Source: an optimization exercise on an open RTL-to-GDS flow (aim: small area, a short achievable clock period and few clock cycles). Production flows keep margins and buffers that such runs may drop. Where RTL was checked, it was by simulation tests only, not by an equivalence proof against the original. Not every run is shown, and edits may drop behaviour that the tests do not exercise. Only the layout flow was run in runs 2 and 6; the RTL was not checked for function there.

File: design/flow/config.mk
export PLATFORM = sky130hd
export DESIGN_NAME = Dual_mode_neuron
export DESIGN_NICKNAME = Dual_mode_neuron
export VERILOG_FILES = /design/flow/design.v
export SDC_FILE = /design/flow/constraint.sdc
export NUM_CORES = 8
export LEC_CHECK = 0
export CAP_MARGIN = 20
export CORE_MARGIN = 2
export CORE_UTILIZATION = 40
export PLACE_DENSITY = 0.75
export SLEW_MARGIN = 20
File: design/flow/constraint.sdc
create_clock -name core_clock -period 11.0 [get_ports {clk}]
set_input_delay 2.2000 -clock core_clock [delete_from_list [all_inputs] [get_ports {clk}]]
set_output_delay 2.2000 -clock core_clock [all_outputs]
set_load 0.01 [all_outputs]
File: design/flow/design.v
module RFC_CORDIC(
    input wire clk, 
    input wire rst_n, 
    input wire init,
    input wire mode,  
    input wire signed [20 : 0] x_init,  
    input wire signed [20 : 0] y_init,  
    output reg signed [22 : 0] result,  
    output reg done
    );
    parameter iter_num = 5'd16;   
    wire flag;       
    reg frac_done;   
    reg signed  [20 : 0] x, y, z, angle, out;  
    reg signed  [21 : 0 ] x_tmp;
    reg         [3 : 0] exp_int;         
    reg signed  [22 : 0] exp_out;
    (*dont_touch = "yes"*) reg [4:0] i;
    wire condition;  
    reg  [4:0] iter_cnt;     
    assign condition = (i >= iter_num) || (!mode & (y <= 'd1)) || (mode & (z <= 'd1)) || (en & (iter_cnt == 5'd31)); 
    wire flag_exp;   
    assign flag_exp  = (exp_int == 'd0);
    reg en, en_0;
    always @(posedge clk or negedge rst_n) begin
        if(!rst_n)              iter_cnt <= 5'd0;
        else if(init)           iter_cnt <= 5'd0;
        else if(en)             iter_cnt <= iter_cnt + 5'd1;
        else                    iter_cnt <= iter_cnt;
    end
    always @(posedge clk or negedge rst_n) begin
        if(!rst_n)              en <= 1'd0;
        else if(init)           en <= 1'd1;
        else if(condition)      en <= 1'd0;
        else                    en <= en;
    end
    always @(posedge clk or negedge rst_n) begin
        if(!rst_n)                      en_0 <= 1'd0;
        else if(init)                   en_0 <= 1'd1;
        else if(frac_done & flag_exp)   en_0 <= 1'd0;
        else                            en_0 <= en_0;
    end
    always @(posedge clk or negedge rst_n) begin
        if(!rst_n)                                      frac_done <= 1'b0;
        else if(mode & condition & en)                  frac_done <= 1'b1;
        else if(mode & frac_done & flag_exp & en_0)     frac_done <= 1'b0;
        else                                            frac_done <= frac_done;
    end
    always @(posedge clk or negedge rst_n) begin
        if(!rst_n)                                      done <= 1'b0;
        else if((!mode) && condition && en)             done <= 1'b1;
        else if(mode && frac_done && flag_exp && en_0)  done <= 1'b1;
        else                                            done <= 1'b0;
    end
    reg x_sign, y_sign;
    always @(posedge clk or negedge rst_n) begin
        if(!rst_n) begin
            x_sign <= 'd0;
            y_sign <= 'd0;
        end
        else if(init) begin
            x_sign <= x_init[20];
            y_sign <= y_init[20];
        end
        else begin
            x_sign <= x_sign;
            y_sign <= y_sign;
        end
    end
    always @(posedge clk or negedge rst_n) begin
        if(!rst_n)
        begin
            x <= 21'd0;
            y <= 21'd0;
            z <= 21'd0;
        end
        else if(init)
            begin
                if(mode) begin
                    x <= 21'd65536;                               
                    y <= 21'd0;                     
                    z <= { {5{x_init[20]}} , x_init[15:0] };    
                end
                else begin
                    x <= y_init[20] ? ~y_init+1 : y_init;  
                    y <= x_init[20] ? ~x_init+1 : x_init;
                    z <= 21'd0;                              
                end
            end
        else if(en) begin
            if(flag)
                begin
                    x <= mode? x - (y >>> i) : x;
                    y <= y - (x >>> i);
                    z <= z + angle;
                end
            else
                begin
                    x <= mode? x + (y >>> i) : x;
                    y <= y + (x >>> i);
                    z <= z - angle;
                end
        end
    end
    always @(posedge clk or negedge rst_n) begin  
        if(!rst_n)                      x_tmp <= 0;
        else if(init & (mode == 1'b0))  x_tmp <= (x_init[20] ? ~x_init+1 : x_init) + ((x_init[20] ? ~x_init+1 : x_init) >>> 1); 
        else if(en & (mode == 1'b0))    x_tmp <= x + (x >>> 1);
        else                            x_tmp <= 0;
    end
    wire signed [37:0] x_tmp_extend;                             
    assign x_tmp_extend = {{13{x_tmp[21]}}, x_tmp};     
    wire signed [20:0] target;
    wire signed [20:0] target_abs;
    assign target = mode? z: y;
    assign target_abs = target[20] ? ~target+21'd1 : target;     
    assign flag = mode? target[20]: ~target[20];  
    wire [16:0] rank;  
    assign rank[16] = (target_abs >= (mode?'d26369  : x_tmp_extend[22:2]));   
    assign rank[15] = (target_abs >= (mode?'d12487   : x_tmp_extend[23:3]));
    assign rank[14] = (target_abs >= (mode?'d6168   : x_tmp_extend[24:4]));
    assign rank[13] = (target_abs >= (mode?'d3075   : x_tmp_extend[25:5]));
    assign rank[12] = (target_abs >= (mode?'d1537   : x_tmp_extend[26:6]));
    assign rank[11] = (target_abs >= (mode?'d768    : x_tmp_extend[27:7]));
    assign rank[10] = (target_abs >= (mode?'d384    : x_tmp_extend[28:8]));
    assign rank[9] = (target_abs >=  (mode?'d192    : x_tmp_extend[29:9]));
    assign rank[8] = (target_abs >=  (mode?'d96     : x_tmp_extend[30:10]));
    assign rank[7] = (target_abs >=  (mode?'d48     : x_tmp_extend[31:11]));
    assign rank[6] = (target_abs >=  (mode?'d24     : x_tmp_extend[32:12]));
    assign rank[5] = (target_abs >=  (mode?'d12      : x_tmp_extend[33:13]));
    assign rank[4] = (target_abs >=  (mode?'d6      : x_tmp_extend[34:14]));
    assign rank[3] = (target_abs >=  (mode?'d3      : x_tmp_extend[35:15]));
    assign rank[2] = (target_abs >=  (mode?'d1      : x_tmp_extend[36:16]));
    assign rank[1] = (target_abs >=  (mode?'d0       : x_tmp_extend[37:17]));
    assign rank[0] = (target_abs <   (mode?'d0       : x_tmp_extend[37:17]));                                             
    always @(*) begin
        if(en) begin
        casez(rank)
            17'b1????????????????: i = 5'd1;
            17'b01???????????????: i = 5'd2;
            17'b001??????????????: i = 5'd3;
            17'b0001?????????????: i = 5'd4;
            17'b00001????????????: i = 5'd5;
            17'b000001???????????: i = 5'd6;
            17'b0000001??????????: i = 5'd7;
            17'b00000001?????????: i = 5'd8;
            17'b000000001????????: i = 5'd9;
            17'b0000000001???????: i = 5'd10;
            17'b00000000001??????: i = 5'd11;
            17'b000000000001?????: i = 5'd12;
            17'b0000000000001????: i = 5'd13;
            17'b00000000000001???: i = 5'd14;
            17'b000000000000001??: i = 5'd15;
            17'b0000000000000001?: i = 5'd16;
            17'b00000000000000001: i = 5'd17;
            default: i = 5'd0;
        endcase
        end 
        else         i = 5'd0;
    end
    always @(*) begin
        case(i)
            5'd1:  angle = mode? 21'd35999  : (21'b0_0000_1000000000000000);  
            5'd2:  angle = mode? 21'd16738  : (21'b0_0000_0100000000000000);
            5'd3:  angle = mode? 21'd8235   : (21'b0_0000_0010000000000000);
            5'd4:  angle = mode? 21'd4101   : (21'b0_0000_0001000000000000);
            5'd5:  angle = mode? 21'd2048   : (21'b0_0000_0000100000000000); 
            5'd6:  angle = mode? 21'd1024   : (21'b0_0000_0000010000000000);
            5'd7:  angle = 21'd512;
            5'd8:  angle = 21'd256;
            5'd9:  angle = 21'd128;
            5'd10: angle = 21'd64;
            5'd11: angle = 21'd32;
            5'd12: angle = 21'd16;
            5'd13: angle = 21'd8;
            5'd14: angle = 21'd4;
            5'd15: angle = 21'd2;
            5'd16: angle = 21'd1;
            5'd17: angle = 21'd1;
            default: angle = 21'd35999;
        endcase
    end
    reg [4:0] index_mem;
    always @(posedge clk or negedge rst_n) begin
        if (!rst_n)     index_mem <= 5'd0;
        else if(init)   index_mem <= 5'd0;
        else begin
                case (i)
                    4'd1: index_mem <= index_mem + 5'b00001;
                    4'd2: index_mem <= index_mem + 5'b00100;
                    4'd3: index_mem <= index_mem + 5'b01000;
                    4'd4: index_mem <= index_mem + 5'b10000;
                    default: index_mem <= index_mem;
                endcase
        end
    end
    always @(*) begin
        if (mode && condition)
            case (index_mem)  
                        5'd1:  out <= (x + y) + ((x + y) >>> 3) + ((x + y) >>> 5) - ((x + y) >>> 9) + ((x + y) >>> 12) + ((x + y) >>> 13) + ((x + y) >>> 15);
                        5'd4:  out <= (x + y) + ((x + y) >>> 5) + ((x + y) >>> 10) + ((x + y) >>> 11) + ((x + y) >>> 14) + ((x + y) >>> 16);
                        5'd5:  out <= (x + y) + ((x + y) >>> 3) + ((x + y) >>> 4) + ((x + y) >>> 8) + ((x + y) >>> 10) + ((x + y) >>> 13) + ((x + y) >>> 15) + ((x + y) >>> 16);
                        5'd8:  out <= (x + y) + ((x + y) >>> 7) + ((x + y) >>> 14) + ((x + y) >>> 15);
                        5'd9:  out <= (x + y) + ((x + y) >>> 3) + ((x + y) >>> 5) + ((x + y) >>> 7) - ((x + y) >>> 12);
                        5'd10: out <= (x + y) + ((x + y) >>> 2) + ((x + y) >>> 4) + ((x + y) >>> 5) + ((x + y) >>> 13);
                        5'd12: out <= (x + y) + ((x + y) >>> 5) + ((x + y) >>> 7) + ((x + y) >>> 9) - ((x + y) >>> 14);
                        5'd13: out <= (x + y) + ((x + y) >>> 3) + ((x + y) >>> 4) + ((x + y) >>> 6) - ((x + y) >>> 9) + ((x + y) >>> 11) + ((x + y) >>> 12);
                        5'd16: out <= (x + y) + ((x + y) >>> 9);
                        5'd17: out <= (x + y) + ((x + y) >>> 3) + ((x + y) >>> 5) + ((x + y) >>> 11) + ((x + y) >>> 12) - ((x + y) >>> 14);
                        5'd20: out <= (x + y) + ((x + y) >>> 5) + ((x + y) >>> 8) - ((x + y) >>> 11) + ((x + y) >>> 13) + ((x + y) >>> 16);
                        5'd21: out <= (x + y) + ((x + y) >>> 3) + ((x + y) >>> 4) + ((x + y) >>> 7) - ((x + y) >>> 11) + ((x + y) >>> 14);
                        5'd24: out <= (x + y) + ((x + y) >>> 7) + ((x + y) >>> 9) + ((x + y) >>> 13) - ((x + y) >>> 16);
                        5'd25: out <= (x + y) + ((x + y) >>> 3) + ((x + y) >>> 5) + ((x + y) >>> 7) + ((x + y) >>> 9) + ((x + y) >>> 14) + ((x + y) >>> 16);
                        default: out <= x + y;
                    endcase
        else
            out = 21'd0;
    end
    always @(posedge clk or negedge rst_n) begin
        if(!rst_n)   begin
            exp_out <= 'd0;
            exp_int <= 'd0;
        end
        else if(mode) begin
            if(init) begin
                exp_out <= 'd0;
                exp_int <= x_init[20] ? ~(x_init[19 : 16]) : x_init[19 : 16];
            end
            else if(condition) begin
                exp_out <= {3'b0, out};
                exp_int <= exp_int;
            end
            else if(frac_done) begin
                if(!flag_exp) begin
                    if(x_sign) begin
                        exp_out <= (exp_out>>>2) + (exp_out>>>3) - (exp_out>>>7) + (exp_out>>>11) + (exp_out>>>13) + (exp_out>>>16) + (exp_out>>>18) + (exp_out>>>20) + (exp_out>>>21);   
                        exp_int <= exp_int - 1;
                    end
                    else begin
                        exp_out <= (exp_out<<<1) + (exp_out>>>1) + (exp_out>>>3) + (exp_out>>>4) + (exp_out>>>5) - (exp_out>>>11) + (exp_out>>>16) + (exp_out>>>18) + (exp_out>>>20);  
                        exp_int <= exp_int - 1;
                    end
                end
                else begin
                    exp_out <= exp_out;
                    exp_int <= exp_int;
                end
            end
            else begin
                exp_out <= exp_out;
                exp_int <= exp_int;
            end
        end
        else begin
            exp_out <= 'd0;
            exp_int <= 'd0;
        end
    end
    always @(posedge clk or negedge rst_n) begin
        if(!rst_n)                                      result <= 'd0;
        else if(!mode & condition)                      result <= (x_sign ^ y_sign) ? (23'd0 - {3'b0, z[19:0]}) : {3'b0,z[19:0]};  
        else if(mode && frac_done && flag_exp && en_0)  result <= exp_out;   
        else                                            result <= 'd0;
    end
endmodule
module Dual_mode_neuron (
    input wire clk,
    input wire rstn,
    input wire mode,     
    input wire signed [26 : 0] i_in,    
    output reg signed [26 : 0] v,
    output reg signed [26:0] h_0,
    output reg done
);
reg  signed [26 : 0] v_0, w_0;
reg  [26:0] m_0, n_0;
reg  [ 5:0] cnt;
wire    cordic_done1, cordic_done2, cordic_done3;
reg     cordic_done_r1, cordic_done_r2, cordic_done_r3;
reg     cordic_en1, cordic_en2, cordic_en3;
reg     cordic_init1, cordic_init2, cordic_init3;
reg     cordic_mode1, cordic_mode2, cordic_mode3;
reg  signed [20 : 0] cordic_x1, cordic_x2, cordic_x3, cordic_y1, cordic_y2, cordic_y3;   
wire signed [22 : 0] cordic_out1, cordic_out2, cordic_out3;                              
reg  signed [26 : 0] cordic_out_r1, cordic_out_r2, cordic_out_r3;
reg  signed [26 : 0] temp1;
reg  signed [23 : 0] temp2;
reg  signed [20 : 0] temp3, temp4;
reg  signed [22 : 0] temp5;
reg  signed [26 : 0] mult_1, mult_2;
wire signed [26 : 0] mult_out;
reg  signed [27*2-1 : 0] mult_out_temp;
always @(posedge clk or negedge rstn) begin
    if(!rstn) mult_out_temp <= 0;
    else      mult_out_temp <= mult_1 * mult_2;
end
assign mult_out = {mult_out_temp[27*2-1], mult_out_temp[(27 + 19 - 2) : 19]};  
reg signed [26 : 0]  add_1, add_2, add_out1;
always @(posedge clk or negedge rstn) begin
    if(!rstn) add_out1 <= 0;
    else      add_out1 <= add_1 + add_2;
end
always @(posedge clk or negedge rstn) begin
    if(!rstn)                                                                                       cnt <= 0;
    else if(mode) begin  
        if(cnt == 11 && (cordic_done_r1 != 1 || cordic_done_r2 != 1 || cordic_done_r3 != 1))        cnt <= cnt;
        else if(cnt == 21 && (cordic_done_r1 != 1 || cordic_done_r2 != 1 || cordic_done_r3 != 1))   cnt <= cnt;
        else if(cnt == 30 && cordic_done_r3 != 1)                                                   cnt <= cnt;
        else if(cnt == 35)                                                                          cnt <= 0;
        else                                                                                        cnt <= cnt + 1;
    end
    else begin   
        if(cnt == 5 && cordic_done_r1 != 1)                                 cnt <= cnt;
        else if(cnt == 7 || (cnt == 1 && add_out1 >= $signed('d10485760)))   cnt <= 0;    
        else                                                                cnt <= cnt + 1;
    end
end
always @(*) begin
    if(mode) begin   
        case(cnt)
        6'd0:begin
            mult_1 = $signed(27'd52429);    
            mult_2 = v_0;
            add_1  = v_0;
            add_2  = $signed(27'd31457280);   
        end
        6'd1:begin
            mult_1 = add_out1;   
            mult_2 = $signed(27'd26215);    
            add_1  = 0;
            add_2  = 0;
        end
        6'd2:begin
            mult_1 = temp1;  
            mult_2 = $signed(27'd6554);    
            add_1  = 0; 
            add_2  = 0;
        end
        6'd3:begin
            mult_1 = temp1;    
            mult_2 = $signed(27'd29127);  
            add_1  = v_0;
            add_2  = $signed(27'd18350080);   
        end
        6'd4:begin
            mult_1 = add_out1;  
            mult_2 = $signed(27'd52429);  
            add_1  = v_0;
            add_2  = $signed(27'd26214400);   
        end
        6'd5:begin
            mult_1 = add_out1;   
            mult_2 = $signed(27'd5243);   
            add_1  = $signed(-27'd25910313);
            add_2  = ~v_0 + 1;
        end
        6'd6:begin
            mult_1 = $signed(27'd157286);  
            mult_2 = (add_out1 >>> 7);   
            add_1  = 0;
            add_2  = 0;
        end
        6'd7:begin
            mult_1 = n_0;
            mult_2 = n_0;
            add_1  = 0;
            add_2  = 0;
        end
        6'd8:begin 
            mult_1 = mult_out;   
            mult_2 = mult_out;
            add_1  = 0;
            add_2  = 0;
        end
        6'd9:begin
            mult_1 = mult_out;   
            mult_2 = $signed(27'd18874368);
            add_1  = $signed(-27'd37822136);
            add_2  = ~v_0 + 1;
        end
        6'd10:begin
            mult_1 = mult_out;   
            mult_2 = (add_out1 >>> 7);   
            add_1  = 0;
            add_2  = 0;
        end
        6'd11:begin  
            mult_1 = mult_out;   
            mult_2 = $signed(27'd524288);  
            add_1  = 0;
            add_2  = 0;
        end
        6'd12:begin 
            mult_1 = cordic_out_r1;  
            mult_2 = $signed(27'd317997);    
            add_1  = $signed(27'd524288);
            add_2  = cordic_out_r1;
        end
        6'd13:begin
            mult_1 = cordic_out_r1;  
            mult_2 = $signed(27'd70955);    
            add_1  = $signed(27'd524288);
            add_2  = ~mult_out+1;    
        end
        6'd14:begin
            mult_1 = m_0;
            mult_2 = m_0;
            add_1  = $signed(27'd524288);
            add_2  = ~mult_out+1;    
        end
        6'd15:begin 
            mult_1 = mult_out;
            mult_2 = m_0;
            add_1  = 0;
            add_2  = 0;
        end
        6'd16:begin
            mult_1 = mult_out;
            mult_2 = h_0;
            add_1  = 0;
            add_2  = 0;
        end
        6'd17:begin
            mult_1 = mult_out;
            mult_2 = $signed(27'd62914560);
            add_1  = $signed(27'd28898755);
            add_2  = ~v_0+1;
        end
        6'd18:begin
            mult_1 = mult_out;   
            mult_2 = (add_out1 >>> 7);
            add_1  = { {6{temp4[20]}} , temp4};  
            add_2  = { {4{temp5[22]}} , temp5};  
        end
        6'd19:begin
            mult_1 = { {3{temp2[23]}} , temp2};  
            mult_2 = $signed(27'd36700);  
            add_1  = add_out1;   
            add_2  = mult_out;   
        end
        6'd20:begin
            mult_1 = 0;
            mult_2 = 0;
            add_1  = add_out1;   
            add_2  = i_in;   
        end
        6'd21:begin  
            mult_1 = 0;
            mult_2 = 0;
            add_1  = add_out1;   
            add_2  = 0;        
        end
        6'd22:begin
            mult_1 = add_out1;   
            mult_2 = $signed(27'b0_0000001_0000000000000000000);
            add_1  = cordic_out_r1;
            add_2  = { {6{temp3[20]}} , temp3} >>> 3;
        end
        6'd23:begin
            mult_1 = add_out1;   
            mult_2 = n_0;
            add_1  = v_0;
            add_2  = mult_out;   
        end
        6'd24:begin
            mult_1 = 0;
            mult_2 = 0;
            add_1  = cordic_out_r1;
            add_2  = ~mult_out + 1;
        end
        6'd25:begin 
            mult_1 = 0;
            mult_2 = 0;
            add_1  = add_out1 >>> 7;   
            add_2  = n_0;
        end
        6'd26:begin
            mult_1 = 0;
            mult_2 = 0;
            add_1  = cordic_out_r2;
            add_2  = { {3{temp2[23]}} , temp2} <<< 2;
        end
        6'd27:begin
            mult_1 = add_out1;
            mult_2 = m_0;
            add_1  = 0;
            add_2  = 0;
        end
        6'd28:begin
            mult_1 = 0;
            mult_2 = 0;
            add_1  = cordic_out_r2;    
            add_2  = ~mult_out + 1;
        end
        6'd29:begin
            mult_1 = 0;
            mult_2 = 0;
            add_1  = add_out1 >>> 7;
            add_2  = m_0;
        end
        6'd30:begin  
            mult_1 = 0;
            mult_2 = 0;
            add_1  = add_out1;
            add_2  = 0;
        end
        6'd31:begin 
            mult_1 = 0;
            mult_2 = 0;
            add_1  = { {6{temp4[20]}} , temp4};
            add_2  = cordic_out_r3;
        end
        6'd32:begin
            mult_1 = add_out1;
            mult_2 = h_0;
            add_1  = 0;
            add_2  = 0;
        end
        6'd33:begin
            mult_1 = 0;
            mult_2 = 0;
            add_1  = { {6{temp4[20]}} , temp4};
            add_2  = ~mult_out + 1;
        end
        6'd34:begin
            mult_1 = 0;
            mult_2 = 0;
            add_1  = add_out1 >>> 7;     
            add_2  = h_0;
        end
        default:begin
            mult_1 = 0;
            mult_2 = 0;
            add_1  = 0;
            add_2  = 0;
        end
        endcase
    end
    else begin   
        case(cnt)
        6'd0:begin
            mult_1 = 27'd349;  
            mult_2 = v_0;
            add_1  = v_0;
            add_2  = 27'd26214400; 
        end
        6'd1:begin
            mult_1 = 27'd524113;
            mult_2 = w_0;
            add_1  = mult_out;
            add_2  = 27'd24466;
        end
        6'd2:begin
            mult_1 = 27'd524025;
            mult_2 = v_0;
            add_1  = mult_out;
            add_2  = add_out1;
        end
        6'd3:begin
            mult_1 = -27'd53;
            mult_2 = w_0;
            add_1  = mult_out;
            add_2  = i_in;   
        end
        6'd4:begin
            mult_1 = 0;
            mult_2 = 0;
            add_1  = mult_out >>> 1;
            add_2  = add_out1;
        end
        6'd5:begin
            mult_1 = 0;
            mult_2 = 0;
            add_1  = 0;
            add_2  = add_out1;
        end
        6'd6:begin
            mult_1 = 0;
            mult_2 = 0;
            add_1  = cordic_out_r1;
            add_2  = add_out1;
        end
        default:begin
            mult_1 = 0;
            mult_2 = 0;
            add_1  = 0;
            add_2  = 0;
        end
        endcase
    end
end
RFC_CORDIC cordic1(
    .clk(clk),               
    .rst_n(rstn),
    .init(cordic_init1),
    .x_init(cordic_x1),
    .y_init(cordic_y1),
    .mode(cordic_mode1),
    .result(cordic_out1),    
    .done(cordic_done1)
);
always @(posedge clk, negedge rstn) begin
    if(!rstn)                       cordic_en1 <= 0;
    else if(mode) begin
        if(cnt == 1 || cnt == 15)   cordic_en1 <= 1;
        else                        cordic_en1 <= 0;
    end
    else begin
        if(cnt == 1)                cordic_en1 <= 1;
        else                        cordic_en1 <= 0;
    end
end
always @(posedge clk, negedge rstn) begin
    if(!rstn)                       cordic_init1 <= 0;
    else if(cordic_en1)             cordic_init1 <= 1;
    else                            cordic_init1 <= 0;
end
always @(posedge clk, negedge rstn) begin
    if(!rstn)                       cordic_mode1 <= 0;
    else if(mode) begin
        if(cnt == 1)                cordic_mode1 <= 1;
        else if(cnt == 15)          cordic_mode1 <= 0;
        else                        cordic_mode1 <= cordic_mode1;
    end
    else                            cordic_mode1 <= 1;
end
always @(posedge clk, negedge rstn) begin
    if(!rstn) begin
            cordic_x1 <= 0;
            cordic_y1 <= 0;
    end
    else if(mode && cnt == 1) begin
            cordic_x1 <= ~({mult_out[26],mult_out[22:3]} + 21'd196608) + 1;    
            cordic_y1 <= 0;
        end
    else if(mode && cnt == 15) begin
            cordic_x1 <= { {6{temp3[20]}}, temp3[19:5]};        
            cordic_y1 <= {add_out1[26], add_out1[24:5]};     
    end
    else if(!mode && cnt == 1) begin
            cordic_x1 <= ( {add_out1[26], add_out1[23:4]} - $signed(21'd452706));   
            cordic_y1 <= 0;
        end
    else if(cordic_en1) begin
            cordic_x1 <= cordic_x1;
            cordic_y1 <= cordic_y1;
    end
    else begin
            cordic_x1 <= 0;
            cordic_y1 <= 0;
    end
end
always @(posedge clk, negedge rstn) begin
    if(!rstn)                               cordic_done_r1 <= 0;
    else if(cordic_done1)                   cordic_done_r1 <= 1;
    else if(mode &&(cnt == 12 ||cnt == 22)) cordic_done_r1 <= 0;
    else if(!mode && cnt == 6)              cordic_done_r1 <= 0;
    else                                    cordic_done_r1 <= cordic_done_r1;
end
always @(posedge clk, negedge rstn) begin
    if(!rstn)               cordic_out_r1 <= 0;
    else if(cordic_done1)   cordic_out_r1 <= {{2{cordic_out1[22]}}, cordic_out1[21:0], {3{cordic_out1[22]}}};    
    else                    cordic_out_r1 <= cordic_out_r1;
end
RFC_CORDIC cordic2(
    .clk(clk),               
    .rst_n(rstn),
    .init(cordic_init2),
    .x_init(cordic_x2),
    .y_init(cordic_y2),
    .mode(cordic_mode2),
    .result(cordic_out2),    
    .done(cordic_done2)
);
always @(posedge clk, negedge rstn) begin
    if(!rstn)                                   cordic_en2 <= 0;
    else if(mode && (cnt == 2 || cnt == 14))    cordic_en2 <= 1;
    else                                        cordic_en2 <= 0;
end
always @(posedge clk, negedge rstn) begin
    if(!rstn)                                   cordic_init2 <= 0;
    else if(cordic_en2)                         cordic_init2 <= 1;
    else                                        cordic_init2 <= 0;
end
always @(posedge clk, negedge rstn) begin
    if(!rstn)                                   cordic_mode2 <= 0;
    else if(mode && cnt == 2)                   cordic_mode2 <= 1;
    else if(mode && cnt == 14)                  cordic_mode2 <= 0;
    else                                        cordic_mode2 <= cordic_mode2;
end
always @(posedge clk, negedge rstn) begin
    if(!rstn) begin
            cordic_x2 <= 0;
            cordic_y2 <= 0;
    end
    else if(mode && cnt == 2) begin
            cordic_x2 <= ~({mult_out[26],mult_out[22:3]}) + 1;
            cordic_y2 <= 0;
        end
    else if(mode && cnt == 14) begin
            cordic_x2 <= { {3{temp2[23]}}, temp2[22:5]};     
            cordic_y2 <= {add_out1[26], add_out1[24:5]};     
    end
    else begin
            cordic_x2 <= cordic_x2;
            cordic_y2 <= cordic_y2;
    end
end
always @(posedge clk, negedge rstn) begin
    if(!rstn)                               cordic_done_r2 <= 0;
    else if(cordic_done2)                   cordic_done_r2 <= 1;
    else if(mode &&(cnt==12 || cnt==22))    cordic_done_r2 <= 0;
    else                                    cordic_done_r2 <= cordic_done_r2;
end
always @(posedge clk, negedge rstn) begin
    if(!rstn)                               cordic_out_r2 <= 0;
    else if(cordic_done2)                   cordic_out_r2 <= {{2{cordic_out2[22]}}, cordic_out2[21:0], {3{cordic_out2[22]}}};
    else                                    cordic_out_r2 <= cordic_out_r2;
end
RFC_CORDIC cordic3(
    .clk(clk),               
    .rst_n(rstn),
    .init(cordic_init3),
    .x_init(cordic_x3),
    .y_init(cordic_y3),
    .mode(cordic_mode3),
    .result(cordic_out3),    
    .done(cordic_done3)
);
always @(posedge clk, negedge rstn) begin
    if(!rstn)                                               cordic_en3 <= 0;
    else if(mode && (cnt == 3 || cnt == 12 || cnt ==22))    cordic_en3 <= 1;
    else                                                    cordic_en3 <= 0;
end
always @(posedge clk, negedge rstn) begin
    if(!rstn)                                               cordic_init3 <= 0;
    else if(cordic_en3)                                     cordic_init3 <= 1;
    else                                                    cordic_init3 <= 0;
end
always @(posedge clk, negedge rstn) begin
    if(!rstn)                                               cordic_mode3 <= 0;
    else if(mode && (cnt == 3 || cnt == 12))                cordic_mode3 <= 1;
    else if(mode && cnt == 22)                              cordic_mode3 <= 0;
    else                                                    cordic_mode3 <= cordic_mode3;
end
always @(posedge clk, negedge rstn) begin
    if(!rstn) begin
            cordic_x3 <= 0;
            cordic_y3 <= 0;
    end
    else if(mode && cnt == 3) begin
            cordic_x3 <= ~ ({mult_out[26],mult_out[22:3]}) + 1;  
            cordic_y3 <= 0;
        end
    else if(mode && cnt == 12) begin
            cordic_x3 <= {temp1[26],temp1[22:3]};    
            cordic_y3 <= 0;
    end
    else if(mode && cnt == 22) begin
            cordic_x3 <= $signed(21'd16384);        
            cordic_y3 <= {temp1[26],temp1[24:5]};   
    end
    else begin
            cordic_x3 <= cordic_x3;
            cordic_y3 <= cordic_y3;
    end
end
always @(posedge clk, negedge rstn) begin
    if(!rstn)                                       cordic_done_r3 <= 0;
    else if(cordic_done3)                           cordic_done_r3 <= 1;
    else if(mode &&(cnt==12 || cnt==22 || cnt==31)) cordic_done_r3 <= 0;
    else                                            cordic_done_r3 <= cordic_done_r3;
end
always @(posedge clk, negedge rstn) begin
    if(!rstn)                                       cordic_out_r3 <= 0;
    else if(cordic_done3)                           cordic_out_r3 <= {{2{cordic_out3[22]}}, cordic_out3[21:0], {3{cordic_out3[22]}}};
    else                                            cordic_out_r3 <= cordic_out_r3;
end
always @(posedge clk, negedge rstn) begin
    if(!rstn)               temp1 <= 0;
    else if(mode) begin
        if(cnt == 1)        temp1 <= add_out1;           
        else if(cnt == 4)   temp1 <= ~mult_out + 1;      
        else if(cnt == 13)  temp1 <= add_out1;           
        else                temp1 <= temp1;
    end
    else   
        if(cnt == 3)        temp1 <= add_out1;   
        else                temp1 <= temp1;
end
always @(posedge clk, negedge rstn) begin
    if(!rstn)               temp2 <= 0;  
    else if(mode) begin
        if(cnt == 5)        temp2 <= {mult_out[26], mult_out[22 : 0]};           
        else if(cnt == 15)  temp2 <= {cordic_out_r2[26], cordic_out_r2[22 : 0]};  
        else if(cnt == 22)  temp2 <= {cordic_out_r3[26], cordic_out_r3[22 : 0]};  
        else                temp2 <= temp2;
    end
    else                    temp2 <= 0;
end
always @(posedge clk, negedge rstn) begin
    if(!rstn)               temp3 <= 0;  
    else if(mode) begin
        if(cnt == 6)        temp3 <= {mult_out[26], mult_out[19 : 0]};   
        else if(cnt == 19)  temp3 <= {cordic_out_r3[26], cordic_out_r3[19 : 0]};  
        else                temp3 <= temp3;
    end
    else                    temp3 <= 0;
end
always @(posedge clk, negedge rstn) begin
    if(!rstn)                           temp4 <= 0;  
    else if(mode) begin
        if(cnt == 7 || cnt == 20)       temp4 <= {mult_out[26], mult_out[19 : 0]};   
        else                            temp4 <= temp4;
    end
    else                                temp4 <= 0;
end
always @(posedge clk, negedge rstn) begin
    if(!rstn)               temp5 <= 0;  
    else if(mode) begin
        if(cnt == 11)       temp5 <= {mult_out[26], mult_out[21 : 0]};   
        else                temp5 <= temp5;
    end
    else                    temp5 <= 0;
end
always @(posedge clk or negedge rstn) begin
    if(!rstn)                                       v_0 <= 0;
    else if(mode)  begin
        if(cnt == 24)                               v_0 <= add_out1;
        else                                        v_0 <= v_0;
    end
    else begin
        if(cnt == 7 && add_out1 < 0)        v_0 <= add_out1;
        else if((cnt == 7 && add_out1 >= 0) 
        || (cnt == 1 && add_out1 >= $signed('d10485760)))         v_0 <= -27'b0_0111010_0000000000000000000;
        else                                        v_0 <= v_0;
    end
end
always @(posedge clk or negedge rstn) begin
    if(!rstn)                                       w_0 <= 0;
    else if(!mode) begin
        if(cnt == 7 && add_out1 < 0)        w_0 <= temp1;
        else if((cnt == 7 && add_out1 >= 0) 
        || (cnt == 1 && add_out1 >= $signed('d10485760)))         w_0 <= temp1 + 0;
        else                                        w_0 <= w_0;
    end
    else                                            w_0 <= 0;
end
always @(posedge clk or negedge rstn) begin
    if(!rstn)                   m_0 <= 27'b0_0000000_0000110110001010111;
    else if(mode && cnt == 30)  m_0 <= add_out1;
    else                        m_0 <= m_0;
end
always @(posedge clk or negedge rstn) begin
    if(!rstn)                   n_0 <= 27'b0_0000000_0101000101010100110;
    else if(mode && cnt == 26)  n_0 <= add_out1;
    else                        n_0 <= n_0;
end
always @(posedge clk or negedge rstn) begin
    if(!rstn)                   h_0 <= 27'b0_0000000_1001100010011010000;
    else if(mode && cnt == 35)  h_0 <= add_out1;
    else                        h_0 <= h_0;
end
always @(posedge clk or negedge rstn) begin
    if(!rstn)   v <= 0;
    else        v <= v_0;
end
always @(posedge clk or negedge rstn) begin
    if(!rstn)                                   done <= 0;
    else if(mode && cnt == 35)                  done <= 1;
    else if(!mode && cnt == 7)                  done <= 1;
    else if(!mode && (cnt == 1 && add_out1 >= $signed('d10485760))) done <= 1;
    else                                        done <= 0;
end
 reg [20:0] itr_cnt;
 always @(posedge clk or negedge rstn) begin
     if(!rstn)                                   itr_cnt <= 0;
     else if(mode && cnt == 35)                  itr_cnt <= itr_cnt + 1'b1;
     else if(!mode && cnt == 7)                  itr_cnt <= itr_cnt + 1'b1;
     else                                        itr_cnt <= itr_cnt;
 end
endmodule
File: design/flow/run.sh
#!/bin/bash
# synth_recipe.tcl (not shown) runs the flow's synth.tcl, then flattens the netlist and writes it again
# the make line also repeats each setting of config.mk as NAME=value (left out here)
make -C /OpenROAD-flow-scripts/flow DESIGN_CONFIG=/design/flow/config.mk WORK_HOME=/design/flow/orfs CLKGATE_MAP_FILE= SYNTH_SCRIPT=/design/flow/synth_recipe.tcl finish
### M2 wires, run 1

Scale bar: 200 um.
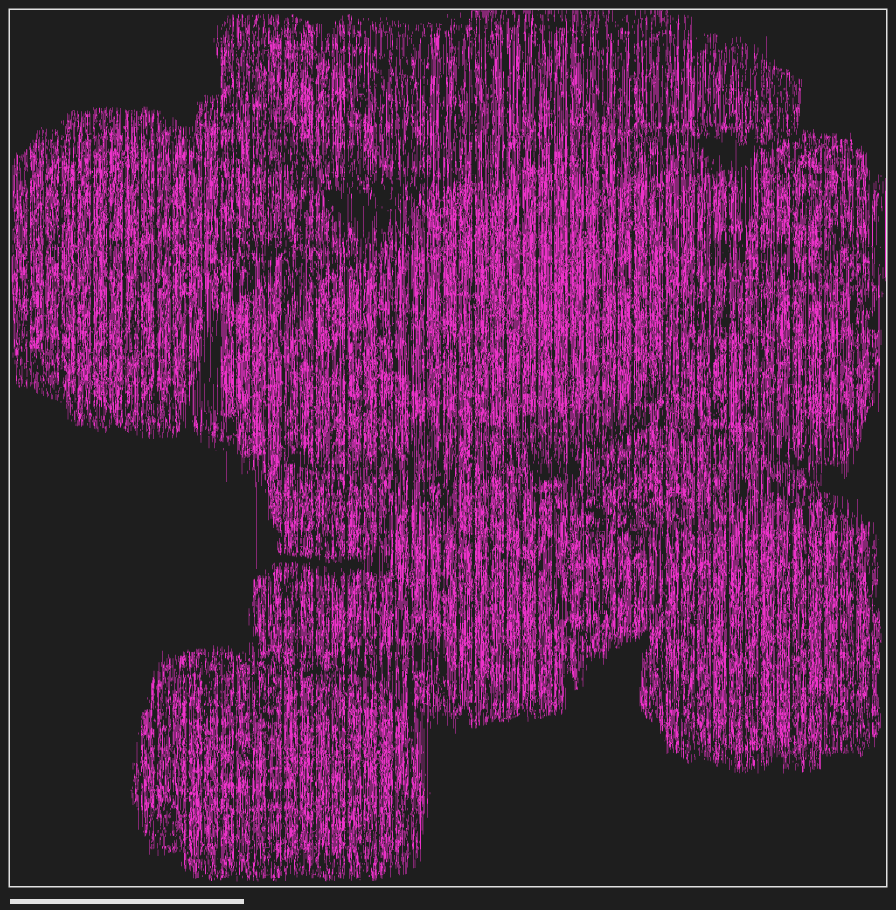
- nets with wire on the layer: 27,601
- share of all routed wire: 43%

### Clock tree branches, run 1

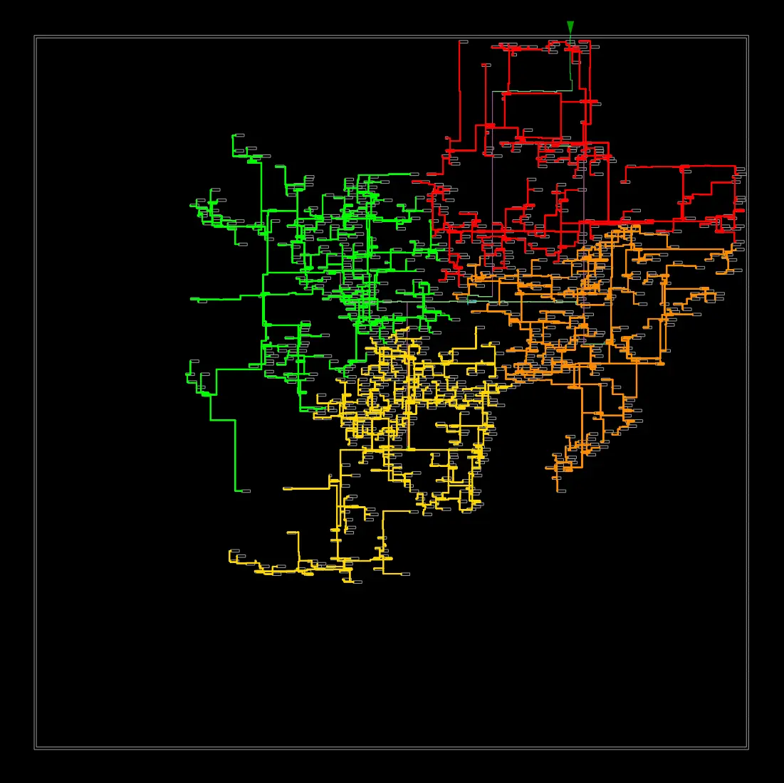
total number of H-tree levels: 4
Num CTS Buffers: 135
CTS root buf: clkbuf_16

### Close-up of the layout, run 1

Scale bar: 10 um. Window x 174 to 199, y 174 to 199 um. Cells in grey, sequential cells in the stronger grey; small squares are vias.
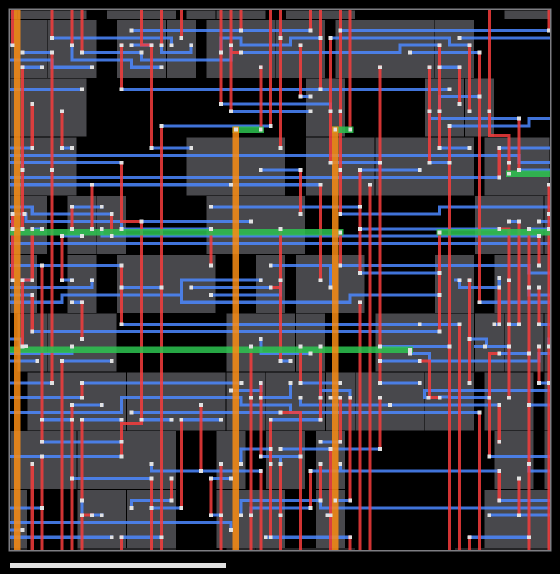
- blue: met1
- red: met2
- orange: met4
- green: met3
- most frequent: ha_1 (12), nor2_1 (8), a21oi_1 (6)
- cells with their middle in the window: 53
- sequential cells in the window: 0

==> results.yml, run 1 <==
run_status:
  status: "no timing/DRC/antenna violations"
placement:
  dp_hpwl_mm: 719
  gp_congestion: 1.07
worst_setup_path:
  crit_type: "register to register"
  critPathArrivalTime_ns: 11.50
  cp-end-kind: "register"
  crit_path_top_delay_cell: "a2111oi_1"
  worstPathRequired_ns: 11.77
  slowest_delay_ns: 0.64
  startpoint_type: "register"
grt:
  antenna_found_initial: 65
  busiest_layer: "met2"
  grt_pass1_vias: 209000
sta:
  post-route-period-util_pct: 97.5
  worstMarginPinSlew_ns: 1.24
  whs_ns: 0.334
  slew_headroom_pct: 15.4
synthesis:
  synth_ff_type: "dfrtp_1"
  ys_ff_latch: 990
  synth-xor-area-share_pct: 8.65
  synth_top_family_by_area: "adder cells"
cells_and_area:
  final_nets: 32300
  n_clock_buffer: 181
  layout_commonest_cell: "ha_1"
  drive_gt1_share_pct: 10.7
detailed_routing:
  antenna_left: 0
clocking:
  clk_latency_ns: 0.90
floorplanning:
  rows: 273
worst_hold_path:
  hp-class: "register to register"
  min_from: "cordic_en3"
Testbench counts for the RTL of run 1, summed over its fixed seeds: cycles 894,796.
## run 1: worst max-delay path: cells and delay by family (launching register included)
kind | cells | cell delay (ns)
AOI/OAI and AO/OA | 9 | 2.48
DFF | 1 | 0.47
and+or+nand+nor | 12 | 2.15
adders and majority gates | 8 | 3.68
xor gates and xnor gates | 1 | 0.15
buffers and inverters | 11 | 1.64
## run 1: worst max path at each step
| stage | start | endpoint | slack [ns] | cells after the start |
|---|---|---|---|---|
| after CTS | cordic_mode1 | cordic1.y[20] | 0.04 | 48 |
| final | cnt[2] | mult_out_temp[53] | 0.27 | 41 |
| after global placement | mode | mult_out_temp[53] | -0.81 | 36 |
| after floorplan | cordic2.y[0] | cordic2.exp_out[18] | -0.08 | 38 |
| after global routing | cordic_mode3 | cordic3.x[20] | -0.15 | 49 |
| after detailed placement | mode | mult_out_temp[53] | -0.84 | 36 |
## run 1: cell usage after synthesis (55+ instances only)
library cell / number / area (um2)
xnor2_1: 1529 / 13400
dfrtp_1: 966 / 24200
o221ai_1: 110 / 963
a22oi_1: 219 / 1640
o21bai_1: 473 / 3550
nor2_1: 1289 / 4840
o22ai_1: 304 / 1900
o31ai_1: 128 / 961
o21a_1: 246 / 1850
nor4_1: 110 / 688
o21ai_0: 1172 / 5870
a31oi_1: 165 / 1030
clkbuf_1: 862 / 3240
ha_1: 3393 / 42500
mux2i_1: 367 / 3670
nand3_1: 315 / 1580
xor2_1: 653 / 5720
a21o_1: 532 / 3990
a21oi_1: 1892 / 9470
nand2b_1: 271 / 1700
and2_1: 150 / 938
buf_1: 92 / 345
nor2b_1: 253 / 1580
o2111ai_1: 69 / 604
inv_1: 3005 / 11300
or3_1: 115 / 719
a221oi_1: 248 / 2170
a222oi_1: 96 / 961
a22o_1: 142 / 1240
nand2_1: 2197 / 8250
and3_1: 152 / 951
a21boi_0: 55 / 413
or2_2: 157 / 982
fa_1: 2175 / 43500
mux2_2: 195 / 2200
a211o_1: 59 / 517
a211oi_1: 172 / 1290
o211ai_1: 102 / 766
nor3_1: 362 / 1810
nand4_1: 115 / 719
## run 1: timing repair
item                                   in CTS  in global routing
resized for setup                           2                253
buffers inserted                            0                 45
setup endpoints to repair                   5                 76
endpoints found under the hold margin       0                  0
pin swaps                                   0                 42
### Signal metal coverage by tile, run 1

The die is cut into 37 by 37 equal tiles; dark purple is low, yellow is high, scaled to the fullest tile. Values are wire area over tile area, all layers added.
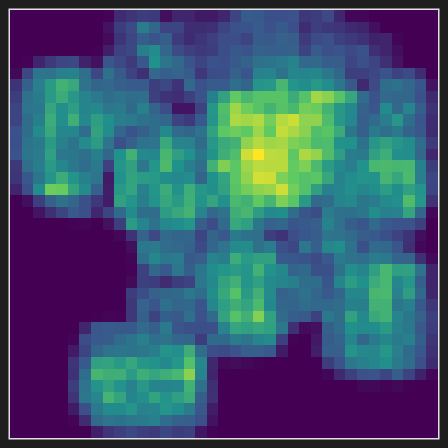

==> run 2: a larger rewrite; changed files in full <==
==> design/flow/design.v <==
module RFC_CORDIC(
    input  wire        clk,
    input  wire        rst_n,
    input  wire        start,        
    input  wire        op_div,       
    input  wire        op_leak,      
    input  wire [2:0]  op_tag,
    input  wire signed [20:0] x_init,
    input  wire signed [20:0] y_init,
    input  wire        abort,        
    output wire        ready,
    output wire        busy,
    output wire        cond,         
    output wire        fdone,        
    output wire [2:0]  ftag,
    output wire [22:0] fres,
    output wire        idone,        
    output wire [2:0]  itag,
    output wire [22:0] ires,
    output wire        ishort        
    );
    reg               fb;           
    reg               md;           
    reg signed [20:0] x, y, z;
    reg signed [21:0] x_tmp;
    reg        [4:0]  it;           
    reg        [4:0]  idx;          
    reg               xs, ys;       
    reg        [3:0]  ei;           
    reg               lk;
    reg        [2:0]  tg;
    assign busy = fb;
    wire signed [37:0] x_tmp_extend = {{16{x_tmp[21]}}, x_tmp};
    wire signed [20:0] target = md ? z : y;
    wire signed [20:0] target_abs = target[20] ? ~target + 21'd1 : target;
    wire flag = md ? target[20] : ~target[20];
    wire [16:0] rank;
    assign rank[16] = (target_abs >= (md ? 'd26369 : x_tmp_extend[22:2]));
    assign rank[15] = (target_abs >= (md ? 'd12487 : x_tmp_extend[23:3]));
    assign rank[14] = (target_abs >= (md ? 'd6168  : x_tmp_extend[24:4]));
    assign rank[13] = (target_abs >= (md ? 'd3075  : x_tmp_extend[25:5]));
    assign rank[12] = (target_abs >= (md ? 'd1537  : x_tmp_extend[26:6]));
    assign rank[11] = (target_abs >= (md ? 'd768   : x_tmp_extend[27:7]));
    assign rank[10] = (target_abs >= (md ? 'd384   : x_tmp_extend[28:8]));
    assign rank[9]  = (target_abs >= (md ? 'd192   : x_tmp_extend[29:9]));
    assign rank[8]  = (target_abs >= (md ? 'd96    : x_tmp_extend[30:10]));
    assign rank[7]  = (target_abs >= (md ? 'd48    : x_tmp_extend[31:11]));
    assign rank[6]  = (target_abs >= (md ? 'd24    : x_tmp_extend[32:12]));
    assign rank[5]  = (target_abs >= (md ? 'd12    : x_tmp_extend[33:13]));
    assign rank[4]  = (target_abs >= (md ? 'd6     : x_tmp_extend[34:14]));
    assign rank[3]  = (target_abs >= (md ? 'd3     : x_tmp_extend[35:15]));
    assign rank[2]  = (target_abs >= (md ? 'd1     : x_tmp_extend[36:16]));
    assign rank[1]  = (target_abs >= (md ? 'd0     : x_tmp_extend[37:17]));
    assign rank[0]  = (target_abs <  (md ? 'd0     : x_tmp_extend[37:17]));
    reg [4:0] i;
    always @(*) begin
        casez(rank)
            17'b1????????????????: i = 5'd1;
            17'b01???????????????: i = 5'd2;
            17'b001??????????????: i = 5'd3;
            17'b0001?????????????: i = 5'd4;
            17'b00001????????????: i = 5'd5;
            17'b000001???????????: i = 5'd6;
            17'b0000001??????????: i = 5'd7;
            17'b00000001?????????: i = 5'd8;
            17'b000000001????????: i = 5'd9;
            17'b0000000001???????: i = 5'd10;
            17'b00000000001??????: i = 5'd11;
            17'b000000000001?????: i = 5'd12;
            17'b0000000000001????: i = 5'd13;
            17'b00000000000001???: i = 5'd14;
            17'b000000000000001??: i = 5'd15;
            17'b0000000000000001?: i = 5'd16;
            17'b00000000000000001: i = 5'd17;
            default: i = 5'd0;
        endcase
    end
    reg signed [20:0] angle;
    always @(*) begin
        case(i)
            5'd1:  angle = md ? 21'd35999 : 21'd32768;
            5'd2:  angle = md ? 21'd16738 : 21'd16384;
            5'd3:  angle = md ? 21'd8235  : 21'd8192;
            5'd4:  angle = md ? 21'd4101  : 21'd4096;
            5'd5:  angle = 21'd2048;
            5'd6:  angle = 21'd1024;
            5'd7:  angle = 21'd512;
            5'd8:  angle = 21'd256;
            5'd9:  angle = 21'd128;
            5'd10: angle = 21'd64;
            5'd11: angle = 21'd32;
            5'd12: angle = 21'd16;
            5'd13: angle = 21'd8;
            5'd14: angle = 21'd4;
            5'd15: angle = 21'd2;
            default: angle = 21'd1;
        endcase
    end
    assign cond = fb & ((i >= 5'd16) | (md ? (z <= 'd1) : (y <= 'd1)) | (it == 5'd31));
    wire signed [20:0] s = x + y;
    wire [20:0] su0 = {~s[20], s[19:0]};
    wire [18:0] su2 = {~s[20], s[19:2]};
    wire gp2 = (idx == 5'd10);
    wire [18:0] sw2 = gp2 ? su2 : 19'd0;
    wire [17:0] su3 = {~s[20], s[19:3]};
    wire gp3 = (idx == 5'd1) | (idx == 5'd5) | (idx == 5'd9) | (idx == 5'd13) | (idx == 5'd17) | (idx == 5'd21) | (idx == 5'd25);
    wire [17:0] sw3 = gp3 ? su3 : 18'd0;
    wire [16:0] su4 = {~s[20], s[19:4]};
    wire gp4 = (idx == 5'd5) | (idx == 5'd10) | (idx == 5'd13) | (idx == 5'd21);
    wire [16:0] sw4 = gp4 ? su4 : 17'd0;
    wire [15:0] su5 = {~s[20], s[19:5]};
    wire gp5 = (idx == 5'd1) | (idx == 5'd4) | (idx == 5'd9) | (idx == 5'd10) | (idx == 5'd12) | (idx == 5'd17) | (idx == 5'd20) | (idx == 5'd25);
    wire [15:0] sw5 = gp5 ? su5 : 16'd0;
    wire [14:0] su6 = {~s[20], s[19:6]};
    wire gp6 = (idx == 5'd13);
    wire [14:0] sw6 = gp6 ? su6 : 15'd0;
    wire [13:0] su7 = {~s[20], s[19:7]};
    wire gp7 = (idx == 5'd8) | (idx == 5'd9) | (idx == 5'd12) | (idx == 5'd21) | (idx == 5'd24) | (idx == 5'd25);
    wire [13:0] sw7 = gp7 ? su7 : 14'd0;
    wire [12:0] su8 = {~s[20], s[19:8]};
    wire gp8 = (idx == 5'd5) | (idx == 5'd20);
    wire [12:0] sw8 = gp8 ? su8 : 13'd0;
    wire [11:0] su9 = {~s[20], s[19:9]};
    wire gp9 = (idx == 5'd12) | (idx == 5'd16) | (idx == 5'd24) | (idx == 5'd25);
    wire gn9 = (idx == 5'd1) | (idx == 5'd13);
    wire [11:0] sw9 = gp9 ? su9 : gn9 ? ~su9 : 12'd0;
    wire [10:0] su10 = {~s[20], s[19:10]};
    wire gp10 = (idx == 5'd4) | (idx == 5'd5);
    wire [10:0] sw10 = gp10 ? su10 : 11'd0;
    wire [9:0] su11 = {~s[20], s[19:11]};
    wire gp11 = (idx == 5'd4) | (idx == 5'd13) | (idx == 5'd17);
    wire gn11 = (idx == 5'd20) | (idx == 5'd21);
    wire [9:0] sw11 = gp11 ? su11 : gn11 ? ~su11 : 10'd0;
    wire [8:0] su12 = {~s[20], s[19:12]};
    wire gp12 = (idx == 5'd1) | (idx == 5'd13) | (idx == 5'd17);
    wire gn12 = (idx == 5'd9);
    wire [8:0] sw12 = gp12 ? su12 : gn12 ? ~su12 : 9'd0;
    wire [7:0] su13 = {~s[20], s[19:13]};
    wire gp13 = (idx == 5'd1) | (idx == 5'd5) | (idx == 5'd10) | (idx == 5'd20) | (idx == 5'd24);
    wire [7:0] sw13 = gp13 ? su13 : 8'd0;
    wire [6:0] su14 = {~s[20], s[19:14]};
    wire gp14 = (idx == 5'd4) | (idx == 5'd8) | (idx == 5'd21) | (idx == 5'd25);
    wire gn14 = (idx == 5'd12) | (idx == 5'd17);
    wire [6:0] sw14 = gp14 ? su14 : gn14 ? ~su14 : 7'd0;
    wire [5:0] su15 = {~s[20], s[19:15]};
    wire gp15 = (idx == 5'd1) | (idx == 5'd5) | (idx == 5'd8);
    wire [5:0] sw15 = gp15 ? su15 : 6'd0;
    wire [4:0] su16 = {~s[20], s[19:16]};
    wire gp16 = (idx == 5'd4) | (idx == 5'd5) | (idx == 5'd20) | (idx == 5'd25);
    wire gn16 = (idx == 5'd24);
    wire [4:0] sw16 = gp16 ? su16 : gn16 ? ~su16 : 5'd0;
    reg [20:0] sc;
    always @(*) begin
        case (idx)
            5'd1: sc = 21'd882273;
            5'd4: sc = 21'd1014192;
            5'd5: sc = 21'd846672;
            5'd8: sc = 21'd1040288;
            5'd9: sc = 21'd876289;
            5'd10: sc = 21'd688000;
            5'd12: sc = 21'd1005505;
            5'd13: sc = 21'd832769;
            5'd16: sc = 21'd1046528;
            5'd17: sc = 21'd883905;
            5'd20: sc = 21'd1011057;
            5'd21: sc = 21'd843201;
            5'd24: sc = 21'd1038193;
            5'd25: sc = 21'd874416;
            default: sc = 21'd1048576;
        endcase
    end
    wire [20:0] out = su0 + sw2 + sw3 + sw4 + sw5 + sw6 + sw7 + sw8 + sw9 + sw10 + sw11 + sw12 + sw13 + sw14 + sw15 + sw16 + sc;
    wire [21:0] eo_e_t1 = {~eo[22], eo[21:1]};
    wire [19:0] eo_e_t3 = {~eo[22], eo[21:3]};
    wire [18:0] eo_e_t4 = {~eo[22], eo[21:4]};
    wire [17:0] eo_e_t5 = {~eo[22], eo[21:5]};
    wire [11:0] eo_e_t11_u = {~eo[22], eo[21:11]};
    wire [11:0] eo_e_t11 = ~eo_e_t11_u;
    wire [6:0] eo_e_t16 = {~eo[22], eo[21:16]};
    wire [4:0] eo_e_t18 = {~eo[22], eo[21:18]};
    wire [2:0] eo_e_t20 = {~eo[22], eo[21:20]};
    wire [22:0] eo_e = {eo[21:0], 1'b0} + eo_e_t1 + eo_e_t3 + eo_e_t4 + eo_e_t5 + eo_e_t11 + eo_e_t16 + eo_e_t18 + eo_e_t20 + 23'd5371821;
    wire [20:0] eo_ie_t2 = {~eo[22], eo[21:2]};
    wire [19:0] eo_ie_t3 = {~eo[22], eo[21:3]};
    wire [15:0] eo_ie_t7_u = {~eo[22], eo[21:7]};
    wire [15:0] eo_ie_t7 = ~eo_ie_t7_u;
    wire [11:0] eo_ie_t11 = {~eo[22], eo[21:11]};
    wire [9:0] eo_ie_t13 = {~eo[22], eo[21:13]};
    wire [6:0] eo_ie_t16 = {~eo[22], eo[21:16]};
    wire [4:0] eo_ie_t18 = {~eo[22], eo[21:18]};
    wire [2:0] eo_ie_t20 = {~eo[22], eo[21:20]};
    wire [1:0] eo_ie_t21 = {~eo[22], eo[21:21]};
    wire [22:0] eo_ie = eo_ie_t2 + eo_ie_t3 + eo_ie_t7 + eo_ie_t11 + eo_ie_t13 + eo_ie_t16 + eo_ie_t18 + eo_ie_t20 + eo_ie_t21 + 23'd6780331;
    reg               ib;
    reg signed [22:0] eo;
    reg        [3:0]  eic;
    reg               isg;
    reg        [2:0]  itg;
    reg               ish;
    wire ilast = ib & (eic == 4'd0);
    wire ifree = ~ib | ilast;
    wire fin   = cond & (~md | ifree);
    assign ready = ~fb | fin;
    assign fdone = cond & ~md;
    assign ftag  = tg;
    assign fres  = (xs ^ ys) ? (23'd0 - {3'b0, z[19:0]}) : {3'b0, z[19:0]};
    assign idone = ilast;
    assign itag  = itg;
    assign ires  = eo;
    assign ishort = ish;
    wire [3:0] ei_load = lk ? (ei - it[3:0]) : ei;
    always @(posedge clk or negedge rst_n) begin
        if (!rst_n)                 fb <= 1'b0;
        else if (start)             fb <= 1'b1;
        else if (abort)             fb <= 1'b0;
        else if (fin)               fb <= 1'b0;
    end
    always @(posedge clk) begin
        if (start) begin
            md <= ~op_div;
            lk <= op_leak;
            tg <= op_tag;
            it <= 5'd0;
            idx <= 5'd0;
            xs <= x_init[20];
            ys <= y_init[20];
            ei <= x_init[20] ? ~x_init[19:16] : x_init[19:16];
            if (!op_div) begin
                x <= 21'd65536;
                y <= 21'd0;
                z <= {{5{x_init[20]}}, x_init[15:0]};
            end
            else begin
                x <= y_init[20] ? ~y_init + 1 : y_init;
                y <= x_init[20] ? ~x_init + 1 : x_init;
                z <= 21'd0;
                x_tmp <= (x_init[20] ? ~x_init + 1 : x_init) + ((x_init[20] ? ~x_init + 1 : x_init) >>> 1);
            end
        end
        else if (fb & ~cond) begin
            if (flag) begin
                x <= md ? x - (y >>> i) : x;
                y <= y - (x >>> i);
                z <= z + angle;
            end
            else begin
                x <= md ? x + (y >>> i) : x;
                y <= y + (x >>> i);
                z <= z - angle;
            end
            x_tmp <= x + (x >>> 1);
            it <= it + 5'd1;
            case (i)
                5'd1: idx <= idx + 5'b00001;
                5'd2: idx <= idx + 5'b00100;
                5'd3: idx <= idx + 5'b01000;
                5'd4: idx <= idx + 5'b10000;
                default: idx <= idx;
            endcase
        end
    end
    wire iload = fin & md & ~abort;
    always @(posedge clk or negedge rst_n) begin
        if (!rst_n)                 ib <= 1'b0;
        else if (abort)             ib <= 1'b0;
        else if (iload)             ib <= 1'b1;
        else if (ilast)             ib <= 1'b0;
    end
    always @(posedge clk) begin
        if (iload) begin
            eo  <= {2'b00, out};
            eic <= ei_load;
            isg <= xs;
            itg <= tg;
            ish <= (it == 5'd0 && ei <= 4'd1) || (it == 5'd1 && ei == 4'd0);
        end
        else if (ib & ~ilast) begin
            eo <= isg ? eo_ie : eo_e;    
            eic <= eic - 4'd1;
        end
    end
endmodule
module Dual_mode_neuron (
    input wire clk,
    input wire rstn,
    input wire mode,     
    input wire signed [26 : 0] i_in,    
    output reg signed [26 : 0] v,
    output reg signed [26:0] h_0,
    output reg done
);
reg  signed [26:0] V, W, m_0, n_0;
reg  signed [26:0] TA;
reg         [20:0] TAH;
reg  signed [26:0] ma, mb;
reg  signed [41:0] plo;      
reg  signed [30:0] phi;      
reg                psg;
reg  signed [26:0] MO;
wire               go;       
wire signed [41:0] plo_n = ma * $signed({1'b0, mb[13:0]});
wire signed [39:0] phi_n = ma * $signed(mb[26:14]);
wire signed [44:0] psum  = {{3{plo[41]}}, plo} + {phi, 14'd0};
always @(posedge clk) begin
    if (go) begin
        plo <= plo_n;
        phi <= phi_n[30:0];
        psg <= (ma != 27'sd0) & (mb != 27'sd0) & (ma[26] ^ mb[26]);
        MO  <= {psg, psum[44:19]};
    end
end
reg  signed [26:0] aa, ab;
reg                asub;
reg  signed [26:0] AO;
wire signed [26:0] asum = aa + (asub ? ~ab : ab) + {26'd0, asub};
always @(posedge clk) begin
    if (go) AO <= asum;
end
reg  [20:0] SX1, SX2, SX3, SX4, SD2x, SD2y, SD1x, SD1y, SD3y;
reg  [6:0]  sv;              
reg  [2:0]  ep;              
reg  [22:0] R1, R2, R3, R4, RD1, RD2, RD3;
reg  [6:0]  rv;              
reg         e4s;             
wire        e_ready, e_busy, e_cond, e_fdone, e_idone, e_ishort;
wire [2:0]  e_ftag, e_itag;
wire [22:0] e_fres, e_ires;
reg         ad_start;        
reg  [20:0] ad_x;
reg         ad_leak;
reg         ad_abort;
wire        hh_start = mode & sv[ep] & e_ready;
wire        e_start  = hh_start | (ad_start & go);
reg         e_div;
reg  [20:0] e_x, e_y;
always @(*) begin
    e_div = 1'b0; e_x = SX1; e_y = 21'd0;
    if (mode) begin
        case (ep)
            3'd0: begin e_div = 1'b0; e_x = SX1;  e_y = 21'd0; end
            3'd1: begin e_div = 1'b0; e_x = SX2;  e_y = 21'd0; end
            3'd2: begin e_div = 1'b0; e_x = SX3;  e_y = 21'd0; end
            3'd3: begin e_div = 1'b0; e_x = SX4;  e_y = 21'd0; end
            3'd4: begin e_div = 1'b1; e_x = SD2x; e_y = SD2y;  end
            3'd5: begin e_div = 1'b1; e_x = SD1x; e_y = SD1y;  end
            default: begin e_div = 1'b1; e_x = 21'd16384; e_y = SD3y; end
        endcase
    end
    else begin
        e_div = 1'b0; e_x = ad_x; e_y = 21'd0;
    end
end
RFC_CORDIC engine (
    .clk(clk), .rst_n(rstn),
    .start(e_start), .op_div(e_div), .op_leak(mode ? 1'b0 : ad_leak),
    .op_tag(mode ? ep : 3'd0),
    .x_init(e_x), .y_init(e_y), .abort(ad_abort & go),
    .ready(e_ready), .busy(e_busy), .cond(e_cond),
    .fdone(e_fdone), .ftag(e_ftag), .fres(e_fres),
    .idone(e_idone), .itag(e_itag), .ires(e_ires), .ishort(e_ishort)
);
always @(posedge clk or negedge rstn) begin
    if (!rstn)          ep <= 3'd0;
    else if (hh_start)  ep <= (ep == 3'd6) ? 3'd0 : ep + 3'd1;
end
always @(posedge clk) begin
    if (e_fdone) begin
        case (e_ftag)
            3'd4: RD2 <= e_fres;
            3'd5: RD1 <= e_fres;
            3'd6: RD3 <= e_fres;
            default: ;
        endcase
    end
    if (e_idone) begin
        case (e_itag)
            3'd0: R1 <= e_ires;
            3'd1: R2 <= e_ires;
            3'd2: R3 <= e_ires;
            3'd3: begin R4 <= e_ires; e4s <= e_ishort; end
            default: ;
        endcase
    end
end
wire        r1_now = e_idone & (e_itag == 3'd0);
wire        r1_ok  = rv[0] | r1_now;
wire [22:0] r1_val = r1_now ? e_ires : R1;
function [26:0] ext;     
    input [22:0] c;
    ext = {{2{c[22]}}, c[21:0], {3{c[22]}}};
endfunction
wire signed [26:0] r1  = ext(r1_val);
wire signed [26:0] r2  = ext(R2);
wire signed [26:0] r3  = ext(e4s ? R4 : R3);
wire signed [26:0] r4  = ext(R4);
wire signed [26:0] rd1 = ext(RD1);
wire signed [26:0] rd2 = ext(RD2);
wire signed [26:0] rd3 = ext(RD3);
wire [23:0] t2b = {r2[26], r2[22:0]};
wire [20:0] t3b = {r3[26], r3[19:0]};
wire [23:0] t2c = {r4[26], r4[22:0]};
wire signed [26:0] beta_n = { {6{t3b[20]}} , t3b} >>> 3;
wire signed [26:0] beta_m = { {3{t2c[23]}} , t2c} <<< 2;
wire signed [26:0] ah_ext = { {6{TAH[20]}} , TAH};
localparam [5:0]
    C0 = 6'd0,  C1 = 6'd1,  C2 = 6'd2,  C3 = 6'd3,  C4 = 6'd4,  C5 = 6'd5,  C6 = 6'd6,
    G0 = 6'd7,  G1 = 6'd8,  G2 = 6'd9,  G3 = 6'd10, G4 = 6'd11, G5 = 6'd12, G6 = 6'd13,
    G7 = 6'd14, G8 = 6'd15, G9 = 6'd16, G10 = 6'd17, G11 = 6'd18, G12 = 6'd19,
    D0 = 6'd20, D1 = 6'd21, D2 = 6'd22, D3 = 6'd23, D4 = 6'd24, D5 = 6'd25, D6 = 6'd26, D7 = 6'd27,
    E0 = 6'd28, E1 = 6'd29, E2 = 6'd30,
    F0 = 6'd31, F1 = 6'd32, F2 = 6'd33, F3 = 6'd34, F4 = 6'd35, F5 = 6'd36, F6 = 6'd37, F7 = 6'd38,
    F8 = 6'd39, F9 = 6'd40, F10 = 6'd41, F11 = 6'd42, F12 = 6'd43, F13 = 6'd44, F14 = 6'd45,
    H0 = 6'd48, H1 = 6'd49, H2 = 6'd50, H3 = 6'd51, H4 = 6'd52, H5 = 6'd53, H6 = 6'd54,
    AX = 6'd55, S1 = 6'd56, S2 = 6'd57;
reg [5:0] pc;
reg       first;         
reg       wt;            
reg [6:0] rclr;          
reg [6:0] sset;          
reg       sp_c1, sp_e0;  
wire signed [26:0] ad_p   = (pc == AX) ? 27'sd0 : r1;
wire signed [26:0] ad_q   = (pc == AX) ? V : AO;
wire signed [26:0] a6     = ad_p + ad_q;
wire signed [26:0] a6v    = ad_p + ad_q + $signed(27'd26214400);
wire        [20:0] x_new  = {a6v[26], a6v[23:4]} - $signed(21'd452706);
wire               esp    = a6v >= $signed('d10485760);
wire signed [26:0] a0_vr  = $signed(-27'b0_0111010_0000000000000000000) + $signed(27'd26214400);
wire        [20:0] x_vr   = {a0_vr[26], a0_vr[23:4]} - $signed(21'd452706);
wire        [3:0]  ei_new = x_new[20] ? ~x_new[19:16] : x_new[19:16];
assign go = ~wt;
always @(*) begin
    ma = 27'sd0; mb = 27'sd0;
    aa = 27'sd0; ab = 27'sd0; asub = 1'b0;
    wt = 1'b0; rclr = 7'd0;
    ad_start = 1'b0; ad_x = x_new; ad_leak = 1'b0; ad_abort = 1'b0;
    case (pc)
    C0: begin wt = |sv[3:0];
              ma = $signed(27'd52429); mb = V; aa = V; ab = $signed(27'd31457280); end
    C1: begin ma = AO; mb = $signed(27'd26215); end
    C2: begin ma = TA; mb = $signed(27'd6554);
              aa = {6'd0, ~{MO[26], MO[22:3]}}; ab = $signed(27'd1) - $signed(27'd196608); end
    C3: begin ma = TA; mb = $signed(27'd29127);
              aa = {6'd0, ~{MO[26], MO[22:3]}}; ab = 27'sd1; end
    C4: begin aa = {6'd0, ~{MO[26], MO[22:3]}}; ab = 27'sd1; end
    C5: begin aa = ~MO; ab = 27'sd1; end
    C6: ;
    G0: begin wt = ~(rv[4] & rv[3]); rclr[4] = 1'b1; rclr[3] = 1'b1;
              aa = rd2; ab = beta_m; end
    G1: begin ma = AO; mb = m_0; end
    G2: begin wt = ~(rv[5] & rv[2]); rclr[5] = 1'b1; rclr[2] = 1'b1;
              aa = rd1; ab = beta_n; end
    G3: begin ma = AO; mb = n_0; aa = rd2; ab = MO; asub = 1'b1; end
    G4: begin aa = AO >>> 7; ab = m_0; end
    G5: begin aa = rd1; ab = MO; asub = 1'b1; end
    G6: begin aa = AO >>> 7; ab = n_0; end
    G7: begin wt = ~rv[6]; rclr[6] = 1'b1;
              aa = ah_ext; ab = rd3; end
    G8: begin ma = AO; mb = h_0; end
    G9: ;
    G10: begin aa = ah_ext; ab = MO; asub = 1'b1; end
    G11: begin aa = AO >>> 7; ab = h_0; end
    G12: ;
    D0: begin wt = ~r1_ok | (|sv[6:4]); rclr[0] = 1'b1;
              ma = r1; mb = $signed(27'd317997); aa = $signed(27'd524288); ab = r1; end
    D1: begin ma = ext(R1); mb = $signed(27'd70955); aa = V; ab = $signed(27'd18350080); end
    D2: begin ma = AO; mb = $signed(27'd52429); aa = $signed(27'd524288); ab = MO; asub = 1'b1; end
    D3: begin aa = $signed(27'd524288); ab = MO; asub = 1'b1; end
    D4: begin aa = V; ab = $signed(27'd26214400); end
    D5: begin ma = AO; mb = $signed(27'd5243); end
    D6: ;
    D7: ;
    E0: begin wt = ~rv[1]; rclr[1] = 1'b1;
              ma = { {3{t2b[23]}} , t2b}; mb = $signed(27'd36700); end
    E1: ;
    E2: ;
    F0: begin ma = n_0; mb = n_0; aa = $signed(-27'd25910313); ab = V; asub = 1'b1; end
    F1: begin ma = $signed(27'd157286); mb = AO >>> 7; end
    F2: begin ma = MO; mb = MO; end
    F3: begin ma = m_0; mb = m_0; aa = V; ab = { {6{MO[26]}}, MO[26], MO[19:0]}; end
    F4: begin ma = MO; mb = $signed(27'd18874368); aa = AO; ab = i_in; end
    F5: begin ma = MO; mb = m_0; aa = $signed(-27'd37822136); ab = V; asub = 1'b1; end
    F6: begin ma = MO; mb = AO >>> 7; end
    F7: begin ma = MO; mb = h_0; end
    F8: begin aa = TA; ab = { {4{MO[26]}}, MO[26], MO[21:0]}; end
    F9: begin ma = MO; mb = $signed(27'd62914560); end
    F10: begin aa = $signed(27'd28898755); ab = V; asub = 1'b1; end
    F11: begin ma = MO; mb = AO >>> 7; end
    F12: ;
    F13: begin aa = TA; ab = MO; end
    F14: ;
    H0: begin ma = $signed(27'd349); mb = V; end
    H1: begin ma = $signed(27'd524113); mb = W; end
    H2: begin ma = $signed(27'd524025); mb = V; aa = MO; ab = $signed(27'd24466); end
    H3: begin ma = $signed(-27'd53); mb = W; aa = MO; ab = AO; end
    H4: begin aa = MO; ab = i_in; end
    H5: begin aa = MO >>> 1; ab = AO; end
    H6: begin wt = ~r1_ok; rclr[0] = 1'b1;
              ad_start = 1'b1; ad_x = (a6 >= 27'sd0) ? x_vr : x_new; end
    AX: begin ad_start = 1'b1; ad_x = x_new; end
    S1: ;
    S2: begin ad_abort = ~(sp_c1 & sp_e0);
              ad_start = ~(sp_c1 & sp_e0); ad_x = x_vr;
              ad_leak = sp_c1 | e_cond; end
    default: ;
    endcase
end
reg [5:0] pc_n;
always @(*) begin
    pc_n = pc + 6'd1;
    case (pc)
        C6:  pc_n = first ? D0 : G0;
        G12: pc_n = D0;
        F14: pc_n = C0;
        H6:  pc_n = ((a6 < 27'sd0) & esp) ? S1 : H0;
        AX:  pc_n = esp ? S1 : H0;
        S2:  pc_n = H0;
        default: ;
    endcase
end
always @(posedge clk or negedge rstn) begin
    if (!rstn) begin
        pc    <= 6'd0;
        first <= 1'b1;
    end
    else if (go) begin
        if (pc == 6'd0 && first && !mode) pc <= AX;    
        else                              pc <= pc_n;
        if (pc == C6) first <= 1'b0;
    end
end
always @(*) begin
    sset = 7'd0;
    if (go) case (pc)
        C3: sset[0] = 1'b1;
        C4: sset[1] = 1'b1;
        C5: sset[2] = 1'b1;
        C6: sset[3] = 1'b1;
        D4: sset[4] = 1'b1;
        D5: sset[6] = 1'b1;
        D7: sset[5] = 1'b1;
        default: ;
    endcase
end
always @(posedge clk or negedge rstn) begin
    if (!rstn) sv <= 7'd0;
    else begin
        sv <= (sv & ~(hh_start ? (7'd1 << ep) : 7'd0)) | sset;
    end
end
always @(posedge clk) begin
    if (go) case (pc)
        C1: TA <= AO;
        C3: SX1 <= AO[20:0];
        C4: SX2 <= AO[20:0];
        C5: SX3 <= AO[20:0];
        C6: SX4 <= {AO[26], AO[22:3]};
        D1: SD3y <= {AO[26], AO[24:5]};
        D3: SD2y <= {AO[26], AO[24:5]};
        D4: begin SD1y <= {AO[26], AO[24:5]}; SD2x <= { {3{MO[26]}}, MO[22:5]}; end
        D7: SD1x <= { {6{MO[26]}}, MO[19:5]};
        E2: TAH <= {MO[26], MO[19:0]};
        F5: TA <= AO;
        F9: TA <= AO;
        H4: TA <= AO;
        default: ;
    endcase
end
always @(posedge clk or negedge rstn) begin
    if (!rstn) rv <= 7'd0;
    else begin
        rv <= (rv | (e_fdone ? (7'd1 << e_ftag) : 7'd0) | (e_idone ? (7'd1 << e_itag) : 7'd0))
              & ~(go ? rclr : 7'd0);
    end
end
always @(posedge clk) begin
    if (pc == H6 || pc == AX) sp_e0 <= (ei_new == 4'd0);
    if (pc == S1) sp_c1 <= e_cond;
end
always @(posedge clk or negedge rstn) begin
    if (!rstn) begin
        V    <= 0;
        W    <= 0;
        m_0  <= 27'b0_0000000_0000110110001010111;
        n_0  <= 27'b0_0000000_0101000101010100110;
        h_0  <= 27'b0_0000000_1001100010011010000;
        done <= 1'b0;
    end
    else begin
        done <= 1'b0;
        if (go) case (pc)
            G5:  m_0 <= AO;
            G7:  n_0 <= AO;
            G12: begin h_0 <= AO; done <= 1'b1; end
            F14: V <= AO;
            H6:  begin
                    V <= (a6 < 27'sd0) ? a6 : $signed(-27'b0_0111010_0000000000000000000);
                    W <= TA;
                    done <= 1'b1;
                 end
            S2:  begin V <= $signed(-27'b0_0111010_0000000000000000000); done <= 1'b1; end
            default: ;
        endcase
    end
end
always @(posedge clk or negedge rstn) begin
    if (!rstn)  v <= 0;
    else        v <= V;
end
endmodule
==> design/flow/config.mk <==
export PLATFORM = sky130hd
export DESIGN_NAME = Dual_mode_neuron
export DESIGN_NICKNAME = Dual_mode_neuron
export VERILOG_FILES = /design/flow/design.v
export SDC_FILE = /design/flow/constraint.sdc
export NUM_CORES = 8
export LEC_CHECK = 0
export ABC_CLOCK_PERIOD_IN_PS = 5000
export CAP_MARGIN = 20
export CORE_MARGIN = 2
export CORE_UTILIZATION = 40
export PLACE_DENSITY = 0.75
export SETUP_SLACK_MARGIN = 5
export SLEW_MARGIN = 20
### Signal metal coverage by tile, run 2

The die is cut into 24 by 24 equal tiles; dark purple is low, yellow is high, scaled to the fullest tile. Values are wire area over tile area, all layers added.
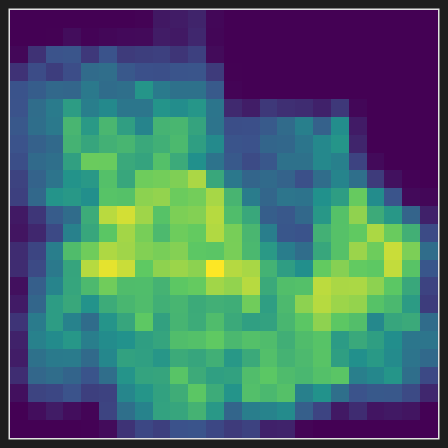
- mean over tiles: 0.36
- emptiest ninth of the die: top right
- densest ninth of the die: middle
- fullest tile: 0.92
- nearly empty tiles: 19%

==> run 2 against run 1 <==
Hold slack better by 0.054 ns. Fmax is 6.4% higher. Area after synthesis is 58% lower. Die area is 58% lower. Still clean on timing, DRC and antenna.
==> results.yml, run 2 <==
synthesis:
  synth_most_common_cell: "inv_1"
  synth_ff_type: "edfxtp_1"
  synth_area_leaders: "edfxtp_1 (20%), fa_1 (19%), ha_1 (11%)"
  synth_enable_flop_cells: 617
  ys_warn_count: 2
  ys_ff_latch: 836
  synth_top_area_share_pct: 20.1
  synth_area_leader_cell: "edfxtp_1"
  synth_common_cells: "inv_1 (1,111), nand2_1 (1,096), fa_1 (899)"
  avgSynthCellArea_um2: 9.44
  syn_inst: 9774
detailed_routing:
  wl_met2_mm: 185
  dr.first_iter.drc_count: 13200
  antenna_left: 0
clocking:
  htree_levels: 3
  cts_tree: "yes"
  cts-buffers-inserted: 95
  cts_root_buffer: "clkbuf_16"
  cts.sinks: 836
  clk_latency_ns: 0.80
worst_setup_path:
  critPathMaxFanout: 6
  critical-path-top-delay-family: "compound AO/OA/AOI/OAI gates"
  path_buf_inv: 6
  cp-end-kind: "register"
  crit_type: "register to register"
  critPathArrivalTime_ns: 10.65
  rrSetupSlack_ns: 0.92
  crit_path_top_delay_cell: "edfxtp_1"
  startpoint_type: "register"
  worstPathRequired_ns: 11.56
  slowest_delay_ns: 0.57
grt:
  grt_pass1_vias: 85800
  grt_overflow: 0
  antenna_found_initial: 46
sta:
  fin_tns_setup_ns: 0
  post-route-period-util_pct: 91.7
  final-setup-viol-count: 0
  worstMarginPinSlew_ns: 1.27
  rsz0062_at_grt: "true"
  timing.final.max_slew_violations: 0
  slew_headroom_pct: 15.6
  max_freq_ghz: 0.0992
  fin_skew_ns: 0.0855
placement:
  gp_congestion: 1.11
  dp_hpwl_mm: 308
  dpl.cell_count: 12900
cells_and_area:
  final_cell_mix: "buf_4 (1,067), inv_1 (1,061), nand2_1 (1,032)"
  largest_register_ff_count: 31
  final_nets: 12700
  reg_top3: "phi: 31 flops, plo: 28 flops"
  drive_gt1_share_pct: 27.4
  layout_commonest_cell: "buf_4"
floorplanning:
  dieArea_mm2: 0.235
  initial_core_util_pct: 40.2
  rows: 176
  core_area_mm2: 0.230
worst_hold_path:
  hp-class: "register to register"
run_status:
  status: "no timing/DRC/antenna violations"
### M2 wires, run 2

Scale bar: 100 um.
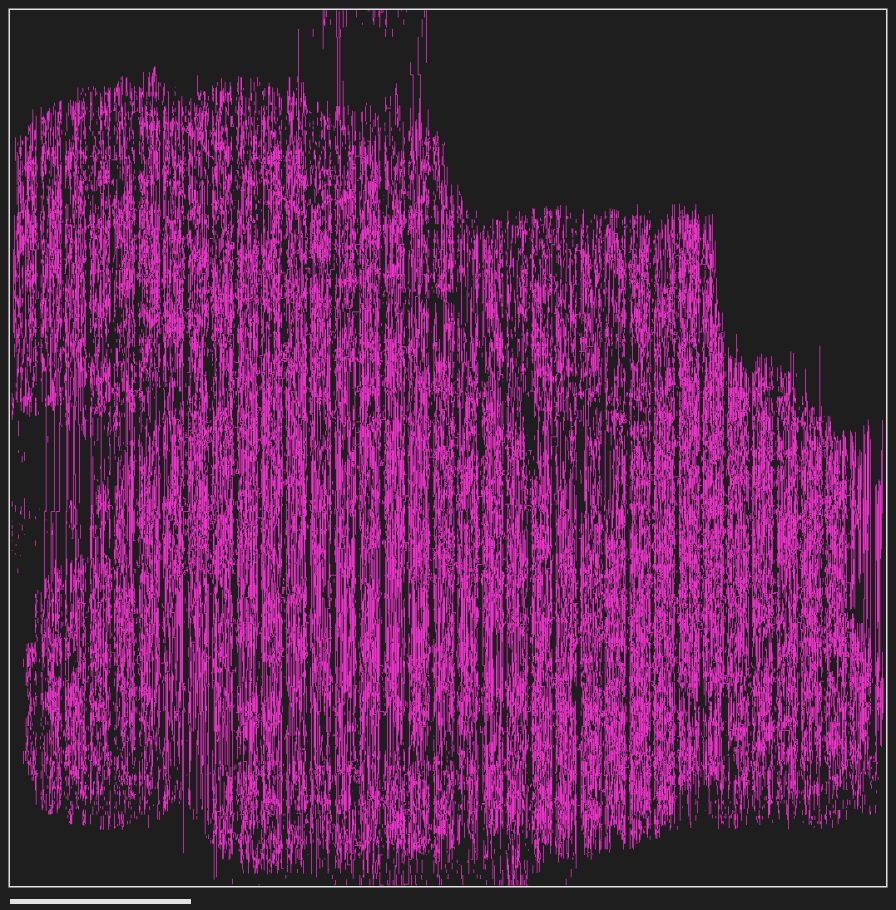
- nets with wire on the layer: 11,097
- longest straight run: 121 um
- share of all routed wire: 41%
- main direction: vertical
- wire length on this layer: 185 mm
vias: 89,500
final wirelength: 452 mm
GR Util met2: 52.3%

-- run 2: through the flow --
stage | utilization [%] | cell area (um2) | worst slack (ns) | hold WS (ns)
global placement | 43.7 | 100000 | 0.377 | 0.376
finish | 52.4 | 120000 | 0.916 | 0.388
global route | 52.3 | 120000 | 0.506 | 0.391
floorplan | - | 93900 | 1.74 | 0.400
CTS | 49.9 | 115000 | 1.11 | 0.383
detailed placement | 43.7 | 100000 | 0.223 | 0.371
-- run 2: cell families after synthesis --
kind of cell,Yosys count,share of synthesized area (%)
fa+ha+maj,1722,30.7
buf+inv,1576,6.45
compound gates,2080,15.2
simple gates,2778,13.6
flops,836,25.9
xor+xnor,478,4.54
mux,304,3.62
-- run 2: area by class of cell --
class	count	area, um2
Clock inverter	55	668
Multi-Input combinational cell	7380	70300
Sequential cell	836	23900
Clock buffer	124	2600
Timing Repair inverter	4	61.3
Fill cell	19400	109000
Inverter	1120	4300
Antenna cell	25	62.6
Timing Repair Buffer	1541	14600
Tap cell	3026	3790
-- run 2: layer usage --
layer / track usage, % / up-vias
met5: 0.0816 / -
met4: 30.4 / 34
met3: 13.9 / 2312
met2: 52.3 / 7091
met1: 42.9 / 43600
li1: - / 36500
-- run 2: what timing repair did --
item / CTS / global route
hold buffers: 0 / 0
pin swaps: 442 / 475
resized for setup: 1054 / 648
setup endpoints to repair: 439 / 411
cloned: 45 / 8
setup buffers: 635 / 291
-- run 2: worst paths after layout --
kind	start	endpoint	depth (start not counted)
setup / recovery	engine.z[8]	engine.y[20]	47
max in group asynchronous	rstn	W[20]	3
hold reg to reg	V[23]	v[23]	0
hold / removal	V[23]	v[23]	0
min in group asynchronous	rstn	V[24]	1
setup reg to reg	engine.z[8]	engine.y[20]	47
--- run 3 (diff from run 2) ---
--- a/design/flow/design.v
+++ b/design/flow/design.v
@@ -100,95 +100,22 @@
     wire signed [20:0] s = x + y;
-    wire [20:0] su0 = {~s[20], s[19:0]};
-    wire [18:0] su2 = {~s[20], s[19:2]};
-    wire gp2 = (idx == 5'd10);
-    wire [18:0] sw2 = gp2 ? su2 : 19'd0;
-    wire [17:0] su3 = {~s[20], s[19:3]};
-    wire gp3 = (idx == 5'd1) | (idx == 5'd5) | (idx == 5'd9) | (idx == 5'd13) | (idx == 5'd17) | (idx == 5'd21) | (idx == 5'd25);
-    wire [17:0] sw3 = gp3 ? su3 : 18'd0;
-    wire [16:0] su4 = {~s[20], s[19:4]};
-    wire gp4 = (idx == 5'd5) | (idx == 5'd10) | (idx == 5'd13) | (idx == 5'd21);
-    wire [16:0] sw4 = gp4 ? su4 : 17'd0;
-    wire [15:0] su5 = {~s[20], s[19:5]};
-    wire gp5 = (idx == 5'd1) | (idx == 5'd4) | (idx == 5'd9) | (idx == 5'd10) | (idx == 5'd12) | (idx == 5'd17) | (idx == 5'd20) | (idx == 5'd25);
-    wire [15:0] sw5 = gp5 ? su5 : 16'd0;
-    wire [14:0] su6 = {~s[20], s[19:6]};
-    wire gp6 = (idx == 5'd13);
-    wire [14:0] sw6 = gp6 ? su6 : 15'd0;
-    wire [13:0] su7 = {~s[20], s[19:7]};
-    wire gp7 = (idx == 5'd8) | (idx == 5'd9) | (idx == 5'd12) | (idx == 5'd21) | (idx == 5'd24) | (idx == 5'd25);
-    wire [13:0] sw7 = gp7 ? su7 : 14'd0;
-    wire [12:0] su8 = {~s[20], s[19:8]};
-    wire gp8 = (idx == 5'd5) | (idx == 5'd20);
-    wire [12:0] sw8 = gp8 ? su8 : 13'd0;
-    wire [11:0] su9 = {~s[20], s[19:9]};
-    wire gp9 = (idx == 5'd12) | (idx == 5'd16) | (idx == 5'd24) | (idx == 5'd25);
-    wire gn9 = (idx == 5'd1) | (idx == 5'd13);
-    wire [11:0] sw9 = gp9 ? su9 : gn9 ? ~su9 : 12'd0;
-    wire [10:0] su10 = {~s[20], s[19:10]};
-    wire gp10 = (idx == 5'd4) | (idx == 5'd5);
-    wire [10:0] sw10 = gp10 ? su10 : 11'd0;
-    wire [9:0] su11 = {~s[20], s[19:11]};
-    wire gp11 = (idx == 5'd4) | (idx == 5'd13) | (idx == 5'd17);
-    wire gn11 = (idx == 5'd20) | (idx == 5'd21);
-    wire [9:0] sw11 = gp11 ? su11 : gn11 ? ~su11 : 10'd0;
-    wire [8:0] su12 = {~s[20], s[19:12]};
-    wire gp12 = (idx == 5'd1) | (idx == 5'd13) | (idx == 5'd17);
-    wire gn12 = (idx == 5'd9);
-    wire [8:0] sw12 = gp12 ? su12 : gn12 ? ~su12 : 9'd0;
-    wire [7:0] su13 = {~s[20], s[19:13]};
-    wire gp13 = (idx == 5'd1) | (idx == 5'd5) | (idx == 5'd10) | (idx == 5'd20) | (idx == 5'd24);
-    wire [7:0] sw13 = gp13 ? su13 : 8'd0;
-    wire [6:0] su14 = {~s[20], s[19:14]};
-    wire gp14 = (idx == 5'd4) | (idx == 5'd8) | (idx == 5'd21) | (idx == 5'd25);
-    wire gn14 = (idx == 5'd12) | (idx == 5'd17);
-    wire [6:0] sw14 = gp14 ? su14 : gn14 ? ~su14 : 7'd0;
-    wire [5:0] su15 = {~s[20], s[19:15]};
-    wire gp15 = (idx == 5'd1) | (idx == 5'd5) | (idx == 5'd8);
-    wire [5:0] sw15 = gp15 ? su15 : 6'd0;
-    wire [4:0] su16 = {~s[20], s[19:16]};
-    wire gp16 = (idx == 5'd4) | (idx == 5'd5) | (idx == 5'd20) | (idx == 5'd25);
-    wire gn16 = (idx == 5'd24);
-    wire [4:0] sw16 = gp16 ? su16 : gn16 ? ~su16 : 5'd0;
-    reg [20:0] sc;
+    reg  signed [20:0] out;
     always @(*) begin
         case (idx)
-            5'd1: sc = 21'd882273;
-            5'd4: sc = 21'd1014192;
-            5'd5: sc = 21'd846672;
-            5'd8: sc = 21'd1040288;
-            5'd9: sc = 21'd876289;
-            5'd10: sc = 21'd688000;
-            5'd12: sc = 21'd1005505;
-            5'd13: sc = 21'd832769;
-            5'd16: sc = 21'd1046528;
-            5'd17: sc = 21'd883905;
-            5'd20: sc = 21'd1011057;
-            5'd21: sc = 21'd843201;
-            5'd24: sc = 21'd1038193;
-            5'd25: sc = 21'd874416;
-            default: sc = 21'd1048576;
+            5'd1:  out = s + (s >>> 3) + (s >>> 5) - (s >>> 9) + (s >>> 12) + (s >>> 13) + (s >>> 15);
+            5'd4:  out = s + (s >>> 5) + (s >>> 10) + (s >>> 11) + (s >>> 14) + (s >>> 16);
+            5'd5:  out = s + (s >>> 3) + (s >>> 4) + (s >>> 8) + (s >>> 10) + (s >>> 13) + (s >>> 15) + (s >>> 16);
+            5'd8:  out = s + (s >>> 7) + (s >>> 14) + (s >>> 15);
+            5'd9:  out = s + (s >>> 3) + (s >>> 5) + (s >>> 7) - (s >>> 12);
+            5'd10: out = s + (s >>> 2) + (s >>> 4) + (s >>> 5) + (s >>> 13);
+            5'd12: out = s + (s >>> 5) + (s >>> 7) + (s >>> 9) - (s >>> 14);
+            5'd13: out = s + (s >>> 3) + (s >>> 4) + (s >>> 6) - (s >>> 9) + (s >>> 11) + (s >>> 12);
+            5'd16: out = s + (s >>> 9);
+            5'd17: out = s + (s >>> 3) + (s >>> 5) + (s >>> 11) + (s >>> 12) - (s >>> 14);
+            5'd20: out = s + (s >>> 5) + (s >>> 8) - (s >>> 11) + (s >>> 13) + (s >>> 16);
+            5'd21: out = s + (s >>> 3) + (s >>> 4) + (s >>> 7) - (s >>> 11) + (s >>> 14);
+            5'd24: out = s + (s >>> 7) + (s >>> 9) + (s >>> 13) - (s >>> 16);
+            5'd25: out = s + (s >>> 3) + (s >>> 5) + (s >>> 7) + (s >>> 9) + (s >>> 14) + (s >>> 16);
+            default: out = s;
         endcase
     end
-    wire [20:0] out = su0 + sw2 + sw3 + sw4 + sw5 + sw6 + sw7 + sw8 + sw9 + sw10 + sw11 + sw12 + sw13 + sw14 + sw15 + sw16 + sc;
-    wire [21:0] eo_e_t1 = {~eo[22], eo[21:1]};
-    wire [19:0] eo_e_t3 = {~eo[22], eo[21:3]};
-    wire [18:0] eo_e_t4 = {~eo[22], eo[21:4]};
-    wire [17:0] eo_e_t5 = {~eo[22], eo[21:5]};
-    wire [11:0] eo_e_t11_u = {~eo[22], eo[21:11]};
-    wire [11:0] eo_e_t11 = ~eo_e_t11_u;
-    wire [6:0] eo_e_t16 = {~eo[22], eo[21:16]};
-    wire [4:0] eo_e_t18 = {~eo[22], eo[21:18]};
-    wire [2:0] eo_e_t20 = {~eo[22], eo[21:20]};
-    wire [22:0] eo_e = {eo[21:0], 1'b0} + eo_e_t1 + eo_e_t3 + eo_e_t4 + eo_e_t5 + eo_e_t11 + eo_e_t16 + eo_e_t18 + eo_e_t20 + 23'd5371821;
-    wire [20:0] eo_ie_t2 = {~eo[22], eo[21:2]};
-    wire [19:0] eo_ie_t3 = {~eo[22], eo[21:3]};
-    wire [15:0] eo_ie_t7_u = {~eo[22], eo[21:7]};
-    wire [15:0] eo_ie_t7 = ~eo_ie_t7_u;
-    wire [11:0] eo_ie_t11 = {~eo[22], eo[21:11]};
-    wire [9:0] eo_ie_t13 = {~eo[22], eo[21:13]};
-    wire [6:0] eo_ie_t16 = {~eo[22], eo[21:16]};
-    wire [4:0] eo_ie_t18 = {~eo[22], eo[21:18]};
-    wire [2:0] eo_ie_t20 = {~eo[22], eo[21:20]};
-    wire [1:0] eo_ie_t21 = {~eo[22], eo[21:21]};
-    wire [22:0] eo_ie = eo_ie_t2 + eo_ie_t3 + eo_ie_t7 + eo_ie_t11 + eo_ie_t13 + eo_ie_t16 + eo_ie_t18 + eo_ie_t20 + eo_ie_t21 + 23'd6780331;
     reg               ib;
@@ -277,3 +204,6 @@
         else if (ib & ~ilast) begin
-            eo <= isg ? eo_ie : eo_e;    
+            if (isg)
+                eo <= (eo>>>2) + (eo>>>3) - (eo>>>7) + (eo>>>11) + (eo>>>13) + (eo>>>16) + (eo>>>18) + (eo>>>20) + (eo>>>21);
+            else
+                eo <= (eo<<<1) + (eo>>>1) + (eo>>>3) + (eo>>>4) + (eo>>>5) - (eo>>>11) + (eo>>>16) + (eo>>>18) + (eo>>>20);
             eic <= eic - 4'd1;
--- a/design/flow/config.mk
+++ b/design/flow/config.mk
@@ -7,3 +7,2 @@
 export LEC_CHECK = 0
-export ABC_CLOCK_PERIOD_IN_PS = 5000
 export CAP_MARGIN = 20
@@ -12,3 +11,2 @@
 export PLACE_DENSITY = 0.75
-export SETUP_SLACK_MARGIN = 5
 export SLEW_MARGIN = 20
==> run 3 against run 2 <==
Design area rose by 3.0%. Non-clock buffer count shrank 928. Highest routed layer unchanged. Via count up 10%. Clock skew down 0.018 ns. Cell count is 14% higher. Wire length down 4.8%. Fmax down 5.4%. Die area increased by 21%. Critical endpoint is now plo[41]. Hold slack improved by 0.031 ns.
==> results.yml, run 3 <==
worst_setup_path:
  critPathMaxFanout: 21
  startpoint_type: "register"
  r2r_start: "pc[5]"
  reg2regPathDepth: 36
  critPathArrivalTime_ns: 11.12
  cp-end-kind: "register"
  crit_path_top_delay_cell: "or4_1"
  timing.rr.end: "plo[41]"
  rrSetupSlack_ns: 0.34
cells_and_area:
  regArea_mm2: 0.0235
  drive_gt1_share_pct: 8.73
  layout_commonest_cell: "inv_1"
  fillers: 26700
  final_nets: 14700
clocking:
  holdBufCountCts: 0
  cts_tree: "yes"
  cts_root_buffer: "clkbuf_16"
sta:
  worstMarginPinSlew_ns: 1.19
  whs_ns: 0.419
  fin_skew_ns: 0.0674
  final-setup-viol-count: 0
  post-route-period-util_pct: 96.9
grt:
  grt_pass1_vias: 96600
  grt_overflow: 0
synthesis:
  synthAdderAreaFrac_pct: 34.1
  ys_ff_latch: 818
  synth_enable_flop_cells: 617
  syn_inst: 12100
  avgSynthCellArea_um2: 9.26
  synth_area_leaders: "fa_1 (19%), edfxtp_1 (17%), ha_1 (15%)"
  synth-simple-area-share_pct: 12.8
  synth_most_common_cell: "inv_1"
  synth.area.mux_share_pct: 2.41
  synth_area_leader_cell: "fa_1"
  synth_compound_area_share_pct: 16.9
placement:
  place_area_mm2: 0.120
  dpl.cell_count: 15900
run_status:
  status: "no timing/DRC/antenna violations"
detailed_routing:
  via_count: 98600
  dr.first_iter.drc_count: 12600
floorplanning:
  initial_core_util_pct: 40.1
  core_area_mm2: 0.279
  dieArea_mm2: 0.284
worst_hold_path:
  min_to: "e4s"
  min_from: "engine.ish"
Testbench counts for the RTL of run 3, summed over its fixed seeds: cycles 779,498.
[run 3: cell count changes after synthesis, sizes merged, moves of 51 or more]
cell	before	now
a21oi	543	691
o22ai	25	90
ha	823	1307
a31oi	52	113
inv	1113	1395
nor2	759	810
a21o	133	191
fa	899	1085
o21ai	409	485
o21bai	66	191
xor2	150	240
xnor2	328	587
[run 3: layout make-up]
class | count | share of cell area (%)
timing repair buffer | 613 | 4.08
multi-input combinational | 9382 | 66.1
sequential | 818 | 19.0
tap | 3724 | 3.76
clock buffer | 115 | 2.11
antenna | 7 | 0.0141
clock inverter | 63 | 0.667
inverter | 1398 | 4.24
[run 3: logic make-up (layout without fill, tap and decap cells)]
group           after synthesis  after routing
flops                       818            818
buf+inv                    1878           2189
other cells                   0              7
mux                         254            254
compound gates             2810           2810
fa+ha+maj                  2395           2395
simple gates               3096           3096
xor+xnor                    827            827
[run 3: worst max-delay path, delay by kind of cell (launching register included)]
family	cells	cell delay [ns]
flip-flops	1	0.64
XOR/XNOR	1	0.08
AND/OR/NAND/NOR	7	2.03
AO/OA/AOI/OAI	17	3.22
buffers and inverters	4	1.00
adder cells (fa/ha/maj)	7	3.31
[run 3: what timing repair did]
action	CTS	global route
endpoints found under the setup margin	0	24
resized for setup	0	46
buffers inserted	0	8
[run 3: per-layer routing]
| layer | GRT usage (%) | routed length (um) |
|---|---|---|
| met5 | 0.0675 | 384 |
| met4 | 20.5 | 36400 |
| met3 | 7.05 | 49600 |
| met2 | 44.1 | 182000 |
| met1 | 38.1 | 162000 |
[run 3: worst max path at each step]
| stage | startpoint | endpoint | slack [ns] | depth (start not counted) |
|---|---|---|---|---|
| 3_5_place_dp | engine.y[1] | engine.eo[20] | 0.02 | 41 |
| 3_3_place_gp | engine.y[1] | engine.eo[20] | 0.17 | 41 |
| 4_1_cts | engine.y[1] | engine.eo[20] | 0.007 | 41 |
| 6_report | pc[5] | plo[41] | 0.34 | 36 |
| 5_1_grt | engine.y[1] | engine.eo[17] | -0.05 | 40 |
| 2_1_floorplan | engine.md | engine.x[20] | 0.01 | 54 |
### Clock distribution, run 3

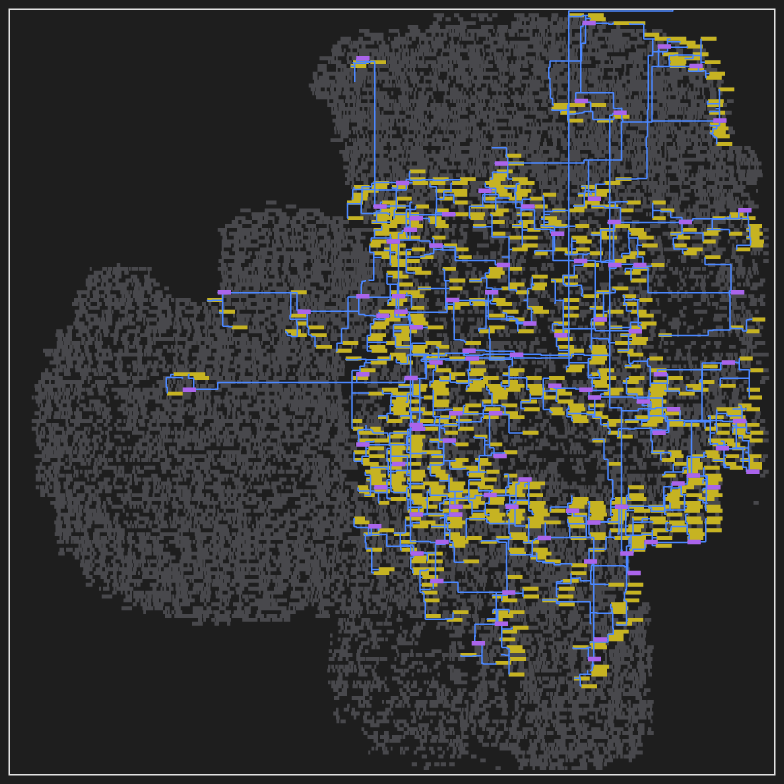
- yellow: flip-flops (count 818)
- blue: clock wires (length 12,000 um)
- purple: cells driving clock nets (count 94)
- routed clock nets: 95

### Clock tree branches, run 3

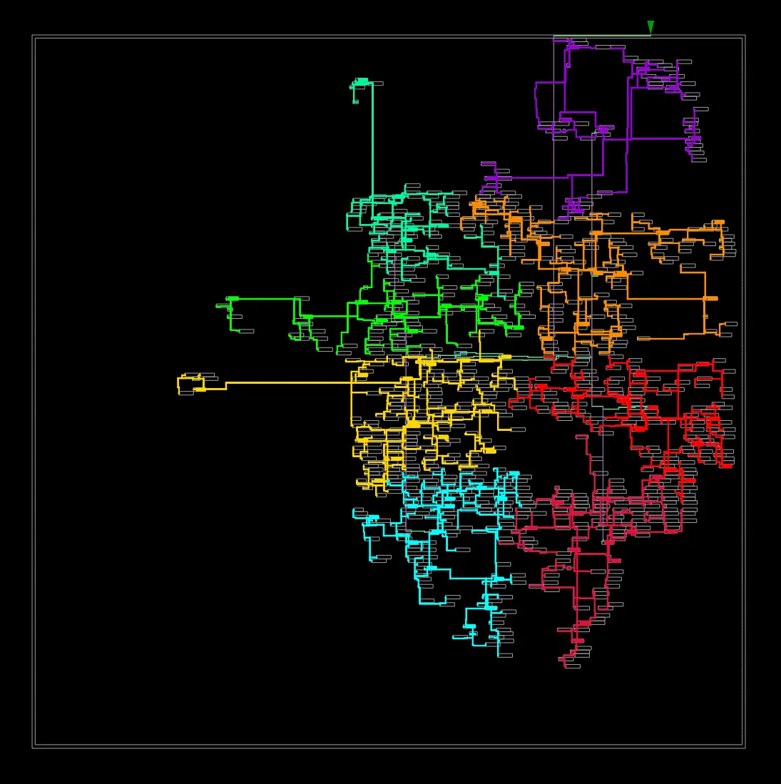
clk sinks: 818
number of sequential cells: 818
total number of H-tree levels: 3
Num CTS Buffers: 94

==> run 4: too many edits to list; what changed since run 3 <==
design/flow/design.v: 539 -> 1722 lines; modules unchanged: 0
  RFC_CORDIC: edited, 212 -> 314 lines
  Dual_mode_neuron: edited, 327 -> 331 lines
  mul27_cs: new, 1077 lines
--- a/design/flow/config.mk
+++ b/design/flow/config.mk
@@ -10,3 +10,4 @@
 export CORE_UTILIZATION = 40
 export PLACE_DENSITY = 0.75
+export SETUP_SLACK_MARGIN = 2
 export SLEW_MARGIN = 20
### Clock distribution, run 4

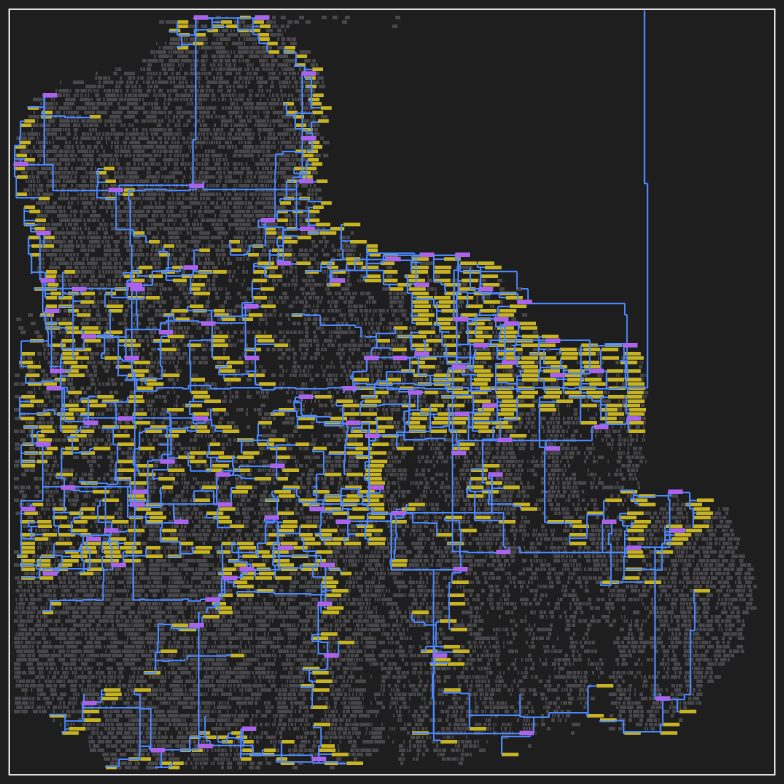
- purple: cells driving clock nets (count 104)
- blue: clock wires (length 14,000 um)
- yellow: flip-flops (count 911)
- routed clock nets: 105

==> run 4 against run 3 <==
Still clean. Critical path depth down 10. Worst setup slack improved by 1.6 ns. Sequential cell count up 93.
==> results.yml, run 4 <==
placement:
  dp_worst_setup_slack_ns: 1.71
  dp_hpwl_mm: 278
  dpl.cell_count: 13000
cells_and_area:
  largest_register_ff_count: 45
  final_cell_area_mm2: 0.102
  regArea_mm2: 0.0247
  final_nets: 11600
  layout_commonest_cell: "nand2_1"
  fillers: 21600
  reg_top3: "pr0: 45 flops, pr1: 44 flops"
clocking:
  cts.sinks: 911
  cts_tree: "yes"
worst_setup_path:
  timing.rr.end: "TA[26]"
synthesis:
  avgSynthCellArea_um2: 8.97
  synth_common_cells: "nand2_1 (923), inv_1 (890), ha_1 (777)"
  ys_ff_latch: 911
  synth_area_leader_cell: "edfxtp_1"
  ys_warn_count: 2
sta:
  whs_ns: 0.348
  post-route-period-util_pct: 82.7
  fin_tns_setup_ns: 0
detailed_routing:
  dr.first_iter.drc_count: 14300
  routed.top_layer: "met5"
  dr_wl_met3_mm: 62.8
grt:
  gr-usage-met1_pct: 40.5
  grt_overflow: 0
run_status:
  status: "no timing/DRC/antenna violations"
floorplanning:
  rows: 175
Testbench counts for the RTL of run 4, summed over its fixed seeds: cycles 801,219.
### M2 wires, run 4

Scale bar: 100 um.
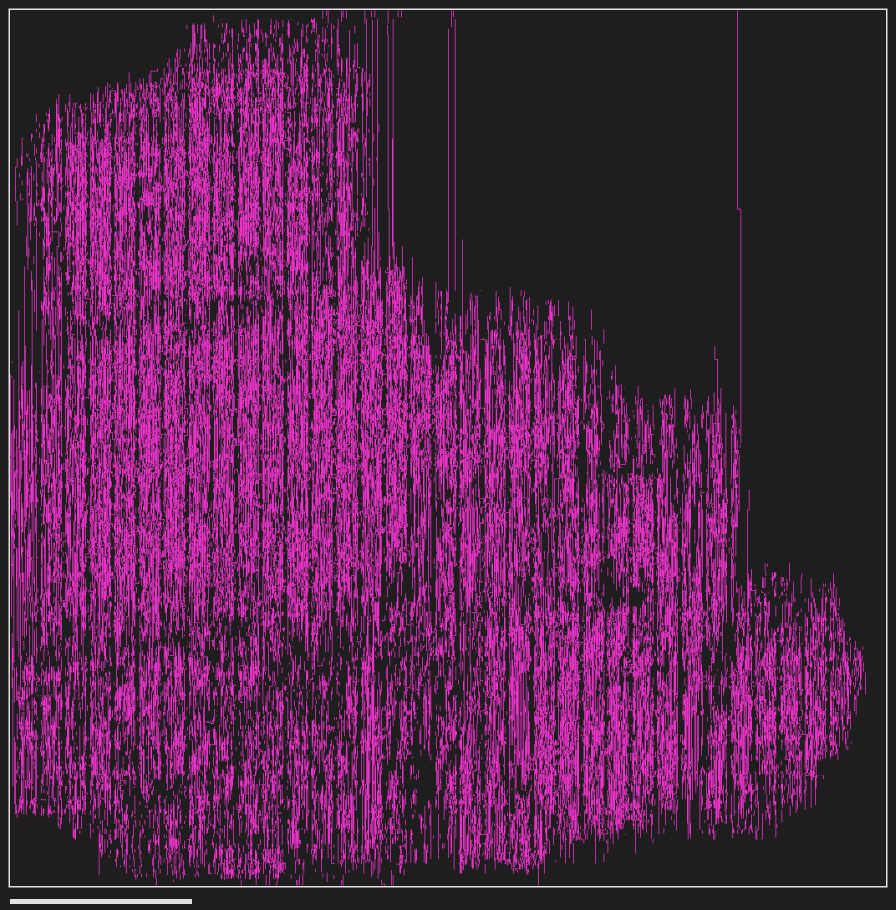
- nets with wire on the layer: 9,427
- main direction: vertical

## run 4: cell count changes after synthesis, sizes merged, moves of 77 or more
| cell | previous run | this run |
|---|---|---|
| a21o | 191 | 114 |
| clkbuf | 414 | 525 |
| dfxtp | 12 | 174 |
| fa | 1085 | 622 |
| ha | 1307 | 777 |
| inv | 1395 | 898 |
| nand2 | 1143 | 923 |
| nand3 | 249 | 435 |
| nor2 | 810 | 607 |
| o21ai | 485 | 667 |
| o21bai | 191 | 67 |
## run 4: worst min-delay path by stage
stage,end,depth (start not counted),slack (ns),from
2_1_floorplan,MO[26],0,0.31,psg
3_3_place_gp,MO[26],0,0.31,psg
3_5_place_dp,MO[26],0,0.32,psg
4_1_cts,MO[26],0,0.33,psg
5_1_grt,MO[26],0,0.34,psg
6_report,MO[26],0,0.35,psg
## run 4: worst max-delay path: stages, from the launching register on
cell,delay [ns]
edfxtp_1,0.41
inv_1,0.08
ha_1,0.21
nor4bb_2,0.58
nand2_1,0.41
buf_4,0.47
mux2i_1,0.40
nand2b_1,0.48
nand4_1,0.15
a21oi_1,0.27
xor2_1,0.44
ha_1,0.36
a21oi_1,0.23
o21bai_1,0.17
a21oi_1,0.28
o21bai_1,0.29
a21oi_1,0.69
o311ai_0,0.32
a311o_1,0.41
a21o_1,0.23
a2111o_1,0.43
a31oi_1,0.29
nor2b_1,0.14
o21ai_0,0.33
a21oi_1,0.18
xnor2_1,0.37
o21ai_0,0.13
## run 4: cell families after synthesis
logic type / share of synthesized area (%)
simple gates: 14.1
compound gates: 18.8
buf+inv: 6.45
fa+ha+maj: 24.2
flops: 27.0
xor+xnor: 6.99
mux: 2.43
## run 4: final cells by class
type | count | area share (%)
diodes | 47 | 0.116
clock buffers | 132 | 2.94
clock inverters | 66 | 0.752
inverters | 913 | 3.39
multi-input cells | 7738 | 60.7
flip-flops and latches | 911 | 24.3
well taps | 3009 | 3.70
repair buffers | 503 | 4.05
repair inverters | 1 | 0.00738
## run 4: what timing repair did
action                                  in CTS  in global routing
resized for setup                           18                 67
endpoints found under the setup margin      15                 59
hold buffers                                 0                  0
setup buffers                                0                 91
gates cloned                                 0                  1
endpoints found under the hold margin        0                  0
pin swaps                                    0                  6
--- run 5 (diff from run 4) ---
--- a/design/flow/config.mk
+++ b/design/flow/config.mk
@@ -11,3 +11,3 @@
 export PLACE_DENSITY = 0.75
-export SETUP_SLACK_MARGIN = 2
+export SETUP_SLACK_MARGIN = 4
 export SLEW_MARGIN = 20
### M2 wires, run 5

Scale bar: 100 um.
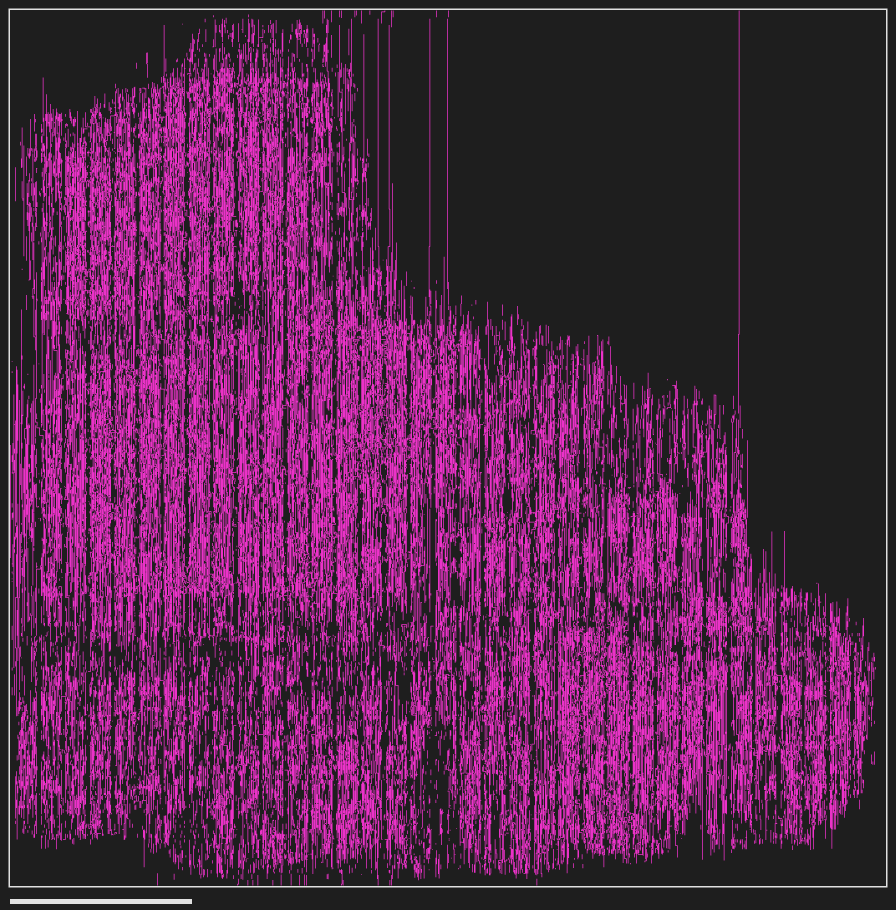
- wire length on this layer: 162 mm
- share of all routed wire: 39%
- longest straight run: 178 um
- main direction: vertical
- nets with wire on the layer: 10,076
final wirelength: 413 mm
GR Util met2: 47.6%
vias: 90,600

### Signal metal coverage by tile, run 5

The die is cut into 24 by 24 equal tiles; dark purple is low, yellow is high, scaled to the fullest tile. Values are wire area over tile area, all layers added.
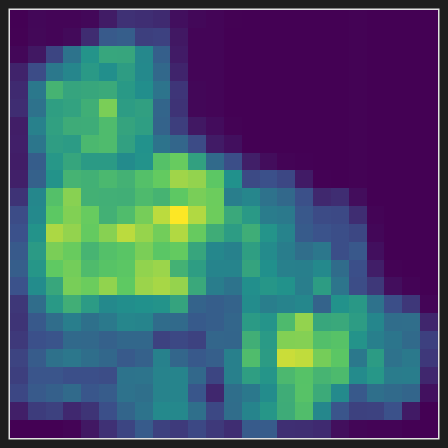
- nearly empty tiles: 28%
- fullest tile: 1.1
- mean over tiles: 0.34

==> run 5 against run 4 <==
Sequential cell count stayed put. Clock skew is 0.049 ns lower. Synthesized cell count stayed put. Critical path type unchanged.
==> results.yml, run 5 <==
cells_and_area:
  final_cell_area_mm2: 0.110
  final_util_pct: 48.4
  final_nets: 12100
  reg_top3: "pr0: 45 flops, pr1: 44 flops"
  largest_register_ff_count: 45
  layout_commonest_cell: "nand2_1"
  drive_gt1_share_pct: 18.9
  final_cell_mix: "nand2_1 (885), inv_1 (849), buf_4 (782)"
clocking:
  clk_latency_ns: 0.82
  cts.sinks: 911
  cts_root_buffer: "clkbuf_16"
  cts_tree: "yes"
  cts-buffers-inserted: 106
  htree_levels: 3
worst_setup_path:
  startpoint_type: "register"
  critPathMaxFanout: 10
  cp-end-kind: "register"
  worstPathRequired_ns: 11.55
  crit_path_top_delay_cell: "edfxtp_1"
  critPathArrivalTime_ns: 8.32
  crit_top_cell: "buf_4"
sta:
  max_freq_ghz: 0.129
  final-setup-viol-count: 0
  fin_tns_setup_ns: 0
  fin_skew_ns: 0.0826
  whs_ns: 0.330
  min_period_ns: 7.78
  post-route-period-util_pct: 70.7
  worstMarginPinSlew_ns: 1.35
  slew_headroom_pct: 9.24
  timing.final.max_slew_violations: 0
floorplanning:
  rows: 175
  initial_core_util_pct: 40.2
  dieArea_mm2: 0.232
  core_area_mm2: 0.227
synthesis:
  synth_ff_type: "edfxtp_1"
  synth_common_cells: "nand2_1 (923), inv_1 (890), ha_1 (777)"
  syn_inst: 10200
  ys_ff_latch: 911
  synth_area_leaders: "edfxtp_1 (18%), fa_1 (14%), ha_1 (11%)"
  synth_enable_flop_cells: 548
  synth_most_common_cell: "nand2_1"
  ys_types: 110
  ys_warn_count: 2
  synth_area_leader_cell: "edfxtp_1"
  avgSynthCellArea_um2: 8.97
  synth_top_area_share_pct: 18.0
worst_hold_path:
  hp-class: "register to register"
detailed_routing:
  dr.first_iter.drc_count: 15600
  antenna_left: 0
run_status:
  status: "no timing/DRC/antenna violations"
placement:
  gp_congestion: 1.09
  place_area_mm2: 0.0969
  dp_hpwl_mm: 279
grt:
  grt_pass1_vias: 86000
  grt_overflow: 0
## run 5: what timing repair did
| action | 4_1_cts | 5_1_grt |
|---|---|---|
| cloned | 16 | 5 |
| endpoints found under the hold margin | 0 | 0 |
| pin swaps | 245 | 180 |
| buffers inserted | 454 | 152 |
| endpoints found under the setup margin | 249 | 134 |
| gates resized for setup | 622 | 351 |
## run 5: stage by stage
stage	instances	setup WS (ns)
4_1_cts	13600	3.58
6_report	13800	3.22
3_5_place_dp	13000	1.75
3_3_place_gp	13000	1.87
5_1_grt	13800	3.15
2_1_floorplan	10200	3.84
## run 5: critical path, delay by kind of cell (launching register included)
family | cells | cell delay (ns)
mux | 2 | 0.43
buf+inv | 9 | 1.55
xor+xnor | 2 | 0.36
compound gates | 18 | 2.90
fa+ha+maj | 2 | 0.67
simple gates | 5 | 0.94
flops | 1 | 0.63
## run 5: cell type report
type | instances | area [um2]
Timing Repair inverter | 2 | 38.8
Tap cell | 3009 | 3760
Antenna cell | 38 | 95.1
Fill cell | 20700 | 117000
Timing Repair Buffer | 1021 | 9000
Inverter | 913 | 3560
Clock buffer | 142 | 3040
Clock inverter | 59 | 648
Multi-Input combinational cell | 7744 | 65000
Sequential cell | 911 | 24700
## run 5: routing by layer
layer / global-route usage [%] / wire, um / vias to the layer above
li1: - / - / 37200
met1: 42.2 / 145000 / 43100
met2: 47.6 / 162000 / 7984
met3: 15.6 / 68100 / 2334
met4: 22.2 / 36700 / 28
met5: 1.00 / 570 / -
## run 5: logic make-up after synthesis
family / count (synthesis) / share of synthesized area, %
flip-flops: 911 / 27.0
adder cells (fa/ha/maj): 1399 / 24.2
XOR/XNOR: 730 / 6.99
multiplexers: 209 / 2.43
AO/OA/AOI/OAI: 2657 / 18.8
AND/OR/NAND/NOR: 2743 / 14.1
buffers and inverters: 1549 / 6.45
## run 5: worst paths after layout
check	from	endpoint	slack [ns]	depth (start not counted)
setup / recovery	engine.y[2]	engine.y[7]	3.22	38
hold / removal	psg	MO[26]	0.33	0
setup reg to reg	engine.y[2]	engine.y[7]	3.22	38
hold reg to reg	psg	MO[26]	0.33	0
max in group asynchronous	rstn	n_0[0]	8.12	2
min in group asynchronous	rstn	v[24]	1.34	1
## Run 6: large edit since run 5, in outline
design/flow/design.v: 1722 -> 1764 lines; modules unchanged: 0
  RFC_CORDIC_exp: new, 261 lines
  RFC_CORDIC_div: new, 132 lines
  Dual_mode_neuron: edited, 331 -> 460 lines
  mul27_cs4: new, 911 lines
  removed: RFC_CORDIC, mul27_cs
==> run 6 against run 5 <==
Still clean. Critical path depth down 10. Die area up 15%. Sequential share of layout area is 6.1 points higher. Wire length up 29%. First-iteration DRC count rose by 19%. Fmax grew 5.2%. Design area increased by 13%. Via count increased by 12%. Critical endpoint is now uexp.eo[20].
==> results.yml, run 6 <==
clocking:
  holdBufCountCts: 0
  clk_latency_ns: 0.92
  cts_root_buffer: "clkbuf_16"
cells_and_area:
  final_nets: 12800
  drive_gt1_share_pct: 16.4
  reg_top3: "pr0: 45 flops, pr1: 44 flops, pr2: 42 flops"
  largest_register_ff_count: 45
  layout_commonest_cell: "nand2_1"
worst_setup_path:
  slowest_delay_ns: 0.62
  startpoint_type: "register"
  cp-end-kind: "register"
  critical-path-top-delay-family: "adder cells"
  path_buf_inv: 4
  critPathLaunch: "uexp.sidx_oh[4]"
synthesis:
  synth_most_common_cell: "nand2_1"
  synth_area_leader_cell: "edfxtp_1"
  syn_inst: 11300
  synth_ff_type: "edfxtp_1"
  ys_types: 113
sta:
  max_freq_ghz: 0.135
  post-route-period-util_pct: 67.2
  rsz0062_at_grt: "true"
run_status:
  status: "no timing/DRC/antenna violations"
floorplanning:
  dieArea_mm2: 0.267
grt:
  grt_overflow: 0
  grt_pass1_vias: 93500
[run 6: cell count changes after synthesis, moves of 108 or more]
cell      previous run  this run
nor2_1             605       713
nand2_1            923      1214
ha_1               777       576
edfxtp_1           548       824
clkbuf_1           525       642
inv_1              890       760
[run 6: logic make-up (layout without fill, tap and decap cells)]
| family | Yosys count | in the layout |
|---|---|---|
| compound gates | 2955 | 2956 |
| xor+xnor | 726 | 729 |
| fa+ha+maj | 1216 | 1216 |
| buf+inv | 1581 | 2004 |
| flops | 1302 | 1302 |
| mux | 313 | 313 |
| other cells | 0 | 88 |
| simple gates | 3223 | 3227 |
[run 6: worst paths after layout]
check                         endpoint  slack (ns)  depth (start not counted)
hold reg to reg            uexp.itg[1]        0.43                          0
hold / removal             uexp.itg[1]        0.43                          0
setup / recovery           uexp.eo[20]        3.61                         28
min in group asynchronous         W[9]        1.25                          1
max in group asynchronous        dp[1]        7.76                          3
setup reg to reg           uexp.eo[20]        3.61                         28
[run 6: cell type report]
| cell class | instances | area share, % |
|---|---|---|
| Antenna cell | 88 | 0.178 |
| Timing Repair Buffer | 926 | 6.59 |
| Timing Repair inverter | 2 | 0.00807 |
| Multi-Input combinational cell | 8441 | 54.2 |
| Inverter | 783 | 2.49 |
| Clock inverter | 88 | 0.761 |
| Sequential cell | 1302 | 28.6 |
| Clock buffer | 205 | 3.61 |
| Tap cell | 3515 | 3.55 |
[run 6: timing repair]
action / CTS / global route
resized for setup: 410 / 334
gates cloned: 15 / 5
setup buffers: 242 / 171
endpoints found under the setup margin: 425 / 277
pin swaps: 148 / 186
[run 6: through the flow]
step	instance area, um2	setup slack (ns)	instances
after global placement	111000	1.75	14500
after detailed placement	111000	1.68	14500
after floorplan	105000	3.95	11300
after global routing	124000	3.31	15300
after CTS	121000	3.72	15100
final	124000	3.61	15400
[run 6: layer usage]
metal,vias up,track usage [%],wire length (um)
met2,8338,53.7,212000
met3,2190,16.4,78000
met5,-,0.973,1160
li1,41500,-,-
met4,56,28.3,48600
met1,49200,48.0,193000
### M2 wires, run 6

Scale bar: 200 um.
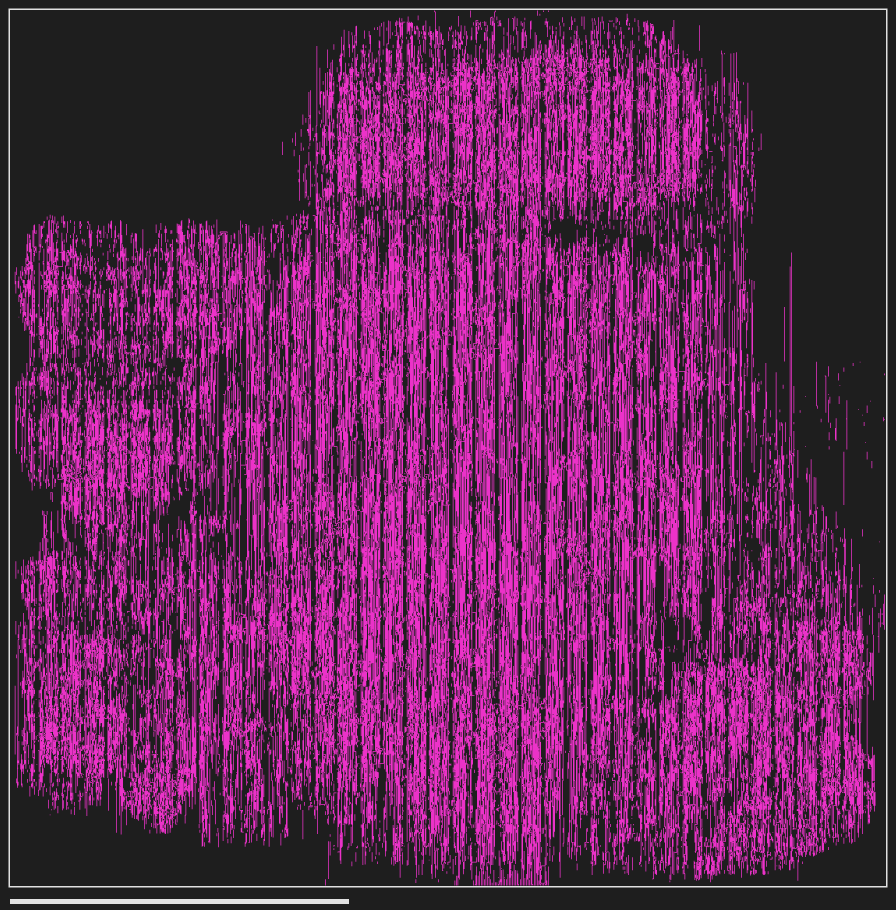
- longest straight run: 168 um
- share of all routed wire: 40%
- wire length on this layer: 212 mm
- nets with wire on the layer: 10,650
- main direction: vertical
vias: 101,000
final wirelength: 533 mm
GR Util met2: 53.7%

### Clock tree branches, run 6

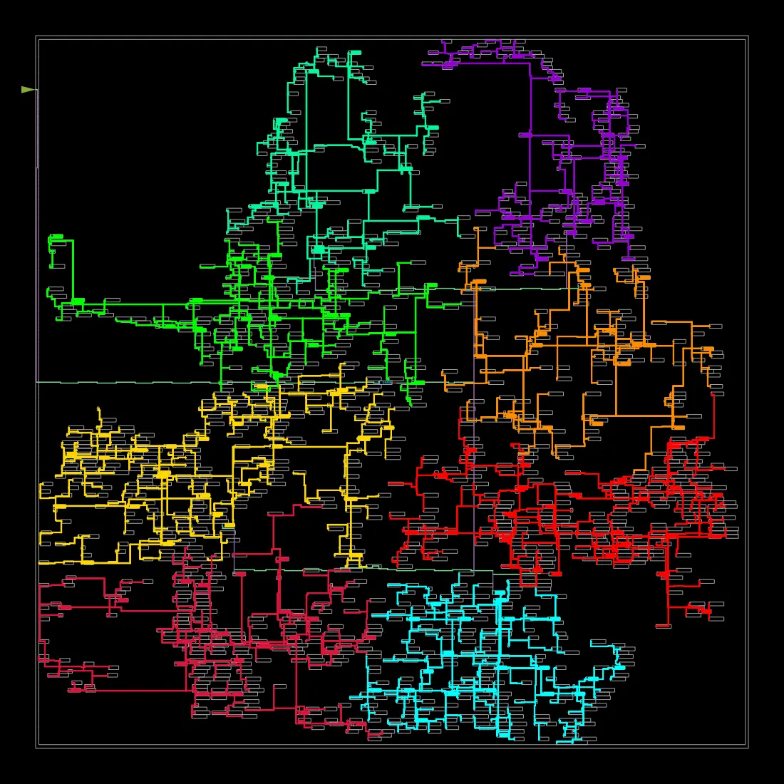
total number of H-tree levels: 4
clk sinks: 1,302
Num CTS Buffers: 164
number of sequential cells: 1,302


==> notes/layouts.md <==
Pictures saved along the way, in no particular order.

Signal metal coverage by tile.
(a)
The die is cut into 26 by 26 equal tiles; dark purple is low, yellow is high, scaled to the fullest tile. Values are wire area over tile area, all layers added.
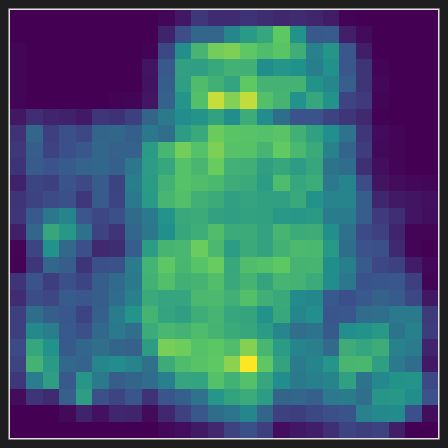
(b)
The die is cut into 24 by 24 equal tiles; dark purple is low, yellow is high, scaled to the fullest tile. Values are wire area over tile area, all layers added.
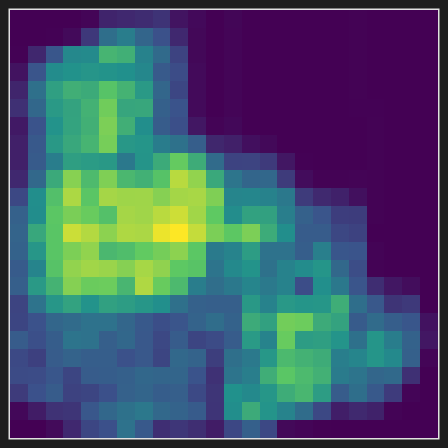
(c)
The die is cut into 27 by 27 equal tiles; dark purple is low, yellow is high, scaled to the fullest tile. Values are wire area over tile area, all layers added.
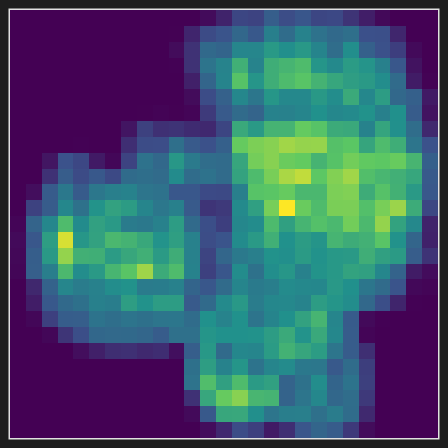
For run 6, see (a).
For run 3, see (c).
For run 4, see (b).

afterwards: timing with drivers on the ports:
The results above use ideal ports. As a check the final layouts listed here were re-extracted and re-timed, cells and wires unchanged.
Step 1, drivers: a clkbuf_16 drives clk and a buf_2 each remaining input, both assumed.
Step 2 moves the port delays by t, midway between the first and last clock arrival at a register: inputs arrive t later, outputs are due t later. That takes back most of the time a late clock gives input paths.
Slacks: no drivers / after step 1 / after step 2; pairs: no drivers / after step 1.
run	t, ns	setup slack, ns	clock arrival spread, ns	cell pins on the clock port's net
run 1	0.958	0.273 / 0.273 / -0.429	0.065 / 0.065	1
run 2	0.856	0.916 / 0.916 / 0.916	0.086 / 0.086	1
run 3	0.835	0.341 / 0.341 / 0.341	0.067 / 0.068	1
run 4	0.873	1.898 / 1.898 / 1.642	0.133 / 0.133	1
run 5	0.857	3.222 / 3.222 / 3.216	0.090 / 0.089	1
run 6	0.962	3.607 / 3.607 / 3.022	0.108 / 0.108	1
With both steps, setup timing fails in run 1, where it was met with ideal ports. For run 1, which loses most, drivers alone change the setup slack by 0.000 ns; drivers and shift together by -0.702 ns.
